Context: an optimization exercise on an open-source flow, tuned for small area and a short achievable clock period. The choices shown serve that exercise and are no tape-out recipe.
RTL that was checked went through simulation tests only; none was proved equivalent to the original.
Not every run is shown, and edits may drop behaviour that the tests do not exercise.
For run 2, only the layout was checked, not whether the RTL still works.
Power is estimated from default activity; no workload was simulated.

==> design.v <==
`timescale 1ns / 1ps
module sumador (
    input [6:0] pc,
    output[6:0] pc_inc
    );	 
	 assign pc_inc = pc+1'b1;
endmodule
`timescale 1ns / 1ps
module mux #(parameter nbits = 7)(
	 input rst,
    input [nbits-1:0] msb,
    input [nbits-1:0] lsb,
    output reg [nbits-1:0] out,
    input dec
    );
	 always@(msb or lsb or dec or rst) begin
		if (rst == 1) out <= 0;
		else begin
			 if (dec == 0) begin
				out <= lsb;
			 end
			 else begin
				out <= msb;
			 end
		end	
	 end
endmodule
`timescale 1ns / 1ps
module mux4(
	 input rst,
    input [31:0] in00,
    input [31:0] in01,
    input [31:0] in02,
    input [31:0] in03,
    input [1:0] signal,
    output reg [31:0] out_mux4
    );
	always@(*) begin
		if (rst == 1) out_mux4 <= 0;
		else begin	
			 case(signal)
				2'b00: begin
							out_mux4 <= in00;
							end
				2'b01: begin
							out_mux4 <= in01;
							end
				2'b10: begin
							out_mux4 <= in02;
							end
				2'b11: begin
							out_mux4 <= in03;
							end
			endcase
		end
	end
endmodule
`timescale 1ns / 1ps
module alu #(parameter ANCHO_BUS = 32)( 
    input rst,
	 input [ANCHO_BUS-1:0] data1,  		 
	 input [ANCHO_BUS-1:0] data2,
	 input [3:0] operation,				 
    output reg[ANCHO_BUS-1:0] alu_result	 
	 );
	 always @(*) begin
		if (rst == 1) begin
			alu_result 	= 0;
		end
		else begin
			case(operation)
				4'b0000: begin
							alu_result = data1 & data2;
							end
				4'b0001: begin
							alu_result = data1 | data2; 
							end
				4'b0010: begin
							alu_result = data1 + data2;  
							end
				4'b0100: begin
							alu_result = data1 ^ data2;  
							end
				4'b0101: begin
							alu_result = ~(data1 | data2);   
							end
				4'b0110: begin
							alu_result = data1 - data2;  
							end
				4'b1001: begin
							alu_result = data1 ^ data2;  
							end
				4'b0111: begin
								if(data1 < data2)
									begin
										alu_result = 0;
									end
								else
									begin
										alu_result = 1;
									end
							end
				default :begin 
								alu_result = 0;
							end
			endcase
		end
	end
endmodule
`timescale 1ns / 1ps
module alu_ctrl(
    input [3:0] ff,
    input [5:0] aluOp,
    output reg [3:0] operation
    );
	 always @(*) begin
		if(aluOp[5]) begin
			case (aluOp[4:2]) 
				3'b000: begin
						  operation <= 4'b0010;  
						  end
				3'b001: begin
						  operation <= 4'b0010;  
						  end
				3'b010: begin
						  operation <= 4'b0111;  
						  end
				3'b011: begin
						  operation <= 4'b0111;  
						  end
				3'b100: begin
						  operation <= 4'b0000;  
						  end
				3'b101: begin
						  operation <= 4'b0001;  
						  end
				3'b110: begin
						  operation <= 4'b0110;  
						  end
				3'b111: begin
						  operation <= 4'b0010;  
						  end
			endcase
		end
		else begin
			operation[0] <= (ff[0] || ff[3]) && (aluOp[1]);
			operation[1] <= ~(ff[2]) || ~(aluOp[1]);
			operation[2] <= (aluOp[1] && ff[1]) || aluOp[0];
			operation[3] <= 0;
		end
	end 
endmodule
`timescale 1ns / 1ps
module branch_sum  #(parameter PC_WIDE = 7)(
    input rst,
	 input [5:0]opcode,
	 input [31:0] d1,
	 input [31:0] d2,
	 input [PC_WIDE - 1:0] pc_next,
    input [6:0] pc_branch,
	 output reg taken,
    output reg [PC_WIDE - 1:0] branch_pc
    );
	localparam BEQ = 6'b000100;
	localparam BNE = 6'b000101;
	localparam JUMP = 6'b000010;
	always @(*) begin
		if (rst == 1) begin
			branch_pc <= 0;
			taken <= 0;
		end
		else begin
			case(opcode)
				BEQ: begin
							if(d1 == d2) begin
								branch_pc <= pc_next + pc_branch[PC_WIDE - 1:0];
								taken <= 1;
							end
							else begin
								taken <= 0;
								branch_pc <= 0;
							end
						end
				BNE: begin
							if(d1 != d2) begin
								branch_pc <= pc_next + pc_branch[PC_WIDE - 1:0];
								taken <= 1;
							end
							else begin
								taken <= 0;
								branch_pc <= 0;
							end
						end
				JUMP: begin
							branch_pc <= pc_branch;
							taken <= 1;
						end
				default: begin
								branch_pc <= 0;
								taken <= 0;
						end
			endcase
		end
	end
endmodule
`timescale 1ns / 1ps
module forwarding(
    input [4:0] rs,
    input [4:0] rt,
	 input [4:0] dst_ex,
    input [4:0] dst_mem,
    input [4:0] dst_wb,
	 input wb_ex,
    input wb_mem,
    input wb_wb,
    output [1:0] cortoA,
    output [1:0] cortoB
    );
	wire x,y,z,i,j,k;
	assign x = ((rs[0]~^dst_ex[0]) & (rs[1]~^dst_ex[1]) & (rs[2]~^dst_ex[2]) & (rs[3]~^dst_ex[3]) & (rs[4]~^dst_ex[4])) & wb_ex;
	assign y = ((rs[0]~^dst_mem[0]) & (rs[1]~^dst_mem[1]) & (rs[2]~^dst_mem[2]) & (rs[3]~^dst_mem[3]) & (rs[4]~^dst_mem[4])) & wb_mem;
	assign z = ((rs[0]~^dst_wb[0]) & (rs[1]~^dst_wb[1]) & (rs[2]~^dst_wb[2]) & (rs[3]~^dst_wb[3]) & (rs[4]~^dst_wb[4])) & wb_wb;
	assign cortoA[0] = x | (z & ~y);
	assign cortoA[1] = ~x & (z | y);
	assign i = ((rt[0]~^dst_ex[0]) & (rt[1]~^dst_ex[1]) & (rt[2]~^dst_ex[2]) & (rt[3]~^dst_ex[3]) & (rt[4]~^dst_ex[4])) & wb_ex;
	assign j = ((rt[0]~^dst_mem[0]) & (rt[1]~^dst_mem[1]) & (rt[2]~^dst_mem[2]) & (rt[3]~^dst_mem[3]) & (rt[4]~^dst_mem[4])) & wb_mem;
	assign k = ((rt[0]~^dst_wb[0]) & (rt[1]~^dst_wb[1]) & (rt[2]~^dst_wb[2]) & (rt[3]~^dst_wb[3]) & (rt[4]~^dst_wb[4])) & wb_wb;
	assign cortoB[0] = i | (k & ~j);
	assign cortoB[1] = ~i & (k | j);
endmodule
`timescale 1ns / 1ps
module hazard(
    input [9:0] instruction,
    input [4:0] rt_ex,
    input mem_to_reg_ex,
    output reg stop
    );
	wire cond1, cond2;
	assign cond1 = instruction[9:5]~^(rt_ex);
	assign cond2 = instruction[4:0]~^(rt_ex);
	always @(*) begin 
		stop = (cond1 | cond2) & mem_to_reg_ex;
	end
endmodule
`timescale 1ns / 1ps
module register_bank(
	 input clk,
	 input rst,
    input [4:0]read_register1,	 
	 input [4:0]read_register2,	 
	 input [4:0]write_register,			 
	 input [31:0]write_data,		 
	 input Reg_write,					 
	 output [31:0] busA,
    output [31:0] busB,
	 output wire [1023:0] registros
    );
	reg [31:0] registers [31:0];
	genvar g;
	generate
		for (g = 0; g < 32; g = g + 1) begin : regs
			assign registros[32*g+31:32*g] = registers[g];
			always @(posedge clk or posedge rst) begin
				if (rst == 1) registers[g] <= 0;
				else if (Reg_write == 1 && write_register == g) registers[g] <= write_data;
			end
		end
	endgenerate
	assign busA = registers[read_register1];
	assign busB = registers[read_register2];
endmodule
`timescale 1ns / 1ps
module sign_extended(
	 input rst,
    input [15:0] offset,
    output [31:0] extension
    );
	 assign extension = (rst == 1) ? 32'd0 : {{16{offset[15]}},offset};
endmodule
`timescale 1ns / 1ps
module ctrl_unit(
	 input rst,
	 input ena,
    input [5:0] opcode,
	 output reg Branch,
	 output reg MemWrite,
	 output reg MemtoReg,
	 output reg RegDst,
	 output reg RegWrite,
	 output reg ALUSrc,
	 output reg [5:0] AluOp
	);
	wire load, store, i_type, b_type, r_type, j;
	assign load		= (~opcode[3]) && (~opcode[4]) && opcode[5];
	assign store	= opcode[3] && (~opcode[4]) && opcode[5];
	assign i_type	= opcode[3] && (~opcode[4]) && (~opcode[5]);
	assign b_type	= (~opcode[1])&&opcode[2]&&(~opcode[3])&&(~opcode[4])&&(~opcode[5]);
	assign r_type	= (~opcode[0])&&(~opcode[1])&&(~opcode[2])&&(~opcode[3])&&(~opcode[4])&&(~opcode[5]);
	assign j 		= (~opcode[0])&&(opcode[1])&&(~opcode[2])&&(~opcode[3])&&(~opcode[4])&&(~opcode[5]);
	always @(*) begin
		Branch 	= 0;
		MemWrite = 0;
		MemtoReg = 0;
		RegDst 	= 0;
		RegWrite = 0;
		ALUSrc 	= 0;
		AluOp 	= 0;
		if (rst == 0 && ena && opcode != 6'b111111) begin
			Branch 		= (~load) && (~store) && (~r_type) && b_type && (~i_type) && (~j);
			MemWrite 	= (~load) && store && (~r_type) && (~b_type) && (~i_type) && (~j);
			MemtoReg 	= load && (~r_type) && (~i_type);
			RegDst 		= (~load) && (r_type) && (~i_type);
			RegWrite 	= (load || r_type || i_type) &&(~store) && (~b_type);
			ALUSrc 		= (load || store || i_type) && (~r_type) && (~b_type);
			AluOp[0] 	= (~load) && (~store) && (~r_type) && (b_type || i_type);
			AluOp[1] 	= (r_type || i_type) && (~load) && (~store) && (~b_type);
			AluOp[2] 	= opcode[0];
			AluOp[3] 	= opcode[1];
			AluOp[4] 	= opcode[2];
			AluOp[5] 	= opcode[3] & (~opcode[5]);  
		end
	end
endmodule
`timescale 1ns / 1ps
module decode_stage(
	 input clk,
	 input rst,
	 input ena,
	 input stop,
	 input reg_write_in,
	 input [31:0] instruccion,
    input [4:0] WR,
    input [31:0] WD,
    output [31:0] data1,
    output [31:0] data2,
    output [31:0] ext_sig,
	 output [11:0] palabra_salida,
	 output wire [1023:0] registros
    ); 
	 wire [5:0] alu_op;
	 wire branch, mem_write, mem_to_reg, reg_dst, reg_write_out, alu_src;
	 register_bank banco (
		.clk(clk),
		.rst(rst),
		.read_register1(instruccion[25:21]), 
		.read_register2(instruccion[20:16]), 
		.write_register(WR), 
		.write_data(WD), 
		.Reg_write(reg_write_in), 
		.busA(data1), 
		.busB(data2),
		.registros(registros)
	);
	sign_extended extension_signo (
		.rst(rst),
		.offset(instruccion[15:0]), 
		.extension(ext_sig)
	);
	ctrl_unit unidad_control (
		.rst(rst),
		.ena(ena),
		.opcode(instruccion[31:26]),
		.Branch(branch),
		.MemWrite(mem_write), 
		.MemtoReg(mem_to_reg), 
		.RegDst(reg_dst), 
		.RegWrite(reg_write_out), 
		.ALUSrc(alu_src), 
		.AluOp(alu_op)
	);
	wire [11:0] word;
	assign word = {branch, mem_write, mem_to_reg, reg_dst, reg_write_out, alu_src, alu_op[5:0]};
	mux #(.nbits(12)) mux1(
		.rst(rst),
		.dec(stop),
		.msb(12'b0),
		.lsb(word),
		.out(palabra_salida)
	);	
endmodule
`timescale 1ns / 1ps
module fetch_stage(
	 input wire clk,
	 input wire dec,
	 input rst,
	 input enbl,
    input [6:0] pc_mux,
    output [6:0] pc_out,
    output [31:0] DR,
	 output [6:0] imem_addr,
	 input [31:0] imem_data
    );
	 wire [6:0] pc_in;
	 wire [6:0] pc_inc;
	 wire [6:0] pc_next;
	 reg [6:0] PC;
	mux mux1(
		.rst(rst),
		.dec(dec),
		.msb(pc_mux),
		.lsb(pc_inc),
		.out(pc_in)
	);
	mux #(.nbits(32))branches(
		.rst(rst),
		.dec(dec),
		.msb(32'b11111100000000000000000000000000),
		.lsb(imem_data),  
		.out(DR)
	);
	sumador sum (
		.pc(PC), 
		.pc_inc(pc_inc)
	);
	assign pc_next = enbl ? pc_in : PC;
	sumador sum_out (
		.pc(pc_next), 
		.pc_inc(pc_out)
	);
	assign imem_addr = PC;
	always@(posedge clk or posedge rst)
	if (rst == 1) PC <= 0;
	else PC <= pc_next;
endmodule
`timescale 1ns / 1ps
module latch_ex(
    input clk,
	 input rst,
	 input alu_src,
    input [5:0] alu_op,
    input reg_dst,
    output reg alu_src_reg,
    output reg [5:0] alu_op_reg,
    output reg reg_dst_reg
    );
	always @(posedge clk or posedge rst) begin
		if (rst == 1) begin
			alu_src_reg	<= 0;
			alu_op_reg 	<= 0;
			reg_dst_reg <= 0;
		end
		else begin
			alu_src_reg	<= alu_src;
			alu_op_reg 	<= alu_op;
			reg_dst_reg <= reg_dst;
		end
	end
endmodule
`timescale 1ns / 1ps
module latch_m(
	 input clk,
	 input rst,
    input mem_write,
    output reg mem_write_reg
    );
	always @(posedge clk or posedge rst) begin
		if (rst == 1) begin
			mem_write_reg	<= 0;
		end
		else begin
			mem_write_reg	<= mem_write;
		end
	end	
endmodule
`timescale 1ns / 1ps
module latch_wb(
	 input clk,
	 input rst,
    input reg_write,
    input mem_to_reg,
    output reg reg_write_reg,
    output reg mem_to_reg_reg
    );
	 always @(posedge clk or posedge rst) begin
		if (rst == 1)  begin
				reg_write_reg <= 0;
				mem_to_reg_reg <= 0;
		end
		else begin	
				reg_write_reg <= reg_write;
				mem_to_reg_reg <= mem_to_reg;
		end
	 end
endmodule
`timescale 1ns / 1ps
module latch_if_id(
    input clk,
	 input rst,
	 input ena,
	 input stop,
	 input [6:0] next_pc,
    input [31:0] instruction,
	 output reg ena_if_id_reg,
    output reg [6:0] next_pc_reg,
    output reg [31:0] instruction_reg
    );
	always @(posedge clk or posedge rst) begin
		if (rst == 1) begin
			next_pc_reg 		<= 0;
			instruction_reg 	<= 0;
			ena_if_id_reg		<= 0;
		end
		else begin
			if(~stop) begin
				next_pc_reg 		<= next_pc;
				instruction_reg 	<= instruction;
				ena_if_id_reg		<= ena;
			end
		end
	end
endmodule
`timescale 1ns / 1ps
module latch_id_ex(
    input [5:0] alu_op,
    input reg_dst,
    input alu_src,
    input mem_write,
    input reg_write,
    input mem_to_reg,
    input [31:0] data1,
    input [31:0] data2,
    input [31:0] sign_extend,
    input [4:0] reg1,
    input [4:0] reg2,
    input clk,
	 input rst,
	 output [5:0] alu_op_reg,
    output reg_dst_reg,
    output alu_src_reg,
    output mem_write_reg,
    output reg_write_reg,
    output mem_to_reg_reg,
    output reg[31:0] data1_reg,
    output reg[31:0] data2_reg,
    output reg[31:0] sign_extend_reg,
    output reg[4:0] reg1_reg,
    output reg[4:0] reg2_reg
    );
	 latch_ex ex (
		.clk(clk),
		.rst(rst),		
		.alu_src(alu_src), 
		.alu_op(alu_op), 
		.reg_dst(reg_dst), 
		.alu_src_reg(alu_src_reg), 
		.alu_op_reg(alu_op_reg), 
		.reg_dst_reg(reg_dst_reg)
	);
	 latch_m m (
		.clk(clk),
		.rst(rst),		
		.mem_write(mem_write),
		.mem_write_reg(mem_write_reg)
	);
	 latch_wb wb (
		.clk(clk),
		.rst(rst),		
		.reg_write(reg_write), 
		.mem_to_reg(mem_to_reg), 
		.reg_write_reg(reg_write_reg), 
		.mem_to_reg_reg(mem_to_reg_reg)
	);
	always@(posedge clk or posedge rst) begin
		if (rst == 1) 	begin
			data1_reg <= 0;
			data2_reg <= 0;
			sign_extend_reg <= 0;
			reg1_reg <= 0;
			reg2_reg <= 0;
		end
		else begin
			data1_reg <= data1;
			data2_reg <= data2;
			sign_extend_reg <= sign_extend;
			reg1_reg <= reg1;
			reg2_reg <= reg2;
		end
	end
endmodule
`timescale 1ns / 1ps
module latch_ex_m(
    input mem_to_reg,
    input reg_write,
    input mem_write,
    input [31:0] alu_result,
    input [31:0] data2,
    input [4:0] dst,
	 input clk,
	 input rst,
	 output mem_to_reg_reg,
    output reg_write_reg,
    output mem_write_reg,
    output reg [31:0] alu_result_reg,
    output reg [31:0] data2_reg,
    output reg [4:0] dst_reg
    );
	latch_m m (
		.clk(clk),
		.rst(rst),
		.mem_write(mem_write),  
		.mem_write_reg(mem_write_reg)
	);
	 latch_wb wb (
		.clk(clk),
		.rst(rst),
		.reg_write(reg_write), 
		.mem_to_reg(mem_to_reg), 
		.reg_write_reg(reg_write_reg), 
		.mem_to_reg_reg(mem_to_reg_reg)
	);
	always@(posedge clk or posedge rst) begin
		if (rst == 1) begin
			data2_reg <= 0;
			alu_result_reg <= 0;
			dst_reg <= 0;
		end
		else begin
				data2_reg <= data2;
				alu_result_reg <= alu_result;
				dst_reg <= dst;
		end
	end
endmodule
`timescale 1ns / 1ps
module latch_m_wb(
    input reg_write,
    input mem_to_reg,
    input [31:0] alu_result,
    input [31:0] data_load,
    input [4:0] dst,
    input clk,
	 input rst,
	 output reg_write_reg,
    output mem_to_reg_reg,
    output reg [31:0] alu_result_reg,
    output reg [31:0] data_load_reg,
    output reg [4:0] dst_reg
    );
	latch_wb wb (
		.clk(clk),
		.rst(rst), 
		.reg_write(reg_write), 
		.mem_to_reg(mem_to_reg), 
		.reg_write_reg(reg_write_reg), 
		.mem_to_reg_reg(mem_to_reg_reg)
	);
	always@(posedge clk or posedge rst) begin
		if (rst == 1) begin
			alu_result_reg <= 0;
			data_load_reg <= 0;
			dst_reg <= 0;
		end
		else begin
			alu_result_reg <= alu_result;
			data_load_reg <= data_load;
			dst_reg <= dst;
		end
	end
endmodule
`timescale 1ns / 1ps
module execute_stage(
    input rst,
	 input alu_src,
    input [5:0] alu_op,
    input reg_dst,
    input [31:0] data1,
    input [31:0] data2,
    input [31:0] sign_extend,
    input [4:0] reg1,
    input [4:0] reg2,
    output [31:0] alu_result,
    output [31:0] data2_out,
    output [4:0] dst
    );
	 wire [3:0]  wire_operation;
	 wire [31:0] wire_data2;
	 assign data2_out = data2;
	 alu alu_instance (
		.rst(rst),
		.data1(data1), 
		.data2(wire_data2), 
		.operation(wire_operation), 
		.alu_result(alu_result)
	 );
	 alu_ctrl alu_ctrl_instance (
		.ff(sign_extend[3:0]), 
		.aluOp(alu_op), 
		.operation(wire_operation)
	 );
	 mux #(.nbits(32)) mux_data(
		.rst(rst),
		.msb(sign_extend), 
		.lsb(data2), 
		.out(wire_data2), 
		.dec(alu_src)
	 );
	 mux #(.nbits(5)) mux_reg(
		.rst(rst),
		.msb(reg2), 
		.lsb(reg1), 
		.out(dst), 
		.dec(reg_dst)
	 );
endmodule
`timescale 1ns / 1ps
module wb_stage(
	 input rst,
    input mem_to_reg,
    input [31:0] data_in,
    input [31:0] dir,
    output [31:0] data_out
    );
	 mux #(.nbits(32)) wb_mux(
		.rst(rst),
		.msb(data_in),	 
		.lsb(dir), 		 
		.out(data_out), 
		.dec(mem_to_reg)
	);
endmodule
`timescale 1ns / 1ps
module pipeline(
		input wire clk,
		input wire rst,
		output wire [6:0] imem_addr,
		input wire [31:0] imem_data,
		output wire [6:0] dmem_addr,
		output wire [31:0] dmem_wdata,
		output wire dmem_we,
		input wire [31:0] dmem_rdata,
		output wire [1023:0] registros
		);
	 wire enable;
	 assign enable = 1'b1;
	 wire stop;
	 wire [6:0] pc_out;
	 wire [6:0] branch_pc ;
	 wire [31:0] DR;
	 wire stop_enable;
	 wire [31:0] data1;
	 wire [31:0] data2;
	 wire [31:0] ext_sig;
	 wire [11:0] palabra;
	 wire taken;
	 assign stop_enable = enable & (~stop);
	fetch_stage ifetch_instance (
		.clk(clk),
		.dec(taken),  
		.rst(rst), 
		.enbl(stop_enable),
		.pc_mux(branch_pc),  
		.pc_out(pc_out),   
		.DR(DR),  
		.imem_addr(imem_addr),
		.imem_data(imem_data)
	); 
	 wire ena_id;
	 wire [6:0] next_pc_reg;
	 wire [31:0] instruction_reg;
	 latch_if_id if_id_instance (
		.clk(clk),  
		.rst(rst),
		.ena(enable),
		.stop(stop),
		.next_pc(pc_out),  
		.instruction(DR),  
		.ena_if_id_reg(ena_id),  
		.next_pc_reg(next_pc_reg),  
		.instruction_reg(instruction_reg)  
	);
	 wire reg_write_in;
	 wire [4:0] WR;
	 wire [31:0] WD;
	 decode_stage decode_instance (
		.clk(clk), 
		.rst(rst),
		.stop(stop),
		.ena(ena_id),
		.reg_write_in(reg_write_in),  
		.instruccion(instruction_reg),  
		.WR(WR),  
		.WD(WD),  
		.data1(data1),  
		.data2(data2),  
		.ext_sig(ext_sig),  
		.palabra_salida(palabra),  
		.registros(registros)
	);
	wire [31:0] cortoA_out;
	wire [31:0] cortoB_out;
	branch_sum next_hop (
		.rst(rst),
		.opcode(instruction_reg[31:26]),
		.d1(cortoA_out),
		.d2(cortoB_out),
		.pc_next(next_pc_reg), 
		.pc_branch(ext_sig[6:0]), 
		.taken(taken),
		.branch_pc(branch_pc)
	 );
	 wire [31:0] data1_ex;
	 wire [31:0] data2_ex;
	 wire [31:0] sign_extend_ex;
	 wire mem_write_ex;
	 wire mem_to_reg_ex;
	 wire reg_dst_ex;
	 wire reg_write_ex;
	 wire alu_src_ex;
	 wire [5:0] alu_op_ex;
	 wire [4:0] reg1_ex;
	 wire [4:0] reg2_ex;
	latch_id_ex id_ex_instance (
		.alu_op(palabra[5:0]),  
		.reg_dst(palabra[8]),  
		.alu_src(palabra[6]),  
		.mem_write(palabra[10]),  
		.reg_write(palabra[7]),  
		.mem_to_reg(palabra[9]),  
		.data1(cortoA_out),  
		.data2(cortoB_out),  
		.sign_extend(ext_sig),  
		.reg1(instruction_reg[20:16]),   
		.reg2(instruction_reg[15:11]),  
		.clk(clk),  
		.rst(rst),
		.alu_op_reg(alu_op_ex),  
		.reg_dst_reg(reg_dst_ex),  
		.alu_src_reg(alu_src_ex),  
		.mem_write_reg(mem_write_ex),  
		.reg_write_reg(reg_write_ex),  
		.mem_to_reg_reg(mem_to_reg_ex),  
		.data1_reg(data1_ex),  
		.data2_reg(data2_ex),  
		.sign_extend_reg(sign_extend_ex),  
		.reg1_reg(reg1_ex),  
		.reg2_reg(reg2_ex)
	);
	wire [1:0] cortoA;
	wire [1:0] cortoB;
	wire [31:0] alu_result;
	wire [31:0] data2_out;
	wire [4:0] dst;
	execute_stage execute_instance (
		.rst(rst),
		.alu_src(alu_src_ex),  
		.alu_op(alu_op_ex),  
		.reg_dst(reg_dst_ex),  
		.data1(data1_ex),  
		.data2(data2_ex),  
		.sign_extend(sign_extend_ex),  
		.reg1(reg1_ex),  
		.reg2(reg2_ex),  
		.alu_result(alu_result),  
		.data2_out(data2_out),  
		.dst(dst)  
	);
	wire mem_to_reg_m; 
   wire reg_write_m; 
	wire mem_write_m; 
	wire [31:0] alu_result_m; 
	wire [31:0] data2_m; 
	wire [4:0] dst_m;
	latch_ex_m ex_m_instance (
		.mem_to_reg(mem_to_reg_ex),  
		.reg_write(reg_write_ex),  
		.mem_write(mem_write_ex),  
		.alu_result(alu_result),  
		.data2(data2_out),  
		.dst(dst),  
		.clk(clk),  
		.rst(rst),
		.mem_to_reg_reg(mem_to_reg_m),  
		.reg_write_reg(reg_write_m),  
		.mem_write_reg(mem_write_m),  
		.alu_result_reg(alu_result_m),  
		.data2_reg(data2_m),  
		.dst_reg(dst_m)  
	);
	wire [31:0] data_out;
	assign dmem_addr = alu_result_m[6:0];
	assign dmem_wdata = data2_m;
	assign dmem_we = mem_write_m;
	assign data_out = dmem_rdata;
	wire mem_to_reg_wb;
	wire [31:0] alu_result_wb;
	wire [31:0] data_load_wb;
	latch_m_wb m_wb_instance (
		.reg_write(reg_write_m),  
		.mem_to_reg(mem_to_reg_m),  
		.alu_result(alu_result_m),  
		.data_load(data_out),  
		.dst(dst_m),  
		.clk(clk),  
		.rst(rst),
		.reg_write_reg(reg_write_in),  
		.mem_to_reg_reg(mem_to_reg_wb),  
		.alu_result_reg(alu_result_wb),  
		.data_load_reg(data_load_wb),  
		.dst_reg(WR)  
	);
	wb_stage wb_instance (
		.rst(rst),
		.mem_to_reg(mem_to_reg_wb),  
		.data_in(data_load_wb),  
		.dir(alu_result_wb),  
		.data_out(WD)  
	);
	forwarding unidadCorto(
		.rs(instruction_reg[25:21]), 
		.rt(instruction_reg[20:16]), 
		.dst_ex(dst),
		.dst_mem(dst_m), 
		.dst_wb(WR),
		.wb_ex(reg_write_ex),
		.wb_mem(reg_write_m), 
		.wb_wb(reg_write_in), 
		.cortoA(cortoA), 
		.cortoB(cortoB)
	);
	mux4 rs_cortoA (
		.rst(rst),
		.in00(data1), 
		.in01(alu_result), 
		.in02(alu_result_m), 
		.in03(WD), 
		.signal(cortoA), 
		.out_mux4(cortoA_out)
	);
	mux4 rt_cortoB (
		.rst(rst),
		.in00(data2), 
		.in01(alu_result), 
		.in02(alu_result_m), 
		.in03(WD), 
		.signal(cortoB), 
		.out_mux4(cortoB_out)
	);
	hazard data_hazard_instance (
		.instruction(instruction_reg[25:16]), 
		.rt_ex(reg1_ex), 
		.mem_to_reg_ex(mem_to_reg_ex), 
		.stop(stop)
	);
endmodule
==> run.sh <==
#!/bin/bash
# synth_recipe.tcl (not shown) runs the flow's synth.tcl, then flattens the netlist and writes it again
# the make line also repeats each setting of config.mk as NAME=value (left out here)
make -C /OpenROAD-flow-scripts/flow DESIGN_CONFIG=/design/flow/config.mk WORK_HOME=/design/flow/orfs CLKGATE_MAP_FILE= SYNTH_SCRIPT=/design/flow/synth_recipe.tcl finish
==> config.mk <==
export PLATFORM = sky130hd
export DESIGN_NAME = pipeline
export DESIGN_NICKNAME = pipeline
export VERILOG_FILES = /design/flow/design.v
export SDC_FILE = /design/flow/constraint.sdc
export NUM_CORES = 4
export LEC_CHECK = 0
export CAP_MARGIN = 20
export CORE_MARGIN = 2
export CORE_UTILIZATION = 30
export SLEW_MARGIN = 20
==> constraint.sdc <==
create_clock -name core_clock -period 9.0 [get_ports {clk}]
set_input_delay 1.8000 -clock core_clock [delete_from_list [all_inputs] [get_ports {clk}]]
set_output_delay 1.8000 -clock core_clock [all_outputs]
set_load 0.01 [all_outputs]
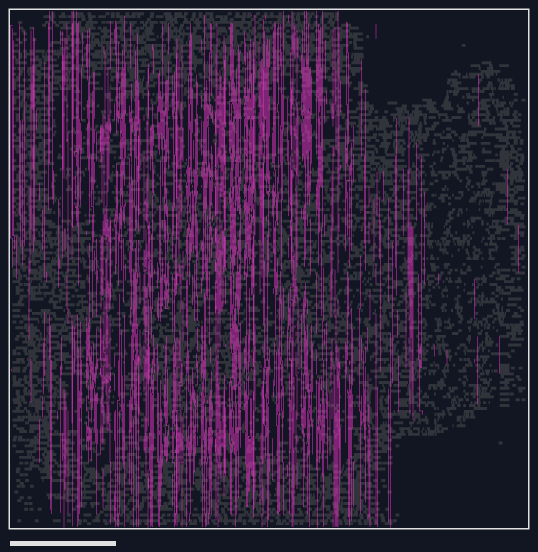
run_1/m4.png
Bar = 100 µm.
The longest straight run is 233 µm. The wires run mostly vertical.
via count: 82.61k
drt total wl: 580800 µm

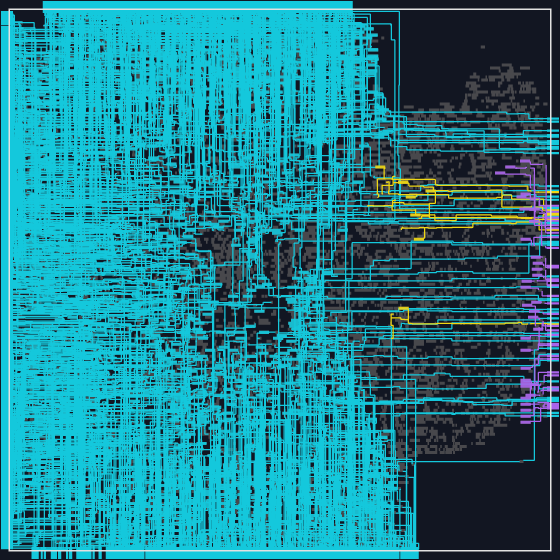
run_1/port_trees.png
dmem_addr: marked yellow, bits 7, direction output, end cells 7, buffers 7, wire 1300 µm. dmem_wdata: marked purple, bits 32, direction output, end cells 32, buffers 32, wire 854 µm. registros: marked cyan, bits 1024, direction output, end cells 1024, buffers 1024, wire 198 mm.
port bufs: 1136
IO Pins: 1137

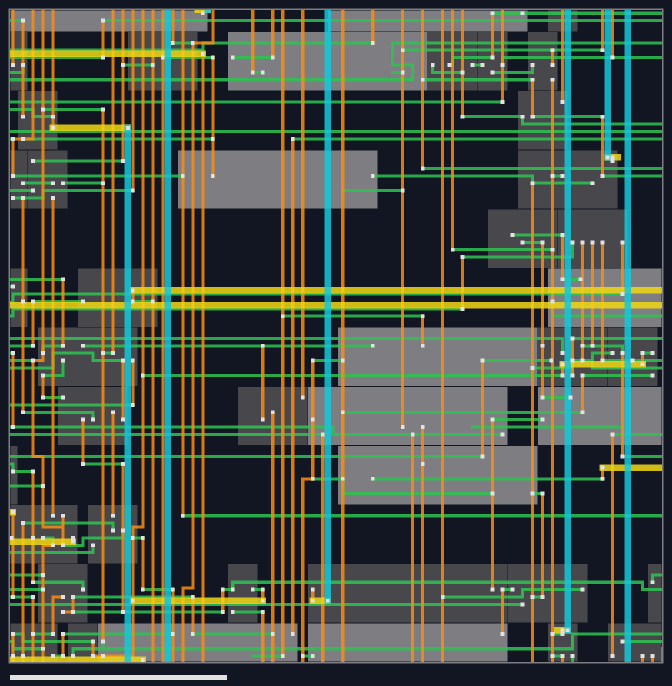
run_1/closeup.png
Bar = 10 µm. Window x 352 to 382, y 107 to 137 µm. Cells in gray, sequential cells in the stronger gray; small squares are vias.
M1: marked green. M3: marked yellow. M2: marked orange. M4: marked cyan.
Sequential cells in the window: 9. Most frequent: dfrtp_1 (9), nor2_1 (4). Netlist names of flops here include id_ex_instance.data2_reg (4), id_ex_instance.data1_reg (2). 37 logic cells have their middle in the window.

==> impl_results.md, run 1 <==
* # nets final at between 9k and 10k
* FP Rows at ~180
* CTS root buffer: clkbuf_16
* First drt pass iteration count at 11
* CTS tree: yes
* Top reg by flops: decode_instance.banco.registers
* Highest metal used: met5
* M3 GR Usage at a little under a quarter
* Seq pwr share at 37.7%
* Grt met1 use at 55.25%
* Max cap viols at 0
* Post-Syn Area per Cell at 8.842 µm²
* Top cell type's share of synthesized area at 46.62%
* TritonCTS Sinks at 1315
* Largest net degree at the start of global routing at 156
* Critical path's top delay family: compound AO/OA/AOI/OAI gates
* CTS Hold Bufs at 0
* Arr. time, crit path at between 9 and 10 ns
* Clock Path Buffers at 3
* Register area share after synthesis at ~47%
* Top_reg_cell synth: dfrtp_1
* M1 wire length at 206500 µm
* Clk Latency, worst-skew pair at between 0.8 and 0.9 ns
* Worst path max stage delay at around 0.99 ns
* Setup violators final at 0
* Top power group: registers
* WL/cell at about 48 µm
* NetSw at about 0.010 W
* Final hold violations at 0
* Compound-Gate Fraction of Synth Area at between 20% and 30%
* Max reg flops at between 1k and 1.5k
* Mapped Cells at about 8.0k
* Vias/cell at a little under 7
* Worst-path fanout max at 38
* Place WS at 0.3975 ns
* Final GP Congestion at 1.061
* Outcome: finished clean
* Num CTS Buffers at 157
* Count leader, synth: nand2_1
* Global-route wire length before repair at between 700000 and 800000 µm
* Post-Synth XOR/XNOR Area at less than 1%
* Worst setup endpoint: if_id_instance.next_pc_reg[6]$_DFFE_PP0N_
* Clock transition at path regs at around 0.070 ns
* Ranking of synthesized cells by area: dfrtp_1 47%, o21ai_0 8.4%, nand2_1 7.2%
* GR peak layer: met2
* Routed wl met3 at ~86000 µm
* Tightest Pin Transition at between 1 and 1.5 ns
* Met2 usage at 63.71%
* Net Sw Frac at a little over two fifths
* Worst setup SP type: register
* Buf+Inv Stages, Crit Path at 3
* Drt drc at 0
* CP endpoint kind: register
* Final period util at roughly 93%
* Cell mode on critical path: buf_4
* Synth async-reset ratio at 100.0%
* Drt initial violations at between 10k and 15k
* Worst hold path class: reg2reg
* Initial antenna violation count at between 90 and 100
* P_leak at between 40 and 50 nW
* Layout fillers at 23.26k
* Synth cell count leaders: 1358 x nand2_1, 1315 x dfrtp_1, 1178 x o21ai_0, 507 x a22oi_1, 473 x clkbuf_1
* Clock Skews at between 0.08 and 0.09 ns
* Library cells used by synthesis at 125
* Die height at just under 500 µm
* Die Wd at between 400 and 500 µm
* Mapped Area at about 71000 µm²
* Worst Hold Depth at 0
* Layout cells sized above 1 at between 10 and 15%
* Gate power share at between 30% and 40%
* Post-CTS Setup Bufs at 0
* RSZ-0062 raised after global routing: false
* Leading area contributor after synthesis: dfrtp_1
* Largest family of logic cells by synthesized area: compound AO/OA/AOI/OAI gates
* Post-DP Area at between 80000 and 90000 µm²
* Core Region at 234500 µm²
* Seq group at 0.00913 W
* PwrDens at around 260 nW/µm²
* Simple-gate area share of the yosys netlist at approximately a fifth
* Crit Path Category: reg2reg
* Internal Power at about 0.014 W
* Total number of H-tree levels at 4
* Routed met2 length at ~230000 µm
* Crit-path slowest cell: a31oi_1
* CP Cell Sequence: nand3_1, nor2_4, buf_4, a22oi_1, and3_1, a31oi_1, o21ai_0, o21ai_0, a21bo_2, a32oi_1, buf_4, and4_1, buf_4, and4_1, o2111ai_4, nand2_1, o221a_4, o21ai_4, ha_2, and4b_1, a31oi_1, o31ai_2
* Vias in the first global route at about 76k
* Worst slew margin at between 5 and 6%
* Fin. max-slew vios at 0
* Clock group at 0.00713 W
* GRT Residual Overflow at 0
* CTS resizes at 0
* P&R area growth vs syn at 30.93%
* Post-route ant nets at 0
* WHS Endpoint: m_wb_instance.wb.mem_to_reg_reg$_DFF_PP0_
* Worst vdd ir at between 200 and 250 µV
* Clock power frac at 29.5%
* Post-Synth Adder-Cell Area at between 1.5 and 2%
* Mux cell area share after synthesis at under 10%
* Die Footprint at around 240000 µm²
* Flop-to-flop setup slack at roughly 0.65 ns
* Highest Clock Rate at between 100 and 150 MHz
* Initial Util at 30.10%
* GRT Total Usage at a little under half
* Number of synthesized flops with an enable pin at 0
* Hold path start: ex_m_instance.wb.mem_to_reg_reg$_DFF_PP0_
* DP HPWL at around 420000 µm
* R2R Path End: if_id_instance.next_pc_reg[6]$_DFFE_PP0N_
* Most frequent cells in the layout: 1323 x nand2_1, 1304 x dfrtp_1, 1176 x o21ai_0, 1135 x clkdlybuf4s50_1, 507 x a22oi_1
* Combinational power at around 0.0079 W
* Commonest non-fill, non-tap cell in the layout: nand2_1
* R2R cell count at 22
* Flops & latches, synth at 1315
* Cell area after layout at 92410 µm²
* Tmin final at roughly 8.3 ns
* Worst EP required at 9.71 ns
* Crit. Startpoint: if_id_instance.instruction_reg[22]$_DFFE_PP0N_
* Total Power at 0.02419 W
* Post-route worst setup slack at 0.6542 ns
* Critical path depth at 22
* Worst r2r src: if_id_instance.instruction_reg[22]$_DFFE_PP0N_
* Syn_nets at 8156
* Yosys warnings at 20
## run 1: per-stage QoR
| step | hold slack (ns) | utilization [%] | TNS (ns) | cells |
|---|---|---|---|---|
| finish | 0.3542 | 39.40 | 0 | 12200 |
| global route | 0.3529 | 39.36 | 0 | 12159 |
| CTS | 0.3534 | 39.27 | 0 | 12146 |
| detailed placement | 0.3373 | 36.88 | 0 | 11863 |
| global placement | 0.3374 | 36.84 | 0 | 11860 |
| floorplan | 0.3312 | - | -39.93 | 7982 |
## run 1: cells by family (layout without fill, tap and decap cells)
kind of cell / Yosys count / after routing
AOI/OAI and AO/OA: 2627 / 2627
xor gates and xnor gates: 68 / 68
adders and majority gates: 108 / 108
buffers and inverters: 855 / 1874
DFF: 1315 / 1315
muxes: 80 / 80
other: 0 / 49
and+or+nand+nor: 2929 / 2929
## run 1: area by class of cell
cell class,instances,area [µm²],area share [%]
multi-input cells,5812,35240,38.14
clock buffers,211,4405,4.767
flip-flops and latches,1315,32940,35.64
inverters,128,489.2,0.5294
clock inverters,72,1214,1.313
repair buffers,1463,14050,15.21
diodes,49,122.6,0.1327
well taps,3150,3941,4.265
==> run 2: a larger rewrite; changed files in full <==
==> design.v <==
`timescale 1ns / 1ps
module pipeline(
		input wire clk,
		input wire rst,
		output wire [6:0] imem_addr,
		input wire [31:0] imem_data,
		output wire [6:0] dmem_addr,
		output wire [31:0] dmem_wdata,
		output wire dmem_we,
		input wire [31:0] dmem_rdata,
		output wire [1023:0] registros
		);
	reg [6:0]  pc;
	reg [5:0]  ir_op;        
	reg [25:0] ir_lo;        
	wire [31:0] ir = {ir_op, ir_lo};
	reg        ena_id;       
	reg [31:0] a_ex;         
	reg [31:0] b_ex;         
	reg [31:0] d2_ex;        
	reg [4:0]  dst_ex;
	reg        rt0_ex;       
	reg        cin_ex;       
	reg        f_sum_ex, f_and_ex, f_or_ex, f_xor_ex, f_nor_ex, f_slt_ex;
	reg        mem_write_ex, reg_write_ex, mem_to_reg_ex;
	reg [6:0]  alu_m_lo;
	reg [31:7] alu_m_hi;
	wire [31:0] alu_m = {alu_m_hi, alu_m_lo};
	reg [31:0] d2_m;
	reg [4:0]  dst_m;
	reg        mem_write_m, reg_write_m, mem_to_reg_m;
	reg [31:0] wd_wb;
	reg [4:0]  dst_wb;
	reg        reg_write_wb;
	reg [1023:0] rf;
	assign registros = rf;
	wire [5:0] op = ir[31:26];
	wire [4:0] rs = ir[25:21];
	wire [4:0] rt = ir[20:16];
	wire [4:0] rd = ir[15:11];
	wire [3:0] ff = ir[3:0];
	wire stop = mem_to_reg_ex & ((rs[0] ~^ rt0_ex) | (rt[0] ~^ rt0_ex));
	wire g = ena_id & ~stop & (op != 6'b111111);
	wire is_load  = op[5] & ~op[4] & ~op[3];
	wire is_store = op[5] & ~op[4] &  op[3];
	wire is_i     = ~op[5] & ~op[4] & op[3];
	wire is_b     = ~op[5] & ~op[4] & ~op[3] & op[2] & ~op[1];
	wire is_r     = (op == 6'b000000);
	wire c_alu_src = is_load | is_store | is_i;
	wire c_aluop0  = is_b | is_i;
	wire c_aluop1  = is_r | is_i;
	wire c_aluop5  = op[3] & ~op[5];
	reg [2:0] oper;
	always @(*) begin
		if (c_aluop5) begin
			case (op[2:0])
				3'b010, 3'b011: oper = 3'b111;  
				3'b100:         oper = 3'b000;  
				3'b101:         oper = 3'b001;  
				3'b110:         oper = 3'b110;  
				default:        oper = 3'b010;  
			endcase
		end else begin
			oper[0] = (ff[0] | ff[3]) & c_aluop1;
			oper[1] = ~ff[2] | ~c_aluop1;
			oper[2] = (c_aluop1 & ff[1]) | c_aluop0;
		end
	end
	wire [2:0] oper_g = g ? oper : 3'b010;
	wire alu_src_g = g & c_alu_src;
	wire inv_g = (oper_g == 3'b110) | (oper_g == 3'b111);
	wire [31:0] rs_oh = 32'd1 << rs;
	wire [31:0] rt_oh = 32'd1 << rt;
	reg  [31:0] r1, r2;
	integer k;
	always @(*) begin
		r1 = 32'd0;
		r2 = 32'd0;
		for (k = 0; k < 32; k = k + 1) begin
			r1 = r1 | (rf[32*k +: 32] & {32{rs_oh[k]}});
			r2 = r2 | (rt_oh[k] ? rf[32*k +: 32] : 32'd0);
		end
	end
	wire [32:0] sum = {1'b0, a_ex} + {1'b0, b_ex} + {32'd0, cin_ex};
	wire [31:0] alu =
		  ({32{f_sum_ex}} & sum[31:0])
		| ({32{f_and_ex}} & (a_ex & b_ex))
		| ({32{f_or_ex}}  & (a_ex | b_ex))
		| ({32{f_xor_ex}} & (a_ex ^ b_ex))
		| ({32{f_nor_ex}} & ~(a_ex | b_ex))
		| {31'd0, f_slt_ex & sum[32]};
	wire xa = reg_write_ex & (rs == dst_ex);
	wire ya = reg_write_m  & (rs == dst_m);
	wire za = reg_write_wb & (rs == dst_wb);
	wire xb = reg_write_ex & (rt == dst_ex);
	wire yb = reg_write_m  & (rt == dst_m);
	wire zb = reg_write_wb & (rt == dst_wb);
	wire [31:0] d1 = xa ? alu : ya ? alu_m : za ? wd_wb : r1;
	wire [31:0] d2 = xb ? alu : yb ? alu_m : zb ? wd_wb : r2;
	wire eq = (d1 == d2);
	wire is_beq = (op == 6'b000100);
	wire is_bne = (op == 6'b000101);
	wire is_j   = (op == 6'b000010);
	wire taken = is_j | (is_beq & eq) | (is_bne & ~eq);
	wire [6:0] pc_inc = pc + 7'd1;
	wire [6:0] branch_pc = is_j ? ir[6:0] : pc_inc + ir[6:0];
	wire [31:0] sext = {{16{ir[15]}}, ir[15:0]};
	wire [31:0] b_sel = alu_src_g ? sext : d2;
	always @(posedge clk or posedge rst) begin
		if (rst) begin
			pc <= 7'd0;
			ir_op <= 6'd0;
			ena_id <= 1'b0;
			f_sum_ex <= 1'b0; f_and_ex <= 1'b0; f_or_ex <= 1'b0;
			f_xor_ex <= 1'b0; f_nor_ex <= 1'b0; f_slt_ex <= 1'b0;
			cin_ex <= 1'b0;
			mem_write_ex <= 1'b0; reg_write_ex <= 1'b0; mem_to_reg_ex <= 1'b0;
			d2_ex <= 32'd0;
			alu_m_lo <= 7'd0;
			d2_m <= 32'd0;
			mem_write_m <= 1'b0; reg_write_m <= 1'b0; mem_to_reg_m <= 1'b0;
			reg_write_wb <= 1'b0;
		end else begin
			if (!stop) begin
				pc <= taken ? branch_pc : pc_inc;
				ir_op <= taken ? 6'b111111 : imem_data[31:26];
				ena_id <= 1'b1;
			end
			f_sum_ex <= (oper_g == 3'b010) | (oper_g == 3'b110);
			f_and_ex <= (oper_g == 3'b000);
			f_or_ex  <= (oper_g == 3'b001);
			f_xor_ex <= (oper_g == 3'b100);
			f_nor_ex <= (oper_g == 3'b101);
			f_slt_ex <= (oper_g == 3'b111);
			cin_ex <= inv_g;
			mem_write_ex <= g & is_store;
			reg_write_ex <= g & (is_load | is_r | is_i);
			mem_to_reg_ex <= g & is_load;
			d2_ex <= d2;
			alu_m_lo <= alu[6:0];
			d2_m <= d2_ex;
			mem_write_m <= mem_write_ex;
			reg_write_m <= reg_write_ex;
			mem_to_reg_m <= mem_to_reg_ex;
			reg_write_wb <= reg_write_m;
		end
	end
	always @(posedge clk) begin
		if (!stop) begin
			ir_lo[25:16] <= taken ? 10'd0 : imem_data[25:16];
			ir_lo[15:0] <= imem_data[15:0];
		end
		a_ex <= d1;
		b_ex <= inv_g ? ~b_sel : b_sel;
		dst_ex <= is_r ? rd : rt;
		rt0_ex <= rt[0];
		alu_m_hi <= alu[31:7];
		dst_m <= dst_ex;
		wd_wb <= mem_to_reg_m ? dmem_rdata : alu_m;
		dst_wb <= dst_m;
	end
	wire [31:0] we_oh = ({31'd0, reg_write_wb} << dst_wb) | {32{rst}};
	wire [31:0] wdata = wd_wb & {32{~rst}};
	integer w;
	always @(posedge clk)
		for (w = 0; w < 32; w = w + 1)
			if (we_oh[w]) rf[32*w +: 32] <= wdata;
	assign imem_addr = pc;
	assign dmem_addr = alu_m[6:0];
	assign dmem_wdata = d2_m;
	assign dmem_we = mem_write_m;
endmodule
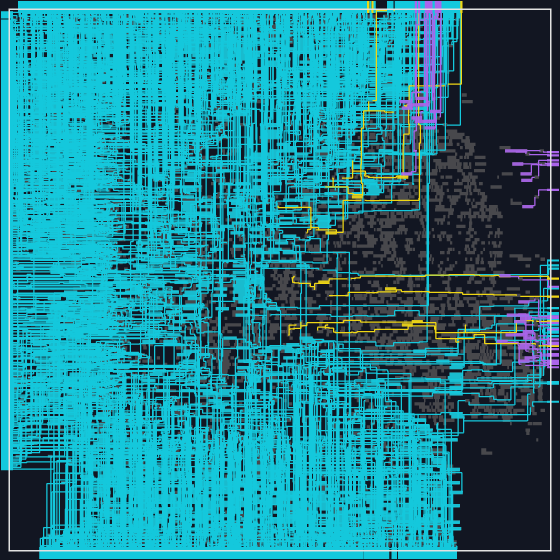
run_2/port_trees.png
dmem_addr: marked yellow, bits 7, direction output, end cells 7, buffers 7, wire 1810 µm. dmem_wdata: marked purple, bits 32, direction output, end cells 32, buffers 32, wire 1540 µm. registros: marked cyan, bits 1024, direction output, end cells 1024, buffers 1024, wire 183 mm.

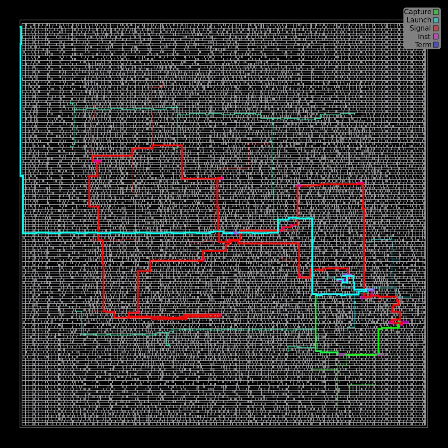
run_2/critical_path.png
Finished Layout Cells: 8578
Setup TNS Final: 0 ns
post-route worst setup slack: 0.9962 ns

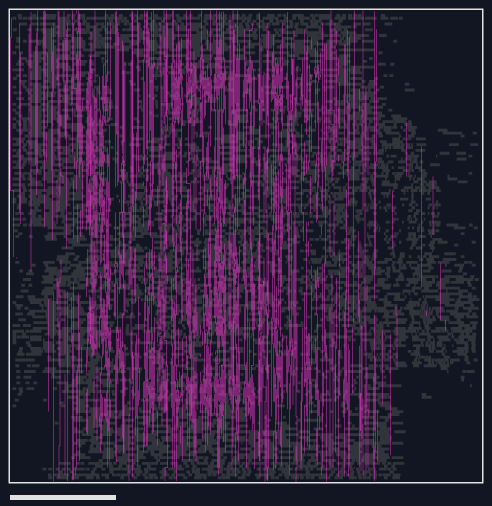
run_2/m4.png
Bar = 100 µm.
via count: 61.49k
drt total wl: 486100 µm

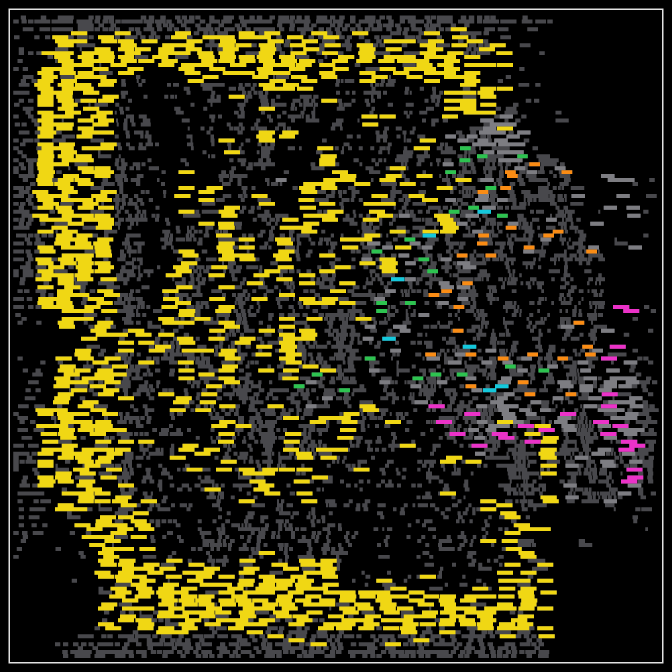
run_2/ff_map.png
Other sequential cells in the stronger gray, the rest of the logic in the fainter gray.
alu_m_hi: marked green, placed flops 25. ir_lo: marked magenta, placed flops 26. alu_m_lo: marked cyan, placed flops 7. b_ex: marked orange, placed flops 32, where right middle. rf: marked yellow, placed flops 1024.
Another 172 sequential cells are not colored.
fraction of area in registers: 46.10%
final design utilization: 40.88%
Sequential Area: 36750 µm²

==> impl_results.md, run 2 <==
* # diodes at between 40 and 50
* Highest Clock Rate at 124.9 MHz
* Fin. max-slew vios at 0
* Combinational power at about 0.0083 W
* Crit Path Category: reg2reg
* Global-route wire length before repair at a little over 600000 µm
* Synth cell count leaders: 1050 x edfxtp_1, 712 x a22oi_1, 294 x nand2_1, 148 x nor2_1, 147 x buf_2
* Post-CTS Setup Bufs at 0
* Die height at around 450 µm
* Layout fillers at 18.24k
* Hold path start: d2_ex[12]$_DFF_PP0_
* Library cells used by synthesis at about 110
* Final period util at 88.93%
* Count leader, synth: edfxtp_1
* Seq pwr share at 42.2%
* Max-area cell class: registers
* Gate power share at 32.5%
* CTS tree: yes
* Critical path's top delay family: simple AND/OR/NAND/NOR gates
* Final hold violations at 0
* Clk Latency, worst-skew pair at a little under 0.9 ns
* Initial antenna violation count at 60
* Vias in the first global route at 55.37k
* FP Rows at 162
* Clock group at between 0.006 and 0.007 W
* GRT Total Usage at between 40 and 50%
* Post-DP Area at 74450 µm²
* CP endpoint kind: register
* Tightest Pin Transition at 1.323 ns
* Num CTS Buffers at about 150
* CTS resizes at 0
* Buf+Inv Stages, Crit Path at 1
* Worst Hold Depth at 0
* Place WS at between 1.5 and 2 ns
* Cell area after layout at between 70000 and 80000 µm²
* Drt drc at 0
* Worst slew margin at between 10% and 20%
* Number of synthesized flops with an enable pin at about 1.1k
* Largest net degree at the start of global routing at 61
* Non-clock buffer count at about 1.4k
* # Taps at approximately 2.6k
* Worst setup SP type: register
* Final GP Congestion at about 1.1
* Synth async-reset ratio at under 10%
* P_leak at between 20 and 30 nW
* Max cap viols at 0
* Top power group: registers
* Post-route ant nets at 0
* Non-clock buffer share at 16.60%
* Outcome: finished clean
* Syn_nets at roughly 4.7k
* Flop-to-flop setup slack at 1.0 ns
* Seq group at roughly 0.011 W
* Final hold slack at 0.3464 ns
* RSZ-0062 raised after global routing: false
* NetSw at around 0.011 W
* Crit-path slowest cell: nor4_1
* Arr. time, crit path at slightly below 9 ns
* R2R Path End: pc[2]$_DFFE_PP0N_
* Inverters at ~120
* Post-Syn Area per Cell at ~13 µm²
* Die Footprint at about 200000 µm²
* Num sequential at 1286
* Mapped Area at roughly 60000 µm²
* DP HPWL at about 350000 µm
* Placed cell count at between 8k and 9k
* Core Region at between 150000 and 200000 µm²
* Top cell type's share of synthesized area at between 50 and 60%
* Largest family of logic cells by synthesized area: compound AO/OA/AOI/OAI gates
* Flops & latches, synth at between 1k and 1.5k
* CTS root buffer: clkbuf_16
* Internal Power at 0.01483 W
* Vias/cell at ~7.2
* Layout cells sized above 1 at around an eighth
* Tmin final at 8.004 ns
* Clock Path Buffers at 3
* IO Pins at ~1.1k
* Post-Synth XOR/XNOR Area at 1.693%
* Clock power frac at around a quarter
* Top reg by flops: rf
* Register area share after synthesis at 62.39%
* Worst vdd ir at around 230 µV
* Port bufs at roughly 1.1k
* Setup violators final at 0
* Cell mode on critical path: nand2b_1
* Multi-input logic portion of the cell area at 26.17%
* Drt initial violations at 13.86k
* Multi-input gates at around 2.9k
* Most frequent cells in the layout: 1135 x clkdlybuf4s50_1, 1050 x edfxtp_1, 712 x a22oi_1, 282 x nand2_1, 220 x buf_4
* Total Power at 0.02539 W
* TritonCTS Sinks at about 1.3k
* Clock buf/inv share at under 10%
* Simple-gate area share of the yosys netlist at between 10% and 20%
* Worst hold path class: reg2reg
* Commonest non-fill, non-tap cell in the layout: clkdlybuf4s50_1
* Max reg flops at roughly 1k
* First drt pass iteration count at 13
* CP Cell Sequence: nand2b_1, nor2_4, buf_16, a32oi_1, nand4_1, nor4_1, a22oi_1, o21ai_0, nand2b_1, o211ai_1, or4_1, or4_4, nor4_4, xor2_2, a21oi_2, mux2_4, o22a_1
* Top_reg_cell synth: edfxtp_1
* Post-Synth Adder-Cell Area at under 10%
* Mux cell area share after synthesis at 2.133%
* Die Wd at between 400 and 500 µm
* Worst path max stage delay at approximately 1.1 ns
* R2R cell count at 17
* Initial Util at 30.21%
* Total number of H-tree levels at 4
* Clock buffers at approximately 180
* Leading area contributor after synthesis: edfxtp_1
* P&R area growth vs syn at 35.34%
* Worst r2r src: ir_lo[21]$_SDFFCE_PP0N_
* Clock Skews at approximately 0.069 ns
* Net Sw Frac at roughly 42%
* # nets final at between 5k and 6k
* Yosys warnings at 1
* Worst-path fanout max at 14
* CTS Hold Bufs at 0
* Mapped Cells at ~4.6k
* WHS Endpoint: d2_m[12]$_DFF_PP0_
* PwrDens at between 300 and 400 nW/µm²
* Worst EP required at slightly below 10 ns
* Multi-input logic area at approximately 21000 µm²
* Ranking of synthesized cells by area: edfxtp_1 54%, a22oi_1 9.1%, dfxtp_1 4.7%
* GRT Residual Overflow at 0
* Compound-Gate Fraction of Synth Area at a little under a fifth
* Crit. Startpoint: ir_lo[21]$_SDFFCE_PP0N_
* Clock transition at path regs at roughly 0.060 ns
* WL/cell at ~57 µm
==> run 2: cell types whose count changed after synthesis, moves of 158 or more <==
cell | before | now
o21ai_0 | 1178 | 100
a22oi_1 | 507 | 712
nand3_1 | 288 | 97
and3_1 | 320 | 102
edfxtp_1 | 0 | 1050
nor2_1 | 306 | 148
clkbuf_1 | 473 | 102
dfrtp_1 | 1315 | 99
nand2_1 | 1358 | 294
==> run 2: how the worst max path moves through the flow <==
stage                                   end  slack, ns  depth (start not counted)
after global placement    pc[2]$_DFFE_PP0N_       1.49                         17
after global routing      pc[2]$_DFFE_PP0N_       1.17                         19
after CTS                 pc[2]$_DFFE_PP0N_       1.49                         18
after floorplan           rf[160]$_DFFE_PP_       1.44                          3
after detailed placement  pc[2]$_DFFE_PP0N_       1.52                         17
final                     pc[2]$_DFFE_PP0N_        1.0                         17
==> run 2: routing by layer <==
metal  GRT usage [%]  vias to the layer above  wire (µm)  part of all wire (%)
met5           1.758                        -        604                  0.12
met4           38.92                       36      54290                    11
met3           24.89                     2270      77620                    16
met2           64.25                     7439     191100                    39
met1           53.89                    30819     162500                    33
li1                -                    20928          -                     -
## Run 3: files that changed since run 2, shown whole
removed: run.sh
==> design.v <==
`timescale 1ns / 1ps
module pipeline(
		input wire clk,
		input wire rst,
		output wire [6:0] imem_addr,
		input wire [31:0] imem_data,
		output wire [6:0] dmem_addr,
		output wire [31:0] dmem_wdata,
		output wire dmem_we,
		input wire [31:0] dmem_rdata,
		output wire [1023:0] registros
		);
	reg [6:0]  pc;
	reg [5:0]  ir_op;        
	reg [25:0] ir_lo;        
	wire [31:0] ir = {ir_op, ir_lo};
	reg        ena_id;       
	reg        sq;           
	reg [31:0] r1_q, r2_q;   
	reg        xa, ya, za, wa, ka, ra;
	reg        xb, yb, zb, wb, kb, rb;
	reg        pm, pw, pk, p1, p2;
	reg        bothx, anyx;
	reg [31:0] a_ex;         
	reg [31:0] b_ex;         
	reg [31:0] d2_ex;        
	reg [4:0]  dst_ex;
	reg        rt0_ex;       
	reg        cin_ex;       
	reg        f_sum_ex, f_and_ex, f_or_ex, f_xor_ex, f_nor_ex, f_slt_ex;
	reg        mem_write_ex, reg_write_ex, mem_to_reg_ex;
	reg [6:0]  alu_m_lo;
	reg [31:7] alu_m_hi;
	wire [31:0] alu_m = {alu_m_hi, alu_m_lo};
	reg [31:0] d2_m;
	reg [4:0]  dst_m;
	reg        mem_write_m, reg_write_m, mem_to_reg_m;
	reg [31:0] wd_wb;
	reg [4:0]  dst_wb;
	reg        reg_write_wb;
	reg [1023:0] rf;
	assign registros = rf;
	wire [31:0] rf0 = rf[31:0];
	wire [5:0] op = ir[31:26];
	wire [4:0] rs = ir[25:21];
	wire [4:0] rt = ir[20:16];
	wire [4:0] rd = ir[15:11];
	wire [3:0] ff = ir[3:0];
	wire stop = mem_to_reg_ex & ((rs[0] ~^ rt0_ex) | (rt[0] ~^ rt0_ex));
	wire g = ena_id & ~stop & (op != 6'b111111);
	wire is_load  = op[5] & ~op[4] & ~op[3];
	wire is_store = op[5] & ~op[4] &  op[3];
	wire is_i     = ~op[5] & ~op[4] & op[3];
	wire is_b     = ~op[5] & ~op[4] & ~op[3] & op[2] & ~op[1];
	wire is_r     = (op == 6'b000000);
	wire c_alu_src = is_load | is_store | is_i;
	wire c_aluop0  = is_b | is_i;
	wire c_aluop1  = is_r | is_i;
	wire c_aluop5  = op[3] & ~op[5];
	reg [2:0] oper;
	always @(*) begin
		if (c_aluop5) begin
			case (op[2:0])
				3'b010, 3'b011: oper = 3'b111;  
				3'b100:         oper = 3'b000;  
				3'b101:         oper = 3'b001;  
				3'b110:         oper = 3'b110;  
				default:        oper = 3'b010;  
			endcase
		end else begin
			oper[0] = (ff[0] | ff[3]) & c_aluop1;
			oper[1] = ~ff[2] | ~c_aluop1;
			oper[2] = (c_aluop1 & ff[1]) | c_aluop0;
		end
	end
	wire [2:0] oper_g = g ? oper : 3'b010;
	wire alu_src_g = g & c_alu_src;
	wire inv_g = (oper_g == 3'b110) | (oper_g == 3'b111);
	wire [32:0] sum = {1'b0, a_ex} + {1'b0, b_ex} + {32'd0, cin_ex};
	wire [31:0] h = a_ex ^ b_ex;
	wire [31:0] logic_r =
		  ({32{f_and_ex}} & (a_ex & b_ex))
		| ({32{f_or_ex}}  & (a_ex | b_ex))
		| ({32{f_xor_ex}} & h)
		| ({32{f_nor_ex}} & ~(a_ex | b_ex));
	wire [31:0] alu =
		  ({32{f_sum_ex}} & sum[31:0])
		| logic_r
		| {31'd0, f_slt_ex & sum[32]};
	wire [31:0] e1 = ({32{ya}} & alu_m) | ({32{wa}} & wd_wb) | ({32{ka}} & rf0) | ({32{ra}} & r1_q);
	wire [31:0] e2 = ({32{yb}} & alu_m) | ({32{wb}} & wd_wb) | ({32{kb}} & rf0) | ({32{rb}} & r2_q);
	wire [31:0] d1 = xa ? alu : e1;
	wire [31:0] d2 = xb ? alu : e2;
	wire [31:0] partner = ({32{pm}} & alu_m) | ({32{pw}} & wd_wb) | ({32{pk}} & rf0)
		| ({32{p1}} & r1_q) | ({32{p2}} & r2_q);
	wire [31:0] ab_and = a_ex & b_ex;
	wire [31:0] ab_or = a_ex | b_ex;
	wire [31:0] u = h ^ {ab_and[30:0], cin_ex};
	wire [31:0] v = h ^ {ab_or[30:0], cin_ex};
	wire [31:0] p_lo = {partner[30:0], 1'b0};
	wire [31:0] ok = ~((p_lo & (partner ^ u)) | (~p_lo & (partner ^ v)));
	wire eq_sum = &ok;
	wire eq_logic = (logic_r == partner);
	wire eq_slt = (partner[31:1] == 31'd0) & (partner[0] == sum[32]);
	wire eq_alu = f_sum_ex ? eq_sum : f_slt_ex ? eq_slt : eq_logic;
	wire eq_early = (e1 == e2);
	wire eq = bothx | (anyx ? eq_alu : eq_early);
	wire is_beq = (op == 6'b000100);
	wire is_bne = (op == 6'b000101);
	wire is_j   = (op == 6'b000010);
	wire taken = is_j | (is_beq & eq) | (is_bne & ~eq);
	wire [6:0] pc_inc = pc + 7'd1;
	wire [6:0] branch_pc = is_j ? ir[6:0] : pc_inc + ir[6:0];
	wire [31:0] sext = {{16{ir[15]}}, ir[15:0]};
	wire [31:0] b_sel = alu_src_g ? sext : d2;
	wire [4:0] ns = imem_data[25:21];
	wire [4:0] nt = imem_data[20:16];
	wire [31:0] we_wb = {31'd0, reg_write_wb} << dst_wb;
	wire [31:0] rs_sel = (32'd1 << ns) & ~we_wb & {32{~stop}};
	wire [31:0] rt_sel = (32'd1 << nt) & ~we_wb & {32{~stop}};
	wire bp1 = ~stop & reg_write_wb & (dst_wb == ns);
	wire bp2 = ~stop & reg_write_wb & (dst_wb == nt);
	reg  [31:0] r1, r2;
	integer k;
	always @(*) begin
		r1 = ({32{bp1}} & wd_wb) | ({32{stop}} & d1);
		r2 = ({32{bp2}} & wd_wb) | ({32{stop}} & d2);
		for (k = 0; k < 32; k = k + 1) begin
			r1 = r1 | (rf[32*k +: 32] & {32{rs_sel[k]}});
			r2 = r2 | (rf[32*k +: 32] & {32{rt_sel[k]}});
		end
	end
	wire [4:0] dst_id = is_r ? rd : rt;
	wire rw_id = ena_id & (op != 6'b111111) & (is_load | is_r | is_i);
	reg nxa, nya, nza, nxb, nyb, nzb, nsq;
	always @(*) begin
		if (stop) begin
			nxa = 1'b0; nya = xa; nza = ya;
			nxb = 1'b0; nyb = xb; nzb = yb;
			nsq = sq;
		end else if (taken) begin
			nxa = rw_id & (dst_id == 5'd0);
			nya = reg_write_ex & (dst_ex == 5'd0);
			nza = reg_write_m & (dst_m == 5'd0);
			nxb = nxa; nyb = nya; nzb = nza;
			nsq = 1'b1;
		end else begin
			nxa = rw_id & (ns == dst_id);
			nya = reg_write_ex & (ns == dst_ex);
			nza = reg_write_m & (ns == dst_m);
			nxb = rw_id & (nt == dst_id);
			nyb = reg_write_ex & (nt == dst_ex);
			nzb = reg_write_m & (nt == dst_m);
			nsq = 1'b0;
		end
	end
	wire nwa = ~nya & nza;
	wire nka = ~nya & ~nza & nsq;
	wire nra = ~nya & ~nza & ~nsq;
	wire nwb = ~nyb & nzb;
	wire nkb = ~nyb & ~nzb & nsq;
	wire nrb = ~nyb & ~nzb & ~nsq;
	always @(posedge clk or posedge rst) begin
		if (rst) begin
			pc <= 7'd0;
			ir_op <= 6'd0;
			ena_id <= 1'b0;
			sq <= 1'b1;
			xa <= 1'b0; ya <= 1'b0; za <= 1'b0; wa <= 1'b0; ka <= 1'b1; ra <= 1'b0;
			xb <= 1'b0; yb <= 1'b0; zb <= 1'b0; wb <= 1'b0; kb <= 1'b1; rb <= 1'b0;
			pm <= 1'b0; pw <= 1'b0; pk <= 1'b1; p1 <= 1'b0; p2 <= 1'b0;
			bothx <= 1'b0; anyx <= 1'b0;
			f_sum_ex <= 1'b0; f_and_ex <= 1'b0; f_or_ex <= 1'b0;
			f_xor_ex <= 1'b0; f_nor_ex <= 1'b0; f_slt_ex <= 1'b0;
			cin_ex <= 1'b0;
			mem_write_ex <= 1'b0; reg_write_ex <= 1'b0; mem_to_reg_ex <= 1'b0;
			d2_ex <= 32'd0;
			alu_m_lo <= 7'd0;
			d2_m <= 32'd0;
			mem_write_m <= 1'b0; reg_write_m <= 1'b0; mem_to_reg_m <= 1'b0;
			reg_write_wb <= 1'b0;
		end else begin
			if (!stop) begin
				pc <= taken ? branch_pc : pc_inc;
				ir_op <= taken ? 6'b111111 : imem_data[31:26];
				ena_id <= 1'b1;
			end
			sq <= nsq;
			xa <= nxa; ya <= nya; za <= nza; wa <= nwa; ka <= nka; ra <= nra;
			xb <= nxb; yb <= nyb; zb <= nzb; wb <= nwb; kb <= nkb; rb <= nrb;
			pm <= nxa ? nyb : nya;
			pw <= nxa ? nwb : nwa;
			pk <= nxa ? nkb : nka;
			p1 <= ~nxa & nra;
			p2 <= nxa & nrb;
			bothx <= nxa & nxb;
			anyx <= nxa | nxb;
			f_sum_ex <= (oper_g == 3'b010) | (oper_g == 3'b110);
			f_and_ex <= (oper_g == 3'b000);
			f_or_ex  <= (oper_g == 3'b001);
			f_xor_ex <= (oper_g == 3'b100);
			f_nor_ex <= (oper_g == 3'b101);
			f_slt_ex <= (oper_g == 3'b111);
			cin_ex <= inv_g;
			mem_write_ex <= g & is_store;
			reg_write_ex <= g & (is_load | is_r | is_i);
			mem_to_reg_ex <= g & is_load;
			d2_ex <= d2;
			alu_m_lo <= alu[6:0];
			d2_m <= d2_ex;
			mem_write_m <= mem_write_ex;
			reg_write_m <= reg_write_ex;
			mem_to_reg_m <= mem_to_reg_ex;
			reg_write_wb <= reg_write_m;
		end
	end
	always @(posedge clk) begin
		if (!stop) begin
			ir_lo[25:16] <= taken ? 10'd0 : imem_data[25:16];
			ir_lo[15:0] <= imem_data[15:0];
		end
		r1_q <= r1;
		r2_q <= r2;
		a_ex <= d1;
		b_ex <= inv_g ? ~b_sel : b_sel;
		dst_ex <= dst_id;
		rt0_ex <= rt[0];
		alu_m_hi <= alu[31:7];
		dst_m <= dst_ex;
		wd_wb <= mem_to_reg_m ? dmem_rdata : alu_m;
		dst_wb <= dst_m;
	end
	wire [31:0] we_oh = we_wb | {32{rst}};
	wire [31:0] wdata = wd_wb & {32{~rst}};
	integer w;
	always @(posedge clk)
		for (w = 0; w < 32; w = w + 1)
			if (we_oh[w]) rf[32*w +: 32] <= wdata;
	assign imem_addr = pc;
	assign dmem_addr = alu_m[6:0];
	assign dmem_wdata = d2_m;
	assign dmem_we = mem_write_m;
endmodule
==> flow/run.sh <==
#!/bin/bash
# The standard layout, except that the input and output ports are
# buffered with the smallest buffer cell (buf_1) instead of the delay cell
# buffer_ports picks on its own. ORFS keeps each step's log under
# orfs/logs/; standard.sh's own output goes to standard_sh.log.
set -euo pipefail
export BUFFER_PORTS_ARGS="-buffer_cell sky130_fd_sc_hd__buf_1"
bash standard.sh > standard_sh.log 2>&1
==> standard.sh <==
#!/bin/bash
# synth_recipe.tcl (not shown) runs the flow's synth.tcl, then flattens the netlist and writes it again
# the make line also repeats each setting of config.mk as NAME=value (left out here)
make -C /OpenROAD-flow-scripts/flow DESIGN_CONFIG=/design/flow/config.mk WORK_HOME=/design/flow/orfs CLKGATE_MAP_FILE= SYNTH_SCRIPT=/design/flow/synth_recipe.tcl "${@:-finish}"
==> config.mk <==
export PLATFORM = sky130hd
export DESIGN_NAME = pipeline
export DESIGN_NICKNAME = pipeline
export VERILOG_FILES = /design/flow/design.v
export SDC_FILE = /design/flow/constraint.sdc
export NUM_CORES = 4
export LEC_CHECK = 0
export CAP_MARGIN = 20
export CORE_MARGIN = 2
export CORE_UTILIZATION = 30
export SETUP_SLACK_MARGIN = 5
export SLEW_MARGIN = 20
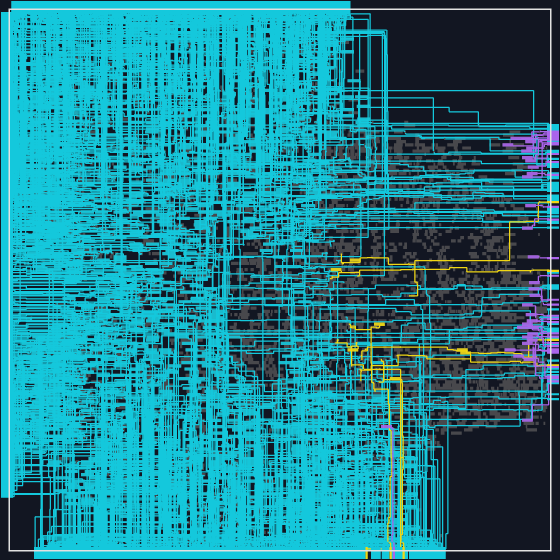
run_3/port_trees.png

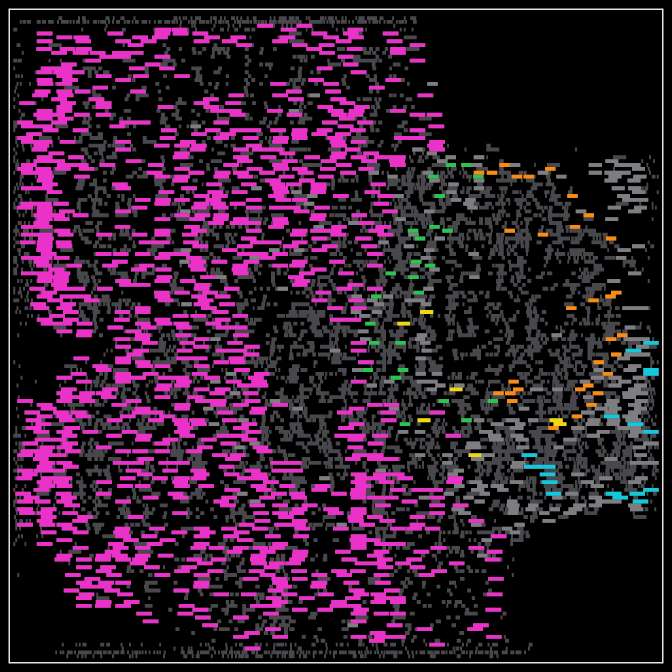
run_3/ff_map.png
Other sequential cells in the stronger gray, the rest of the logic in the fainter gray.
alu_m_lo: marked yellow, placed flops 7. alu_m_hi: marked green, placed flops 25. b_ex: marked orange, placed flops 32, where right middle. rf: marked magenta, placed flops 1024. ir: marked cyan, placed flops 18.
final design utilization: 38.02%
fraction of area in registers: 49.24%
Seq group: 0.0115 W
Sequential Area: 38380 µm²

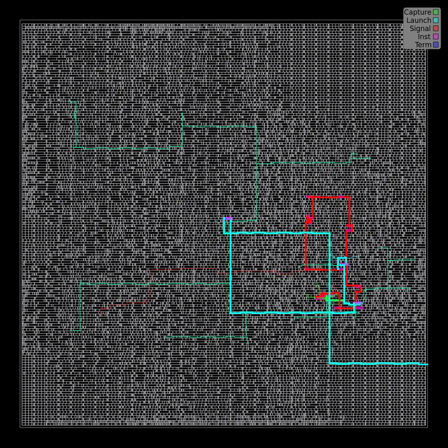
run_3/critical_path.png
Finished Layout Cells: 8989
post-route worst setup slack: 4.762 ns
Tmin final: 4.238 ns

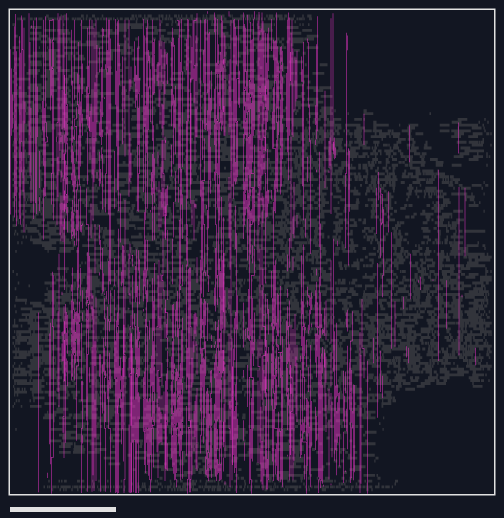
run_3/m4.png
Bar = 100 µm.
drt total wl: 515500 µm
via count: 66.38k

==> impl_results.md, run 3 <==
* Seq pwr share at a little over two fifths
* Cell area after layout at between 70000 and 80000 µm²
* Max reg flops at between 1k and 1.5k
* Highest Clock Rate at 236.0 MHz
* Clock power frac at approximately 25%
* Initial Util at between 30% and 40%
* Number of synthesized flops with an enable pin at roughly 1.0k
* Die height at 458.6 µm
* CTS resizes at between 100 and 150
* Final hold violations at 0
* Max cap viols at 0
* # diodes at 46
* Highest metal used: met5
* P_leak at between 20 and 30 nW
* Flops & latches, synth at 1364
* Arr. time, crit path at 4.98 ns
* Post-Syn Area per Cell at approximately 13 µm²
* Critical path depth at 13
* Critical path's top delay family: compound AO/OA/AOI/OAI gates
* WL/cell at ~57 µm
* Tightest Pin Transition at ~1.3 ns
* Clock buffers at 205
* Leading area contributor after synthesis: edfxtp_1
* Final hold slack at about 0.31 ns
* Crit Path Category: reg2reg
* Worst setup endpoint: p1$_DFF_PP0_
* CTS Hold Bufs at 0
* GR peak layer: met2
* Clock transition at path regs at roughly 0.06 ns
* Non-clock buffer share at under 10%
* Hold path start: d2_ex[12]$_DFF_PP0_
* Routed wl met3 at approximately 90000 µm
* Ranking of synthesized cells by area: edfxtp_1 51%, a22oi_1 12%, dfxtp_1 6.5%
* Clock Skews at roughly 0.074 ns
* Worst-path fanout max at 8
* M3 GR Usage at about a quarter
* Post-CTS Setup Bufs at 50
* Flop-to-flop setup slack at ~4.8 ns
* Post-DP Area at a little over 70000 µm²
* Inverters at around 150
* Mapped Area at 61980 µm²
* Worst setup SP type: register
* Grt met1 use at 55.79%
* Internal Power at ~0.015 W
* GRT Total Usage at between 40 and 50%
* Worst r2r src: wd_wb[27]$_DFF_P_
* Outcome: finished clean
* Met2 usage at 62.48%
* TritonCTS Sinks at approximately 1.4k
* Final period util at a little under half
* Worst hold path class: reg2reg
* Num sequential at 1364
* Multi-input logic portion of the cell area at 29.85%
* Total Power at around 0.027 W
* Setup violators final at 0
* P&R area growth vs syn at 25.75%
* FP Rows at 166
* Final GP Congestion at roughly 1.1
* Clk Latency, worst-skew pair at between 0.8 and 0.9 ns
* Register area share after synthesis at about three fifths
* Global-route wire length before repair at between 600000 and 700000 µm
* Non-clock buffer count at about 1.5k
* Top cell type's share of synthesized area at between 50% and 60%
* CP endpoint kind: register
* CTS tree: yes
* Gate power share at around 32%
* Layout fillers at a little under 20k
* Compound-Gate Fraction of Synth Area at between 10% and 20%
* GRT Residual Overflow at 0
* R2R cell count at 13
* # Taps at between 2k and 3k
* Total number of H-tree levels at 4
* Num CTS Buffers at between 150 and 200
* Initial antenna violation count at 70
* Synth async-reset ratio at around 8.6%
* Most frequent cells in the layout: 1131 x buf_1, 1046 x edfxtp_1, 976 x a22oi_1, 298 x buf_4, 211 x nand4_1
* Worst Hold Depth at 0
* CTS root buffer: clkbuf_16
* Top reg by flops: rf
* Post-route ant nets at 0
* Crit. Startpoint: wd_wb[27]$_DFF_P_
* CP Cell Sequence: a222oi_1, buf_4, and3_1, or3_4, a211oi_2, nand4_1, or4_4, buf_6, o211a_4, a211oi_4, a2111oi_4, o22ai_4, and4b_1
* # nets final at roughly 6.3k
* M1 wire length at 174800 µm
* Post-Synth Adder-Cell Area at under 10%
* Mux cell area share after synthesis at roughly 2.3%
* Yosys warnings at 1
* Vias in the first global route at 59.00k
* Multi-input gates at around 3k
* Library cells used by synthesis at 81
* Syn_nets at about 5k
* Count leader, synth: edfxtp_1
* Post-Synth XOR/XNOR Area at ~3%
* Port bufs at about 1.1k
* Synth cell count leaders: 1046 x edfxtp_1, 979 x a22oi_1, 299 x clkbuf_1, 211 x nand4_1, 210 x nand2_1
* Crit-path slowest cell: dfxtp_1
* WHS Endpoint: d2_m[12]$_DFF_PP0_
* Worst path max stage delay at about 0.82 ns
* Setup TNS Final at 0 ns
* Largest family of logic cells by synthesized area: compound AO/OA/AOI/OAI gates
* Mapped Cells at about 4.9k
* PwrDens at 342.4 nW/µm²
* Clock Path Buffers at 3
* First drt pass iteration count at 13
* Commonest non-fill, non-tap cell in the layout: buf_1
* Worst EP required at just under 10 ns
* Worst slew margin at around 13%
* NetSw at ~0.012 W
* RSZ-0062 raised after global routing: true
* Drt initial violations at approximately 16k
* R2R Path End: p1$_DFF_PP0_
-- run 3: cell types whose count changed after synthesis, sizes merged, moves of 42 or more --
| cell | previous run | this run |
|---|---|---|
| nand4 | 140 | 212 |
| buf | 229 | 50 |
| nor2 | 171 | 125 |
| xnor2 | 82 | 126 |
| a22oi | 713 | 979 |
| clkbuf | 102 | 299 |
| a222oi | 13 | 101 |
| nand2 | 296 | 211 |
| nor3 | 56 | 98 |
| and3 | 103 | 12 |
| dfxtp | 137 | 201 |
| xor2 | 31 | 82 |
| nand3 | 101 | 168 |
-- run 3: power by group through the flow --
stage / sequential [W] / clock [W] / combinational, W
after floorplan: 0.0101 / 0 / 0.00365
after global placement: 0.0113 / 0 / 0.00767
after detailed placement: 0.0113 / 0 / 0.00765
after CTS: 0.0112 / 0.00658 / 0.00789
after global routing: 0.0113 / 0.00682 / 0.00870
final: 0.0115 / 0.00663 / 0.00853
-- run 3: cell families after synthesis --
logic type,Yosys count
AOI/OAI and AO/OA,1533
DFF,1364
and+or+nand+nor,1001
buffers and inverters,501
xor gates and xnor gates,208
muxes,140
adders and majority gates,104
--- run 4 (diff from run 3) ---
--- a/design.v
+++ b/design.v
@@ -48,3 +48,3 @@
 	wire [3:0] ff = ir[3:0];
-	wire stop = mem_to_reg_ex & ((rs[0] ~^ rt0_ex) | (rt[0] ~^ rt0_ex));
+	reg stop;
 	wire g = ena_id & ~stop & (op != 6'b111111);
@@ -78,3 +78,14 @@
 	wire inv_g = (oper_g == 3'b110) | (oper_g == 3'b111);
-	wire [32:0] sum = {1'b0, a_ex} + {1'b0, b_ex} + {32'd0, cin_ex};
+	wire [31:0] kp0 = a_ex ^ b_ex;
+	wire [31:0] kg0 = (a_ex & b_ex) | {31'd0, kp0[0] & cin_ex};
+	wire [31:0] kp1 = kp0 & {kp0[30:0], 1'b0};
+	wire [31:0] kg1 = kg0 | (kp0 & {kg0[30:0], 1'b0});
+	wire [31:0] kp2 = kp1 & {kp1[29:0], 2'b0};
+	wire [31:0] kg2 = kg1 | (kp1 & {kg1[29:0], 2'b0});
+	wire [31:0] kp3 = kp2 & {kp2[27:0], 4'b0};
+	wire [31:0] kg3 = kg2 | (kp2 & {kg2[27:0], 4'b0});
+	wire [31:0] kp4 = kp3 & {kp3[23:0], 8'b0};
+	wire [31:0] kg4 = kg3 | (kp3 & {kg3[23:0], 8'b0});
+	wire [31:0] kg5 = kg4 | (kp4 & {kg4[15:0], 16'b0});
+	wire [32:0] sum = {kg5[31], kp0 ^ {kg5[30:0], cin_ex}};
 	wire [31:0] h = a_ex ^ b_ex;
@@ -110,3 +121,4 @@
 	wire is_j   = (op == 6'b000010);
-	wire taken = is_j | (is_beq & eq) | (is_bne & ~eq);
+	wire t_eq = is_j | is_beq;
+	wire t_ne = is_j | is_bne;
 	wire [6:0] pc_inc = pc + 7'd1;
@@ -125,4 +137,4 @@
 	always @(*) begin
-		r1 = ({32{bp1}} & wd_wb) | ({32{stop}} & d1);
-		r2 = ({32{bp2}} & wd_wb) | ({32{stop}} & d2);
+		r1 = ({32{bp1}} & wd_wb) | ({32{stop}} & e1);
+		r2 = ({32{bp2}} & wd_wb) | ({32{stop}} & e2);
 		for (k = 0; k < 32; k = k + 1) begin
@@ -134,30 +146,32 @@
 	wire rw_id = ena_id & (op != 6'b111111) & (is_load | is_r | is_i);
-	reg nxa, nya, nza, nxb, nyb, nzb, nsq;
-	always @(*) begin
-		if (stop) begin
-			nxa = 1'b0; nya = xa; nza = ya;
-			nxb = 1'b0; nyb = xb; nzb = yb;
-			nsq = sq;
-		end else if (taken) begin
-			nxa = rw_id & (dst_id == 5'd0);
-			nya = reg_write_ex & (dst_ex == 5'd0);
-			nza = reg_write_m & (dst_m == 5'd0);
-			nxb = nxa; nyb = nya; nzb = nza;
-			nsq = 1'b1;
-		end else begin
-			nxa = rw_id & (ns == dst_id);
-			nya = reg_write_ex & (ns == dst_ex);
-			nza = reg_write_m & (ns == dst_m);
-			nxb = rw_id & (nt == dst_id);
-			nyb = reg_write_ex & (nt == dst_ex);
-			nzb = reg_write_m & (nt == dst_m);
-			nsq = 1'b0;
-		end
-	end
-	wire nwa = ~nya & nza;
-	wire nka = ~nya & ~nza & nsq;
-	wire nra = ~nya & ~nza & ~nsq;
-	wire nwb = ~nyb & nzb;
-	wire nkb = ~nyb & ~nzb & nsq;
-	wire nrb = ~nyb & ~nzb & ~nsq;
+	function [19:0] bundle(input bsq, input bxa, input bya, input bza,
+			input bxb, input byb, input bzb);
+		reg bwa, bka, bra, bwb, bkb, brb;
+		begin
+			bwa = ~bya & bza; bka = ~bya & ~bza & bsq; bra = ~bya & ~bza & ~bsq;
+			bwb = ~byb & bzb; bkb = ~byb & ~bzb & bsq; brb = ~byb & ~bzb & ~bsq;
+			bundle = {bsq, bxa, bya, bza, bwa, bka, bra, bxb, byb, bzb, bwb, bkb, brb,
+				bxa ? byb : bya, bxa ? bwb : bwa, bxa ? bkb : bka, ~bxa & bra, bxa & brb,
+				bxa & bxb, bxa | bxb};
+		end
+	endfunction
+	wire s0x = rw_id & (dst_id == 5'd0);
+	wire s0y = reg_write_ex & (dst_ex == 5'd0);
+	wire s0z = reg_write_m & (dst_m == 5'd0);
+	wire [19:0] bun_stop = bundle(sq, 1'b0, xa, ya, 1'b0, xb, yb);
+	wire [19:0] bun_sq = bundle(1'b1, s0x, s0y, s0z, s0x, s0y, s0z);
+	wire [19:0] bun_go = bundle(1'b0,
+		rw_id & (ns == dst_id), reg_write_ex & (ns == dst_ex), reg_write_m & (ns == dst_m),
+		rw_id & (nt == dst_id), reg_write_ex & (nt == dst_ex), reg_write_m & (nt == dst_m));
+	wire [19:0] bun_next = stop ? bun_stop : eq ? (t_eq ? bun_sq : bun_go) : (t_ne ? bun_sq : bun_go);
+	wire mtr_id = g & is_load;
+	wire stop_sq = mtr_id & ~rt[0];
+	wire stop_go = mtr_id & ((ns[0] ~^ rt[0]) | (nt[0] ~^ rt[0]));
+	wire stop_next = ~stop & (eq ? (t_eq ? stop_sq : stop_go) : (t_ne ? stop_sq : stop_go));
+	wire [6:0] pc_go = stop ? pc : pc_inc;
+	wire [6:0] pc_br = stop ? pc : branch_pc;
+	wire [6:0] pc_next = eq ? (t_eq ? pc_br : pc_go) : (t_ne ? pc_br : pc_go);
+	wire [15:0] ir_go = stop ? ir[31:16] : imem_data[31:16];
+	wire [15:0] ir_sq = stop ? ir[31:16] : {6'b111111, 10'd0};
+	wire [15:0] ir_next = eq ? (t_eq ? ir_sq : ir_go) : (t_ne ? ir_sq : ir_go);
 	always @(posedge clk or posedge rst) begin
@@ -165,2 +179,3 @@
 			pc <= 7'd0;
+			stop <= 1'b0;
 			ir_op <= 6'd0;
@@ -182,17 +197,8 @@
 		end else begin
-			if (!stop) begin
-				pc <= taken ? branch_pc : pc_inc;
-				ir_op <= taken ? 6'b111111 : imem_data[31:26];
-				ena_id <= 1'b1;
-			end
-			sq <= nsq;
-			xa <= nxa; ya <= nya; za <= nza; wa <= nwa; ka <= nka; ra <= nra;
-			xb <= nxb; yb <= nyb; zb <= nzb; wb <= nwb; kb <= nkb; rb <= nrb;
-			pm <= nxa ? nyb : nya;
-			pw <= nxa ? nwb : nwa;
-			pk <= nxa ? nkb : nka;
-			p1 <= ~nxa & nra;
-			p2 <= nxa & nrb;
-			bothx <= nxa & nxb;
-			anyx <= nxa | nxb;
+			pc <= pc_next;
+			stop <= stop_next;
+			ir_op <= ir_next[15:10];
+			if (!stop) ena_id <= 1'b1;
+			{sq, xa, ya, za, wa, ka, ra, xb, yb, zb, wb, kb, rb,
+				pm, pw, pk, p1, p2, bothx, anyx} <= bun_next;
 			f_sum_ex <= (oper_g == 3'b010) | (oper_g == 3'b110);
@@ -218,5 +224,5 @@
 		if (!stop) begin
-			ir_lo[25:16] <= taken ? 10'd0 : imem_data[25:16];
 			ir_lo[15:0] <= imem_data[15:0];
 		end
+		ir_lo[25:16] <= ir_next[9:0];
 		r1_q <= r1;
--- a/config.mk
+++ b/config.mk
@@ -10,2 +10,4 @@
 export CORE_UTILIZATION = 30
+export CTS_CLUSTER_DIAMETER = 80
+export CTS_CLUSTER_SIZE = 22
 export SETUP_SLACK_MARGIN = 5
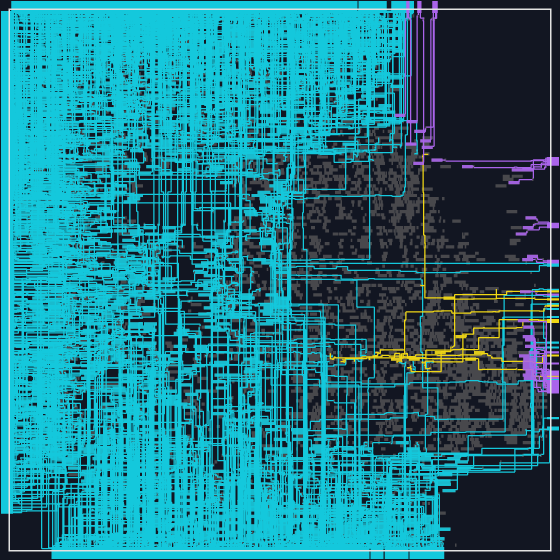
run_4/port_trees.png
dmem_addr: marked yellow, bits 7, direction output, end cells 7, buffers 7, wire 1410 µm. dmem_wdata: marked purple, bits 32, direction output, end cells 32, buffers 32, wire 1570 µm. registros: marked cyan, bits 1024, direction output, end cells 1024, buffers 1030, wire 162 mm.

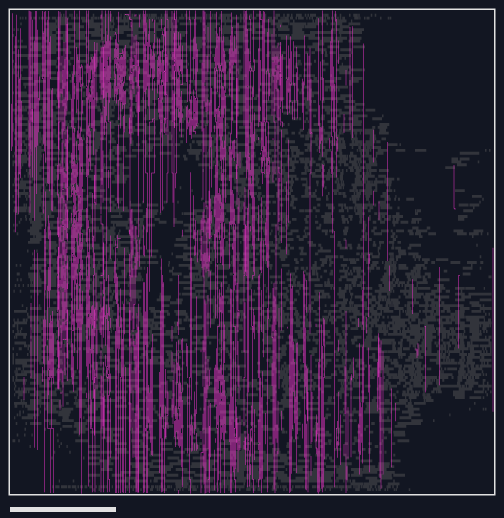
run_4/m4.png
Bar = 100 µm.
The layer holds 11% of the routed length. 555 nets have wire on it. The layer carries 52.3 mm of wire. The longest straight run is 339 µm.
drt total wl: 497300 µm
via count: 64.63k

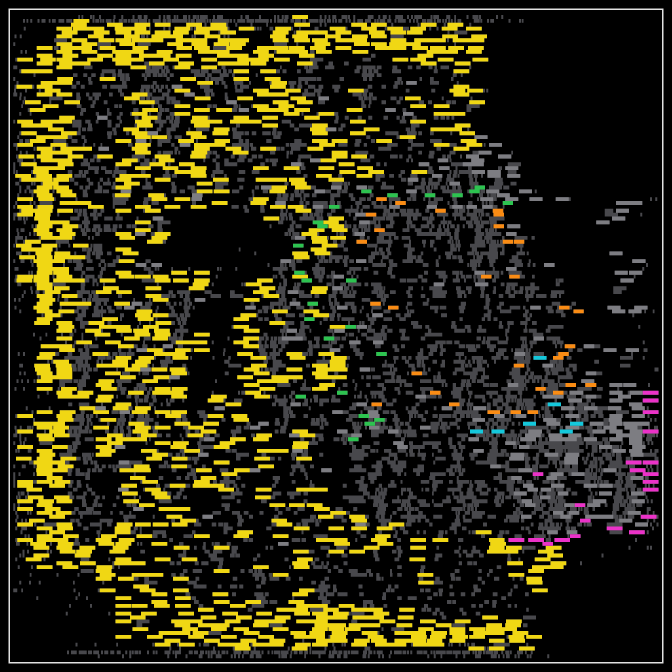
run_4/ff_map.png
Other sequential cells in the stronger gray, the rest of the logic in the fainter gray.
alu_m_hi: marked green, placed flops 25. ir_lo: marked magenta, placed flops 21, where bottom right. rf: marked yellow, placed flops 1024. alu_m_lo: marked cyan, placed flops 7. b_ex: marked orange, placed flops 32, where right middle.
Another 253 sequential cells are not colored.
Seq group: 0.0110 W
Sequential Area: 38310 µm²
final design utilization: 36.77%

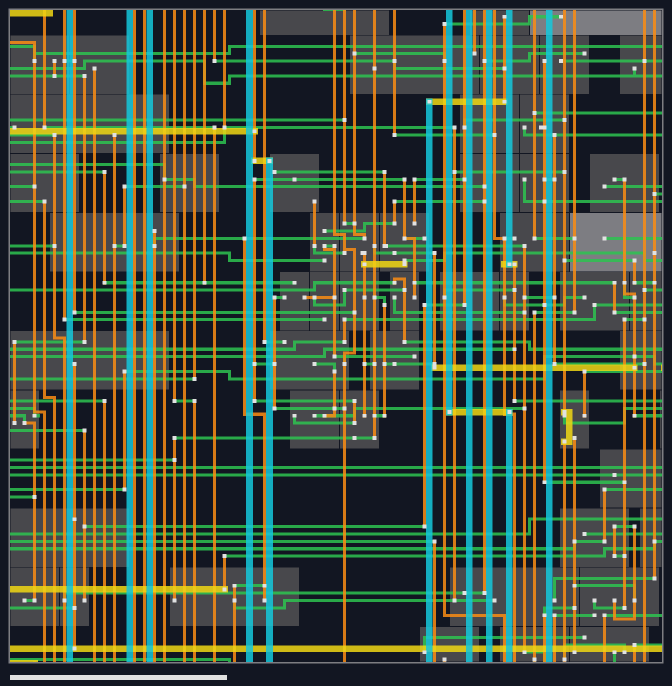
run_4/closeup.png
Bar = 10 µm. Window x 328 to 358, y 99 to 129 µm. Cells in gray, sequential cells in the stronger gray; small squares are vias.

==> impl_results.md, run 4 <==
* PwrDens at around 310 nW/µm²
* CTS root buffer: clkbuf_16
* Syn_nets at 4947
* Routed wl met3 at about 79000 µm
* Mux cell area share after synthesis at roughly 1.8%
* Initial antenna violation count at 36
* Critical path's top delay family: simple AND/OR/NAND/NOR gates
* Drt drc at 0
* M1 wire length at around 170000 µm
* Largest net degree at the start of global routing at ~120
* GRT Total Usage at between 40% and 50%
* Worst Hold Depth at 0
* Top_reg_cell synth: edfxtp_1
* Initial Util at 30.20%
* Clock transition at path regs at approximately 0.090 ns
* Post-route worst setup slack at 4.708 ns
* Largest family of logic cells by synthesized area: compound AO/OA/AOI/OAI gates
* Post-route ant nets at 0
* DP HPWL at roughly 340000 µm
* Total number of H-tree levels at 3
* Max cap viols at 0
* WL/cell at ~57 µm
* Num CTS Buffers at 95
* GR peak layer: met2
* Ranking of synthesized cells by area: edfxtp_1 51%, a22oi_1 6.7%, dfxtp_1 6.6%
* Max reg flops at 1024
* Crit Path Category: reg2reg
* Post-Synth XOR/XNOR Area at around 2.9%
* Core Region at around 200000 µm²
* Clk Latency, worst-skew pair at between 0.8 and 0.9 ns
* Die height at approximately 460 µm
* Port bufs at around 1.1k
* Library cells used by synthesis at 75
* Met2 usage at 60.35%
* Flop-to-flop setup slack at approximately 4.7 ns
* Crit-path slowest cell: edfxtp_1
* Worst EP required at 9.66 ns
* Commonest non-fill, non-tap cell in the layout: buf_1
* Drt initial violations at 15.60k
* Worst r2r src: rf[27]$_DFFE_PP_
* GRT Residual Overflow at 0
* Tightest Pin Transition at 1.330 ns
* CTS tree: yes
* Leading area contributor after synthesis: edfxtp_1
* R2R Path End: pc[2]$_DFF_PP0_
* Setup violators final at 0
* Setup TNS Final at 0 ns
* Highest Clock Rate at 233.0 MHz
* Routed met2 length at slightly below 200000 µm
* Layout cells sized above 1 at 12.16%
* Yosys warnings at 1
* Simple-gate area share of the yosys netlist at under 10%
* TritonCTS Sinks at 1362
* Die Wd at between 400 and 500 µm
* Synth async-reset ratio at approximately 8.6%
* Final GP Congestion at 1.044
* P_leak at ~26 nW
* Top cell type's share of synthesized area at between 50% and 60%
* Post-Synth Adder-Cell Area at 2.507%
* Count leader, synth: edfxtp_1
* Clock Skews at about 0.075 ns
* Vias/cell at roughly 7.4
* P&R area growth vs syn at 21.75%
* Worst setup SP type: register
* R2R cell count at 11
* RSZ-0062 raised after global routing: true
* Tmin final at 4.292 ns
* Clock Path Buffers at 3
* M3 GR Usage at between 20% and 30%
* Buf+Inv Stages, Crit Path at 0
* Highest metal used: met5
* Final period util at 47.69%
* CP endpoint kind: register
* First drt pass iteration count at 12
* # nets final at 6085
* Arr. time, crit path at 4.95 ns
* Mapped Area at approximately 60000 µm²
* Worst setup endpoint: pc[2]$_DFF_PP0_
* Final hold slack at roughly 0.35 ns
* Critical path depth at 11
* CP Cell Sequence: a22oi_1, nand2_1, xnor2_1, nand4_1, nor2_1, a41o_1, nor4_4, mux2i_4, nand2_4, mux2_4, o22a_1
* Compound-Gate Fraction of Synth Area at roughly 20%
* Place WS at approximately 3.6 ns
* Flops & latches, synth at approximately 1.4k
* Number of synthesized flops with an enable pin at around 1.0k
* Outcome: finished clean
* Crit. Startpoint: rf[27]$_DFFE_PP_
* Vias in the first global route at around 58k
* Hold path start: d2_ex[30]$_DFF_PP0_
* Global-route wire length before repair at ~620000 µm
* Mapped Cells at ~4.8k
* Synth cell count leaders: 1040 x edfxtp_1, 553 x a22oi_1, 306 x clkbuf_1, 273 x a221oi_1, 268 x a22o_1
* WHS Endpoint: d2_m[30]$_DFF_PP0_
* Register area share after synthesis at 61.93%
* Most frequent cells in the layout: 1127 x buf_1, 1040 x edfxtp_1, 544 x a22oi_1, 271 x a221oi_1, 268 x a22o_1
* Worst vdd ir at about 170 µV
* Top reg by flops: rf
* Worst path max stage delay at slightly below 0.9 ns
* Die Footprint at 209600 µm²
* Worst slew margin at between 10% and 20%
* FP Rows at 166
* Fin. max-slew vios at 0
-- run 4: where the power goes --
part	leakage [nW]	internal [W]	switching [W]
Combinational	11.1	0.00234	0.00547
Sequential	13.8	0.00856	0.00244
Clock	1.56	0.00215	0.00270
Total	26.5	0.0130	0.0106
-- run 4: cell type report --
| cell class | instances | area, µm² |
|---|---|---|
| Antenna cell | 30 | 75.07 |
| Timing Repair Buffer | 1404 | 6601 |
| Clock inverter | 58 | 748.2 |
| Clock buffer | 118 | 2495 |
| Tap cell | 2688 | 3363 |
| Inverter | 119 | 459.2 |
| Multi-Input combinational cell | 2933 | 23170 |
| Fill cell | 19836 | 129400 |
| Sequential cell | 1362 | 38310 |
-- run 4: timing repair --
item	4_1_cts	5_1_grt
endpoints found under the setup margin	423	257
pin swaps	31	30
buffers inserted	52	21
gates cloned	2	2
gates resized for setup	92	97
-- run 4: through the flow --
stage / instance area [µm²] / cells / power, W
after floorplan: 61870 / 4777 / 0.01324
after global placement: 70330 / 8425 / 0.01792
after global routing: 75170 / 8689 / 0.02386
after CTS: 74490 / 8659 / 0.02274
final: 75230 / 8712 / 0.02365
after detailed placement: 70400 / 8429 / 0.01787
--- run 5 (diff from run 4) ---
--- a/design.v
+++ b/design.v
@@ -27,3 +27,2 @@
 	reg [4:0]  dst_ex;
-	reg        rt0_ex;       
 	reg        cin_ex;       
@@ -49,3 +48,4 @@
 	reg stop;
-	wire g = ena_id & ~stop & (op != 6'b111111);
+	wire nop = sq | (op == 6'b111111);
+	wire g = ena_id & ~stop & ~nop;
 	wire is_load  = op[5] & ~op[4] & ~op[3];
@@ -121,4 +121,4 @@
 	wire is_j   = (op == 6'b000010);
-	wire t_eq = is_j | is_beq;
-	wire t_ne = is_j | is_bne;
+	wire t_eq = ~sq & (is_j | is_beq);
+	wire t_ne = ~sq & (is_j | is_bne);
 	wire [6:0] pc_inc = pc + 7'd1;
@@ -145,3 +145,3 @@
 	wire [4:0] dst_id = is_r ? rd : rt;
-	wire rw_id = ena_id & (op != 6'b111111) & (is_load | is_r | is_i);
+	wire rw_id = ena_id & ~nop & (is_load | is_r | is_i);
 	function [19:0] bundle(input bsq, input bxa, input bya, input bza,
@@ -173,5 +173,2 @@
 	wire [6:0] pc_next = eq ? (t_eq ? pc_br : pc_go) : (t_ne ? pc_br : pc_go);
-	wire [15:0] ir_go = stop ? ir[31:16] : imem_data[31:16];
-	wire [15:0] ir_sq = stop ? ir[31:16] : {6'b111111, 10'd0};
-	wire [15:0] ir_next = eq ? (t_eq ? ir_sq : ir_go) : (t_ne ? ir_sq : ir_go);
 	always @(posedge clk or posedge rst) begin
@@ -180,8 +177,7 @@
 			stop <= 1'b0;
-			ir_op <= 6'd0;
 			ena_id <= 1'b0;
 			sq <= 1'b1;
-			xa <= 1'b0; ya <= 1'b0; za <= 1'b0; wa <= 1'b0; ka <= 1'b1; ra <= 1'b0;
-			xb <= 1'b0; yb <= 1'b0; zb <= 1'b0; wb <= 1'b0; kb <= 1'b1; rb <= 1'b0;
-			pm <= 1'b0; pw <= 1'b0; pk <= 1'b1; p1 <= 1'b0; p2 <= 1'b0;
+			xa <= 1'b0; ya <= 1'b0; za <= 1'b0; wa <= 1'b0; ka <= 1'b0; ra <= 1'b0;
+			xb <= 1'b0; yb <= 1'b0; zb <= 1'b0; wb <= 1'b0; kb <= 1'b0; rb <= 1'b0;
+			pm <= 1'b0; pw <= 1'b0; pk <= 1'b0; p1 <= 1'b0; p2 <= 1'b0;
 			bothx <= 1'b0; anyx <= 1'b0;
@@ -199,3 +195,2 @@
 			stop <= stop_next;
-			ir_op <= ir_next[15:10];
 			if (!stop) ena_id <= 1'b1;
@@ -224,5 +219,5 @@
 		if (!stop) begin
-			ir_lo[15:0] <= imem_data[15:0];
-		end
-		ir_lo[25:16] <= ir_next[9:0];
+			ir_op <= imem_data[31:26];
+			ir_lo <= imem_data[25:0];
+		end
 		r1_q <= r1;
@@ -232,3 +227,2 @@
 		dst_ex <= dst_id;
-		rt0_ex <= rt[0];
 		alu_m_hi <= alu[31:7];
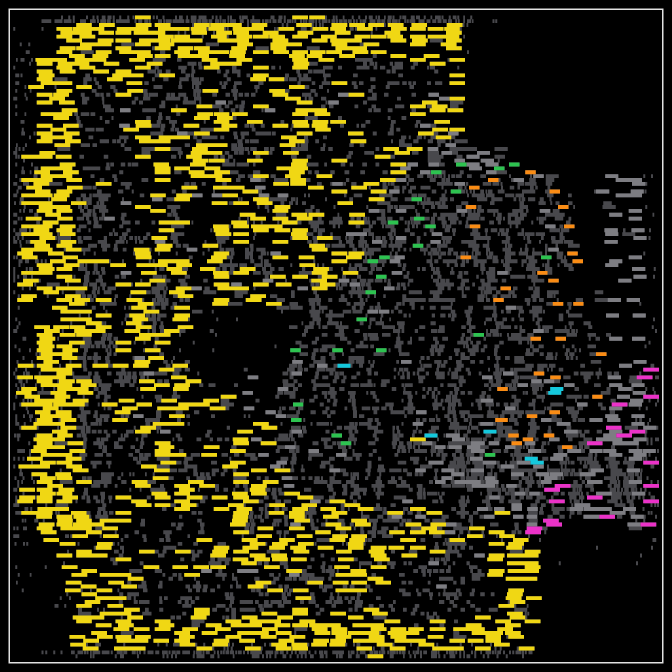
run_5/ff_map.png
Other sequential cells in the stronger gray, the rest of the logic in the fainter gray.
b_ex: marked orange, placed flops 32, where right middle. rf: marked yellow, placed flops 1024. ir_lo: marked magenta, placed flops 21, where bottom right. alu_m_lo: marked cyan, placed flops 7. alu_m_hi: marked green, placed flops 25.
final design utilization: 36.79%
Seq group: 0.0109 W
fraction of area in registers: 50.93%

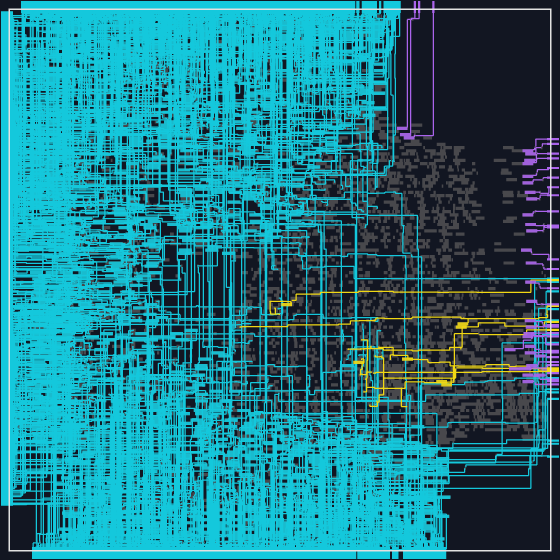
run_5/port_trees.png
dmem_addr: marked yellow, bits 7, direction output, end cells 7, buffers 7, wire 1650 µm. dmem_wdata: marked purple, bits 32, direction output, end cells 32, buffers 32, wire 813 µm. registros: marked cyan, bits 1024, direction output, end cells 1024, buffers 1034, wire 160 mm.

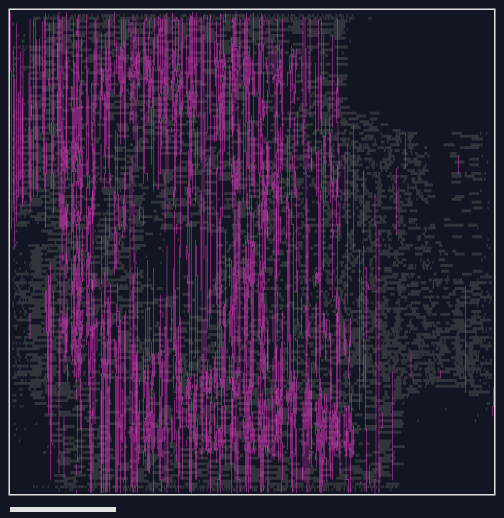
run_5/m4.png
Bar = 100 µm.
drt total wl: 495600 µm
via count: 64.56k

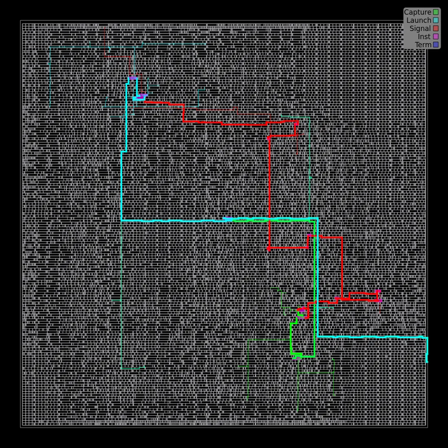
run_5/critical_path.png
Finished Layout Cells: 8757
post-route worst setup slack: 4.557 ns
Tmin final: 4.443 ns

==> impl_results.md, run 5 <==
* Seq pwr share at between 40 and 50%
* Commonest non-fill, non-tap cell in the layout: buf_1
* Die Wd at 458.0 µm
* Clock transition at path regs at about 0.090 ns
* Outcome: finished clean
* Routed met2 length at about 190000 µm
* Worst EP required at roughly 9.7 ns
* Worst slew margin at 13.46%
* CP endpoint kind: register
* Vias/cell at 7.373
* Arr. time, crit path at a little over 5 ns
* Worst-path fanout max at 6
* Leading area contributor after synthesis: edfxtp_1
* Compound-Gate Fraction of Synth Area at about 20%
* Initial Util at between 30% and 40%
* P_leak at about 27 nW
* Net Sw Frac at 44.58%
* Num CTS Buffers at between 100 and 150
* Register area share after synthesis at 62.00%
* Crit-path slowest cell: edfxtp_1
* Simple-gate area share of the yosys netlist at under 10%
* Final period util at roughly half
* Mapped Area at 61840 µm²
* WL/cell at 56.59 µm
* R2R cell count at 12
* Drt drc at 0
* Final hold violations at 0
* CTS resizes at about 90
* Multi-input logic area at around 23000 µm²
* Ranking of synthesized cells by area: edfxtp_1 51%, a22oi_1 7.0%, dfxtp_1 6.5%
* Post-Synth Adder-Cell Area at 2.505%
* Critical path's top delay family: simple AND/OR/NAND/NOR gates
* Post-Syn Area per Cell at 12.92 µm²
* Inverters at 117
* Setup TNS Final at 0 ns
* FP Rows at between 150 and 200
* Clock buffers at 122
* Count leader, synth: edfxtp_1
* Post-CTS Setup Bufs at between 40 and 50
* Layout cells sized above 1 at ~12%
* Flop-to-flop setup slack at 4.56 ns
* Mapped Cells at 4787
* Syn_nets at roughly 5k
* Worst setup SP type: register
* # Taps at roughly 2.7k
* M3 GR Usage at about 22%
* Worst path max stage delay at around 0.76 ns
* Final GP Congestion at between 1 and 1.5
* Clock Path Buffers at 3
* Crit Path Category: reg2reg
* Met2 usage at between 60% and 70%
* Vias in the first global route at between 50k and 60k
* TritonCTS Sinks at roughly 1.4k
* Max-area cell class: registers
* Layout fillers at about 20k
* Global-route wire length before repair at just over 600000 µm
* Yosys warnings at 1
* Non-clock buffer share at just under 9%
* Top_reg_cell synth: edfxtp_1
* Non-clock buffer count at ~1.4k
* Hold path start: d2_ex[24]$_DFF_PP0_
* Grt met1 use at a little over half
* Library cells used by synthesis at 74
* Total Power at approximately 0.024 W
==> run 5: cell types whose count changed after synthesis, sizes merged, moves of 12 or more <==
| cell | delta |
|---|---|
| nor3 | +59 |
| or3 | -31 |
| nor4 | -28 |
| clkbuf | -24 |
| a22oi | +22 |
| nand2 | +18 |
| a21oi | -17 |
| o21ai | -17 |
| xor2 | -17 |
| xnor2 | +15 |
| nor2 | +14 |
| a221oi | -13 |
| buf | +12 |
==> run 5: kinds of logic after synthesis <==
| group | Yosys count |
|---|---|
| compound gates | 1551 |
| xor+xnor | 201 |
| fa+ha+maj | 104 |
| buf+inv | 471 |
| flops | 1362 |
| mux | 104 |
| simple gates | 994 |
==> run 5: stage by stage <==
stage	instances	worst slack, ns	hold WS, ns	cell area [µm²]	utilization, %
detailed placement	8475	3.345	0.3347	70540	34.44
CTS	8703	4.830	0.3475	74780	36.52
floorplan	4787	4.540	0.3312	61850	-
global placement	8470	3.467	0.3350	70420	34.39
finish	8757	4.557	0.3494	75340	36.79
global route	8731	4.757	0.3599	75270	36.76
--- run 6 (diff from run 5) ---
--- a/design.v
+++ b/design.v
@@ -18,6 +18,5 @@
 	reg        sq;           
-	reg [31:0] r1_q, r2_q;   
-	reg        xa, ya, za, wa, ka, ra;
-	reg        xb, yb, zb, wb, kb, rb;
-	reg        pm, pw, pk, p1, p2;
+	reg [31:0] r1_q, r2_q, e0_q;
+	reg        xa, ya, xb, yb;
+	reg        s0, s1, q0, q1, q2;
 	reg        bothx, anyx;
@@ -100,8 +99,7 @@
 		| {31'd0, f_slt_ex & sum[32]};
-	wire [31:0] e1 = ({32{ya}} & alu_m) | ({32{wa}} & wd_wb) | ({32{ka}} & rf0) | ({32{ra}} & r1_q);
-	wire [31:0] e2 = ({32{yb}} & alu_m) | ({32{wb}} & wd_wb) | ({32{kb}} & rf0) | ({32{rb}} & r2_q);
+	wire [31:0] e1 = ({32{s0}} & e0_q) | ({32{s1}} & r1_q);
+	wire [31:0] e2 = ({32{s0}} & e0_q) | ({32{s1}} & r2_q);
 	wire [31:0] d1 = xa ? alu : e1;
 	wire [31:0] d2 = xb ? alu : e2;
-	wire [31:0] partner = ({32{pm}} & alu_m) | ({32{pw}} & wd_wb) | ({32{pk}} & rf0)
-		| ({32{p1}} & r1_q) | ({32{p2}} & r2_q);
+	wire [31:0] partner = ({32{q0}} & e0_q) | ({32{q1}} & r1_q) | ({32{q2}} & r2_q);
 	wire [31:0] ab_and = a_ex & b_ex;
@@ -116,3 +114,3 @@
 	wire eq_alu = f_sum_ex ? eq_sum : f_slt_ex ? eq_slt : eq_logic;
-	wire eq_early = (e1 == e2);
+	wire eq_early = sq | (r1_q == r2_q);
 	wire eq = bothx | (anyx ? eq_alu : eq_early);
@@ -127,32 +125,34 @@
 	wire [31:0] b_sel = alu_src_g ? sext : d2;
+	wire [31:0] wd_next = mem_to_reg_m ? dmem_rdata : alu_m;
 	wire [4:0] ns = imem_data[25:21];
 	wire [4:0] nt = imem_data[20:16];
+	wire [4:0] dst_id = is_r ? rd : rt;
+	wire rw_id = ena_id & ~nop & (is_load | is_r | is_i);
+	wire xga = rw_id & (ns == dst_id);
+	wire yga = reg_write_ex & (ns == dst_ex);
+	wire zga = reg_write_m & (ns == dst_m);
+	wire xgb = rw_id & (nt == dst_id);
+	wire ygb = reg_write_ex & (nt == dst_ex);
+	wire zgb = reg_write_m & (nt == dst_m);
 	wire [31:0] we_wb = {31'd0, reg_write_wb} << dst_wb;
-	wire [31:0] rs_sel = (32'd1 << ns) & ~we_wb & {32{~stop}};
-	wire [31:0] rt_sel = (32'd1 << nt) & ~we_wb & {32{~stop}};
-	wire bp1 = ~stop & reg_write_wb & (dst_wb == ns);
-	wire bp2 = ~stop & reg_write_wb & (dst_wb == nt);
-	reg  [31:0] r1, r2;
+	wire [31:0] rs_sel = (stop ? (32'd1 << rs) : (32'd1 << ns)) & ~we_wb;
+	wire [31:0] rt_sel = (stop ? (32'd1 << rt) : (32'd1 << nt)) & ~we_wb;
+	wire bp1 = reg_write_wb & (stop ? (dst_wb == rs) : (dst_wb == ns));
+	wire bp2 = reg_write_wb & (stop ? (dst_wb == rt) : (dst_wb == nt));
+	wire y1 = stop ? xa : yga;
+	wire z1 = stop ? ya : zga;
+	wire y2 = stop ? xb : ygb;
+	wire z2 = stop ? yb : zgb;
+	reg  [31:0] rd1, rd2;
 	integer k;
 	always @(*) begin
-		r1 = ({32{bp1}} & wd_wb) | ({32{stop}} & e1);
-		r2 = ({32{bp2}} & wd_wb) | ({32{stop}} & e2);
+		rd1 = {32{bp1}} & wd_wb;
+		rd2 = {32{bp2}} & wd_wb;
 		for (k = 0; k < 32; k = k + 1) begin
-			r1 = r1 | (rf[32*k +: 32] & {32{rs_sel[k]}});
-			r2 = r2 | (rf[32*k +: 32] & {32{rt_sel[k]}});
-		end
-	end
-	wire [4:0] dst_id = is_r ? rd : rt;
-	wire rw_id = ena_id & ~nop & (is_load | is_r | is_i);
-	function [19:0] bundle(input bsq, input bxa, input bya, input bza,
-			input bxb, input byb, input bzb);
-		reg bwa, bka, bra, bwb, bkb, brb;
-		begin
-			bwa = ~bya & bza; bka = ~bya & ~bza & bsq; bra = ~bya & ~bza & ~bsq;
-			bwb = ~byb & bzb; bkb = ~byb & ~bzb & bsq; brb = ~byb & ~bzb & ~bsq;
-			bundle = {bsq, bxa, bya, bza, bwa, bka, bra, bxb, byb, bzb, bwb, bkb, brb,
-				bxa ? byb : bya, bxa ? bwb : bwa, bxa ? bkb : bka, ~bxa & bra, bxa & brb,
-				bxa & bxb, bxa | bxb};
-		end
-	endfunction
+			rd1 = rd1 | (rf[32*k +: 32] & {32{rs_sel[k]}});
+			rd2 = rd2 | (rf[32*k +: 32] & {32{rt_sel[k]}});
+		end
+	end
+	wire [31:0] go1 = y1 ? alu : z1 ? wd_next : rd1;
+	wire [31:0] go2 = y2 ? alu : z2 ? wd_next : rd2;
 	wire s0x = rw_id & (dst_id == 5'd0);
@@ -160,8 +160,16 @@
 	wire s0z = reg_write_m & (dst_m == 5'd0);
-	wire [19:0] bun_stop = bundle(sq, 1'b0, xa, ya, 1'b0, xb, yb);
-	wire [19:0] bun_sq = bundle(1'b1, s0x, s0y, s0z, s0x, s0y, s0z);
-	wire [19:0] bun_go = bundle(1'b0,
-		rw_id & (ns == dst_id), reg_write_ex & (ns == dst_ex), reg_write_m & (ns == dst_m),
-		rw_id & (nt == dst_id), reg_write_ex & (nt == dst_ex), reg_write_m & (nt == dst_m));
-	wire [19:0] bun_next = stop ? bun_stop : eq ? (t_eq ? bun_sq : bun_go) : (t_ne ? bun_sq : bun_go);
+	wire s0w = reg_write_wb & (dst_wb == 5'd0);
+	wire [31:0] sq0 = s0y ? alu : s0z ? wd_next : s0w ? wd_wb : rf0;
+	function [9:0] bundle(input bsq, input bxa, input bya, input bxb, input byb);
+		begin
+			bundle = {bsq, bxa, bya, bxb, byb, bsq, ~bsq,
+				bsq, ~bsq & ~bxa, ~bsq & bxa};
+		end
+	endfunction
+	wire [9:0] bun_stop = bundle(sq, 1'b0, xa, 1'b0, xb);
+	wire [9:0] bun_sq = bundle(1'b1, s0x, s0y, s0x, s0y);
+	wire [9:0] bun_go = bundle(1'b0, xga, yga, xgb, ygb);
+	wire [9:0] bun_next = stop ? bun_stop : eq ? (t_eq ? bun_sq : bun_go) : (t_ne ? bun_sq : bun_go);
+	wire nx_any = stop ? 1'b0 : eq ? (t_eq ? s0x : xga | xgb) : (t_ne ? s0x : xga | xgb);
+	wire nx_both = stop ? 1'b0 : eq ? (t_eq ? s0x : xga & xgb) : (t_ne ? s0x : xga & xgb);
 	wire mtr_id = g & is_load;
@@ -179,5 +187,4 @@
 			sq <= 1'b1;
-			xa <= 1'b0; ya <= 1'b0; za <= 1'b0; wa <= 1'b0; ka <= 1'b0; ra <= 1'b0;
-			xb <= 1'b0; yb <= 1'b0; zb <= 1'b0; wb <= 1'b0; kb <= 1'b0; rb <= 1'b0;
-			pm <= 1'b0; pw <= 1'b0; pk <= 1'b0; p1 <= 1'b0; p2 <= 1'b0;
+			xa <= 1'b0; ya <= 1'b0; xb <= 1'b0; yb <= 1'b0;
+			s0 <= 1'b0; s1 <= 1'b0; q0 <= 1'b0; q1 <= 1'b0; q2 <= 1'b0;
 			bothx <= 1'b0; anyx <= 1'b0;
@@ -196,4 +203,5 @@
 			if (!stop) ena_id <= 1'b1;
-			{sq, xa, ya, za, wa, ka, ra, xb, yb, zb, wb, kb, rb,
-				pm, pw, pk, p1, p2, bothx, anyx} <= bun_next;
+			{sq, xa, ya, xb, yb, s0, s1, q0, q1, q2} <= bun_next;
+			bothx <= nx_both;
+			anyx <= nx_any;
 			f_sum_ex <= (oper_g == 3'b010) | (oper_g == 3'b110);
@@ -222,4 +230,5 @@
 		end
-		r1_q <= r1;
-		r2_q <= r2;
+		r1_q <= go1;
+		r2_q <= go2;
+		e0_q <= sq0;
 		a_ex <= d1;
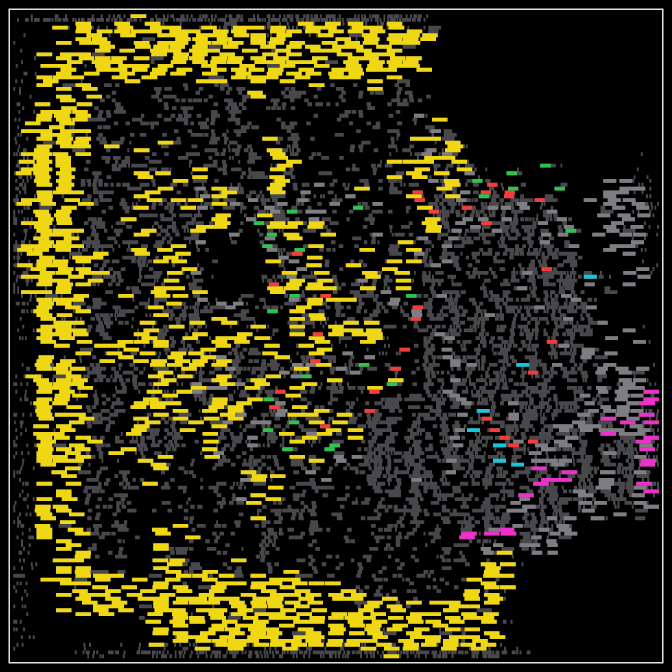
run_6/ff_map.png
Other sequential cells in the stronger gray, the rest of the logic in the fainter gray.
Seq group: 0.0112 W
Sequential Area: 39000 µm²
fraction of area in registers: 49.78%
final design utilization: 37.42%

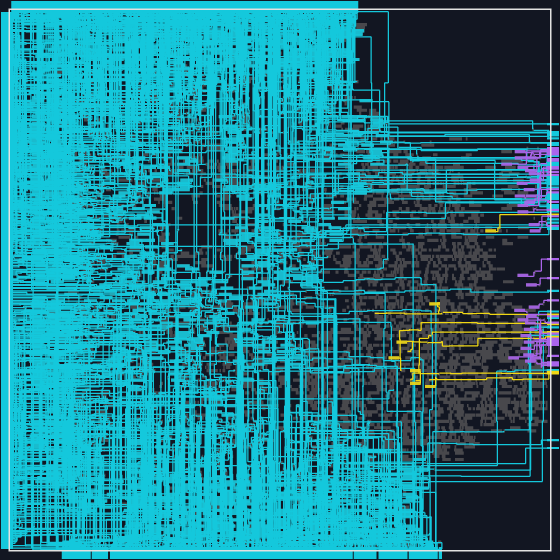
run_6/port_trees.png
dmem_addr: marked yellow, bits 7, direction output, end cells 7, buffers 7, wire 954 µm. dmem_wdata: marked purple, bits 32, direction output, end cells 32, buffers 32, wire 753 µm. registros: marked cyan, bits 1024, direction output, end cells 1024, buffers 1024, wire 184 mm.

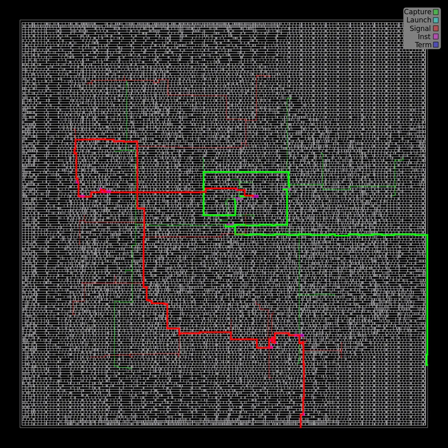
run_6/critical_path.png
Finished Layout Cells: 8940
post-route worst setup slack: 4.886 ns
Tmin final: 4.114 ns

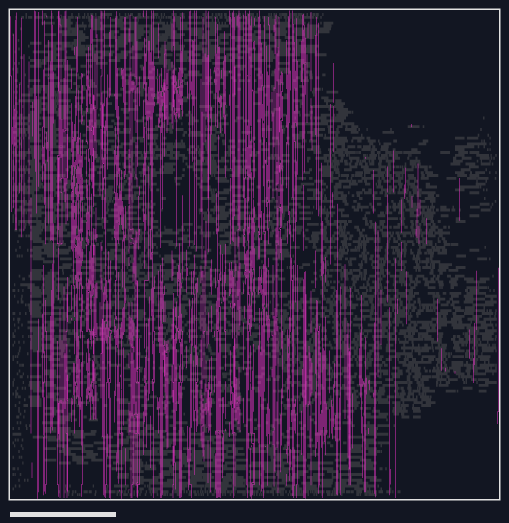
run_6/m4.png
Bar = 100 µm.
560 nets have wire on it. The layer holds 11% of the routed length. The longest straight run is 275 µm. The layer carries 55.5 mm of wire.
drt total wl: 500700 µm
via count: 63.98k

==> impl_results.md, run 6 <==
* Outcome: finished clean
* Most frequent cells in the layout: 1124 x buf_1, 1056 x edfxtp_1, 478 x a22o_1, 435 x a221oi_1, 342 x nand2_1
* WL/cell at around 56 µm
* Met2 usage at 60.67%
* Post-DP Area at slightly above 70000 µm²
* RSZ-0062 raised after global routing: true
* Mapped Area at 63100 µm²
* Drt initial violations at between 10k and 15k
* Register area share after synthesis at 61.78%
* Highest Clock Rate at between 200 and 250 MHz
* R2R cell count at 11
* CTS tree: yes
* Die Wd at 462.6 µm
* Clock transition at path regs at 0.08 ns
* Worst EP required at 9.64 ns
* Worst Hold Depth at 0
* Library cells used by synthesis at between 70 and 80
* DP HPWL at between 300000 and 400000 µm
* CP Cell Sequence: buf_4, nor2_1, a32oi_4, buf_4, buf_4, nor3_4, buf_8, a22o_1, a221oi_2, nand4_1, o41ai_4, o21ai_1
* Top reg by flops: rf
* Core Region at 209400 µm²
* WHS Endpoint: d2_m[15]$_DFF_PP0_
* M1 wire length at between 150000 and 200000 µm
* P&R area growth vs syn at 24.15%
* Crit Path Category: in2reg
* Flop-to-flop setup slack at 5.00 ns
* Initial Util at roughly 30%
* Port bufs at between 1k and 1.5k
* Vias in the first global route at between 50k and 60k
* Crit-path slowest cell: o41ai_4
* CTS root buffer: clkbuf_16
* Tightest Pin Transition at approximately 1.3 ns
* Critical path's top delay family: compound AO/OA/AOI/OAI gates
* Global-route wire length before repair at about 630000 µm
* TritonCTS Sinks at 1393
* Initial antenna violation count at 45
* Total Power at 0.02362 W
* PwrDens at 301.5 nW/µm²
* Worst path max stage delay at roughly 0.6 ns
* Max reg flops at about 1k
* Top cell type's share of synthesized area at 50.25%
* Die Footprint at approximately 210000 µm²
* Routed wl met3 at 74880 µm
* CP endpoint kind: register
* Count leader, synth: edfxtp_1
* Num CTS Buffers at 93
* Synth cell count leaders: 1056 x edfxtp_1, 492 x a221oi_1, 479 x a22o_1, 362 x nand2_1, 336 x clkbuf_1
* Final hold slack at between 0.3 and 0.4 ns
* Layout cells sized above 1 at 13.23%
* Final hold violations at 0
* Worst r2r src: r1_q[27]$_DFF_P_
* Vias/cell at ~7.2
* Clk Latency, worst-skew pair at approximately 0.8 ns
* Arr. time, crit path at ~4.8 ns
* Highest metal used: met5
* Cell area after layout at a little under 80000 µm²
* Worst hold path class: reg2reg
* R2R Path End: ya$_DFF_PP0_
* Final GP Congestion at approximately 1.1
* Mapped Cells at just under 5k
* Largest net degree at the start of global routing at 72
* Number of synthesized flops with an enable pin at between 1k and 1.5k
* # nets final at slightly above 6k
* Commonest non-fill, non-tap cell in the layout: buf_1
* Crit. Startpoint: imem_data[23]
* Synth async-reset ratio at about 7.5%
* Critical path depth at 12
* Cell mode on critical path: buf_4
* Ranking of synthesized cells by area: edfxtp_1 50%, dfxtp_1 7.4%, a221oi_1 6.8%
* GRT Total Usage at ~45%
* FP Rows at 168
* Clock Skews at around 0.062 ns
run 6: metrics by stage:
step	std cells	setup WS, ns
floorplan	4853	4.620
global placement	8642	2.466
detailed placement	8644	2.838
CTS	8861	4.902
global route	8913	4.904
finish	8940	4.886
run 6: kinds of logic after synthesis:
family,count (synthesis),synth area share (%)
XOR/XNOR,235,3.262
AO/OA/AOI/OAI,1622,20.66
multiplexers,135,2.169
flip-flops,1393,61.78
AND/OR/NAND/NOR,850,6.521
buffers and inverters,514,3.157
adder cells (fa/ha/maj),104,2.455
run 6: cell type report:
class	instances	area share [%]
flip-flops and latches	1393	49.78
multi-input cells	2946	31.29
repair buffers	1467	9.760
well taps	2805	4.480
clock buffers	110	3.065
clock inverters	49	0.8432
inverters	141	0.6867
diodes	28	0.08944
repair inverters	1	0.006388
run 6: timing repair:
item | in CTS | in global routing
gates cloned | 1 | 3
resized for setup | 216 | 166
buffers inserted | 57 | 48
pin swaps | 44 | 59
setup endpoints to repair | 123 | 82
run 6: where the power goes:
part | internal (W) | total [W] | switching [W]
clock | 0.00211 | 0.00473 | 0.00263
sequential | 0.00870 | 0.0112 | 0.00254
combinational | 0.00231 | 0.00765 | 0.00534

afterwards: timing with drivers on the ports:
The results above use ideal ports. As a check the final layouts listed here were re-extracted and re-timed, cells and wires unchanged. Step 1, drivers: a clkbuf_16 drives clk and a buf_2 each remaining input, both assumed. Step 2 times the ports against the registers' clock, not the clock port: input delays grow and output delays shrink by t, the midpoint of the rising clock arrivals with the driver on. a / b / c = ideal ports / drivers / drivers and shift; a / b = the first two.
| run | shift t [ns] | slack for setup (ns) | hold slack, ns | worst register clock-pin slew, ns | worst slew at a driven data input, ns |
|---|---|---|---|---|---|
| run 1 | 0.950 | 0.654 / 0.654 / 0.172 | 0.354 / 0.354 / 0.354 | 0.08 / 0.08 | 0.07 |
| run 2 | 0.955 | 0.996 / 0.996 / 0.996 | 0.346 / 0.346 / 0.346 | 0.08 / 0.08 | 0.16 |
| run 3 | 0.931 | 4.762 / 4.762 / 3.854 | 0.314 / 0.314 / 0.314 | 0.08 / 0.08 | 0.14 |
| run 4 | 0.869 | 4.708 / 4.708 / 4.004 | 0.352 / 0.352 / 0.352 | 0.10 / 0.10 | 0.30 |
| run 5 | 0.877 | 4.557 / 4.557 / 3.947 | 0.349 / 0.349 / 0.349 | 0.10 / 0.10 | 0.26 |
| run 6 | 0.875 | 4.886 / 4.907 / 4.031 | 0.332 / 0.332 / 0.332 | 0.11 / 0.11 | 0.29 |
After both steps setup and hold are still met in every run listed. The setup slack of run 3, which loses most, moves by 0.000 ns with the drivers and by -0.908 ns with both steps.
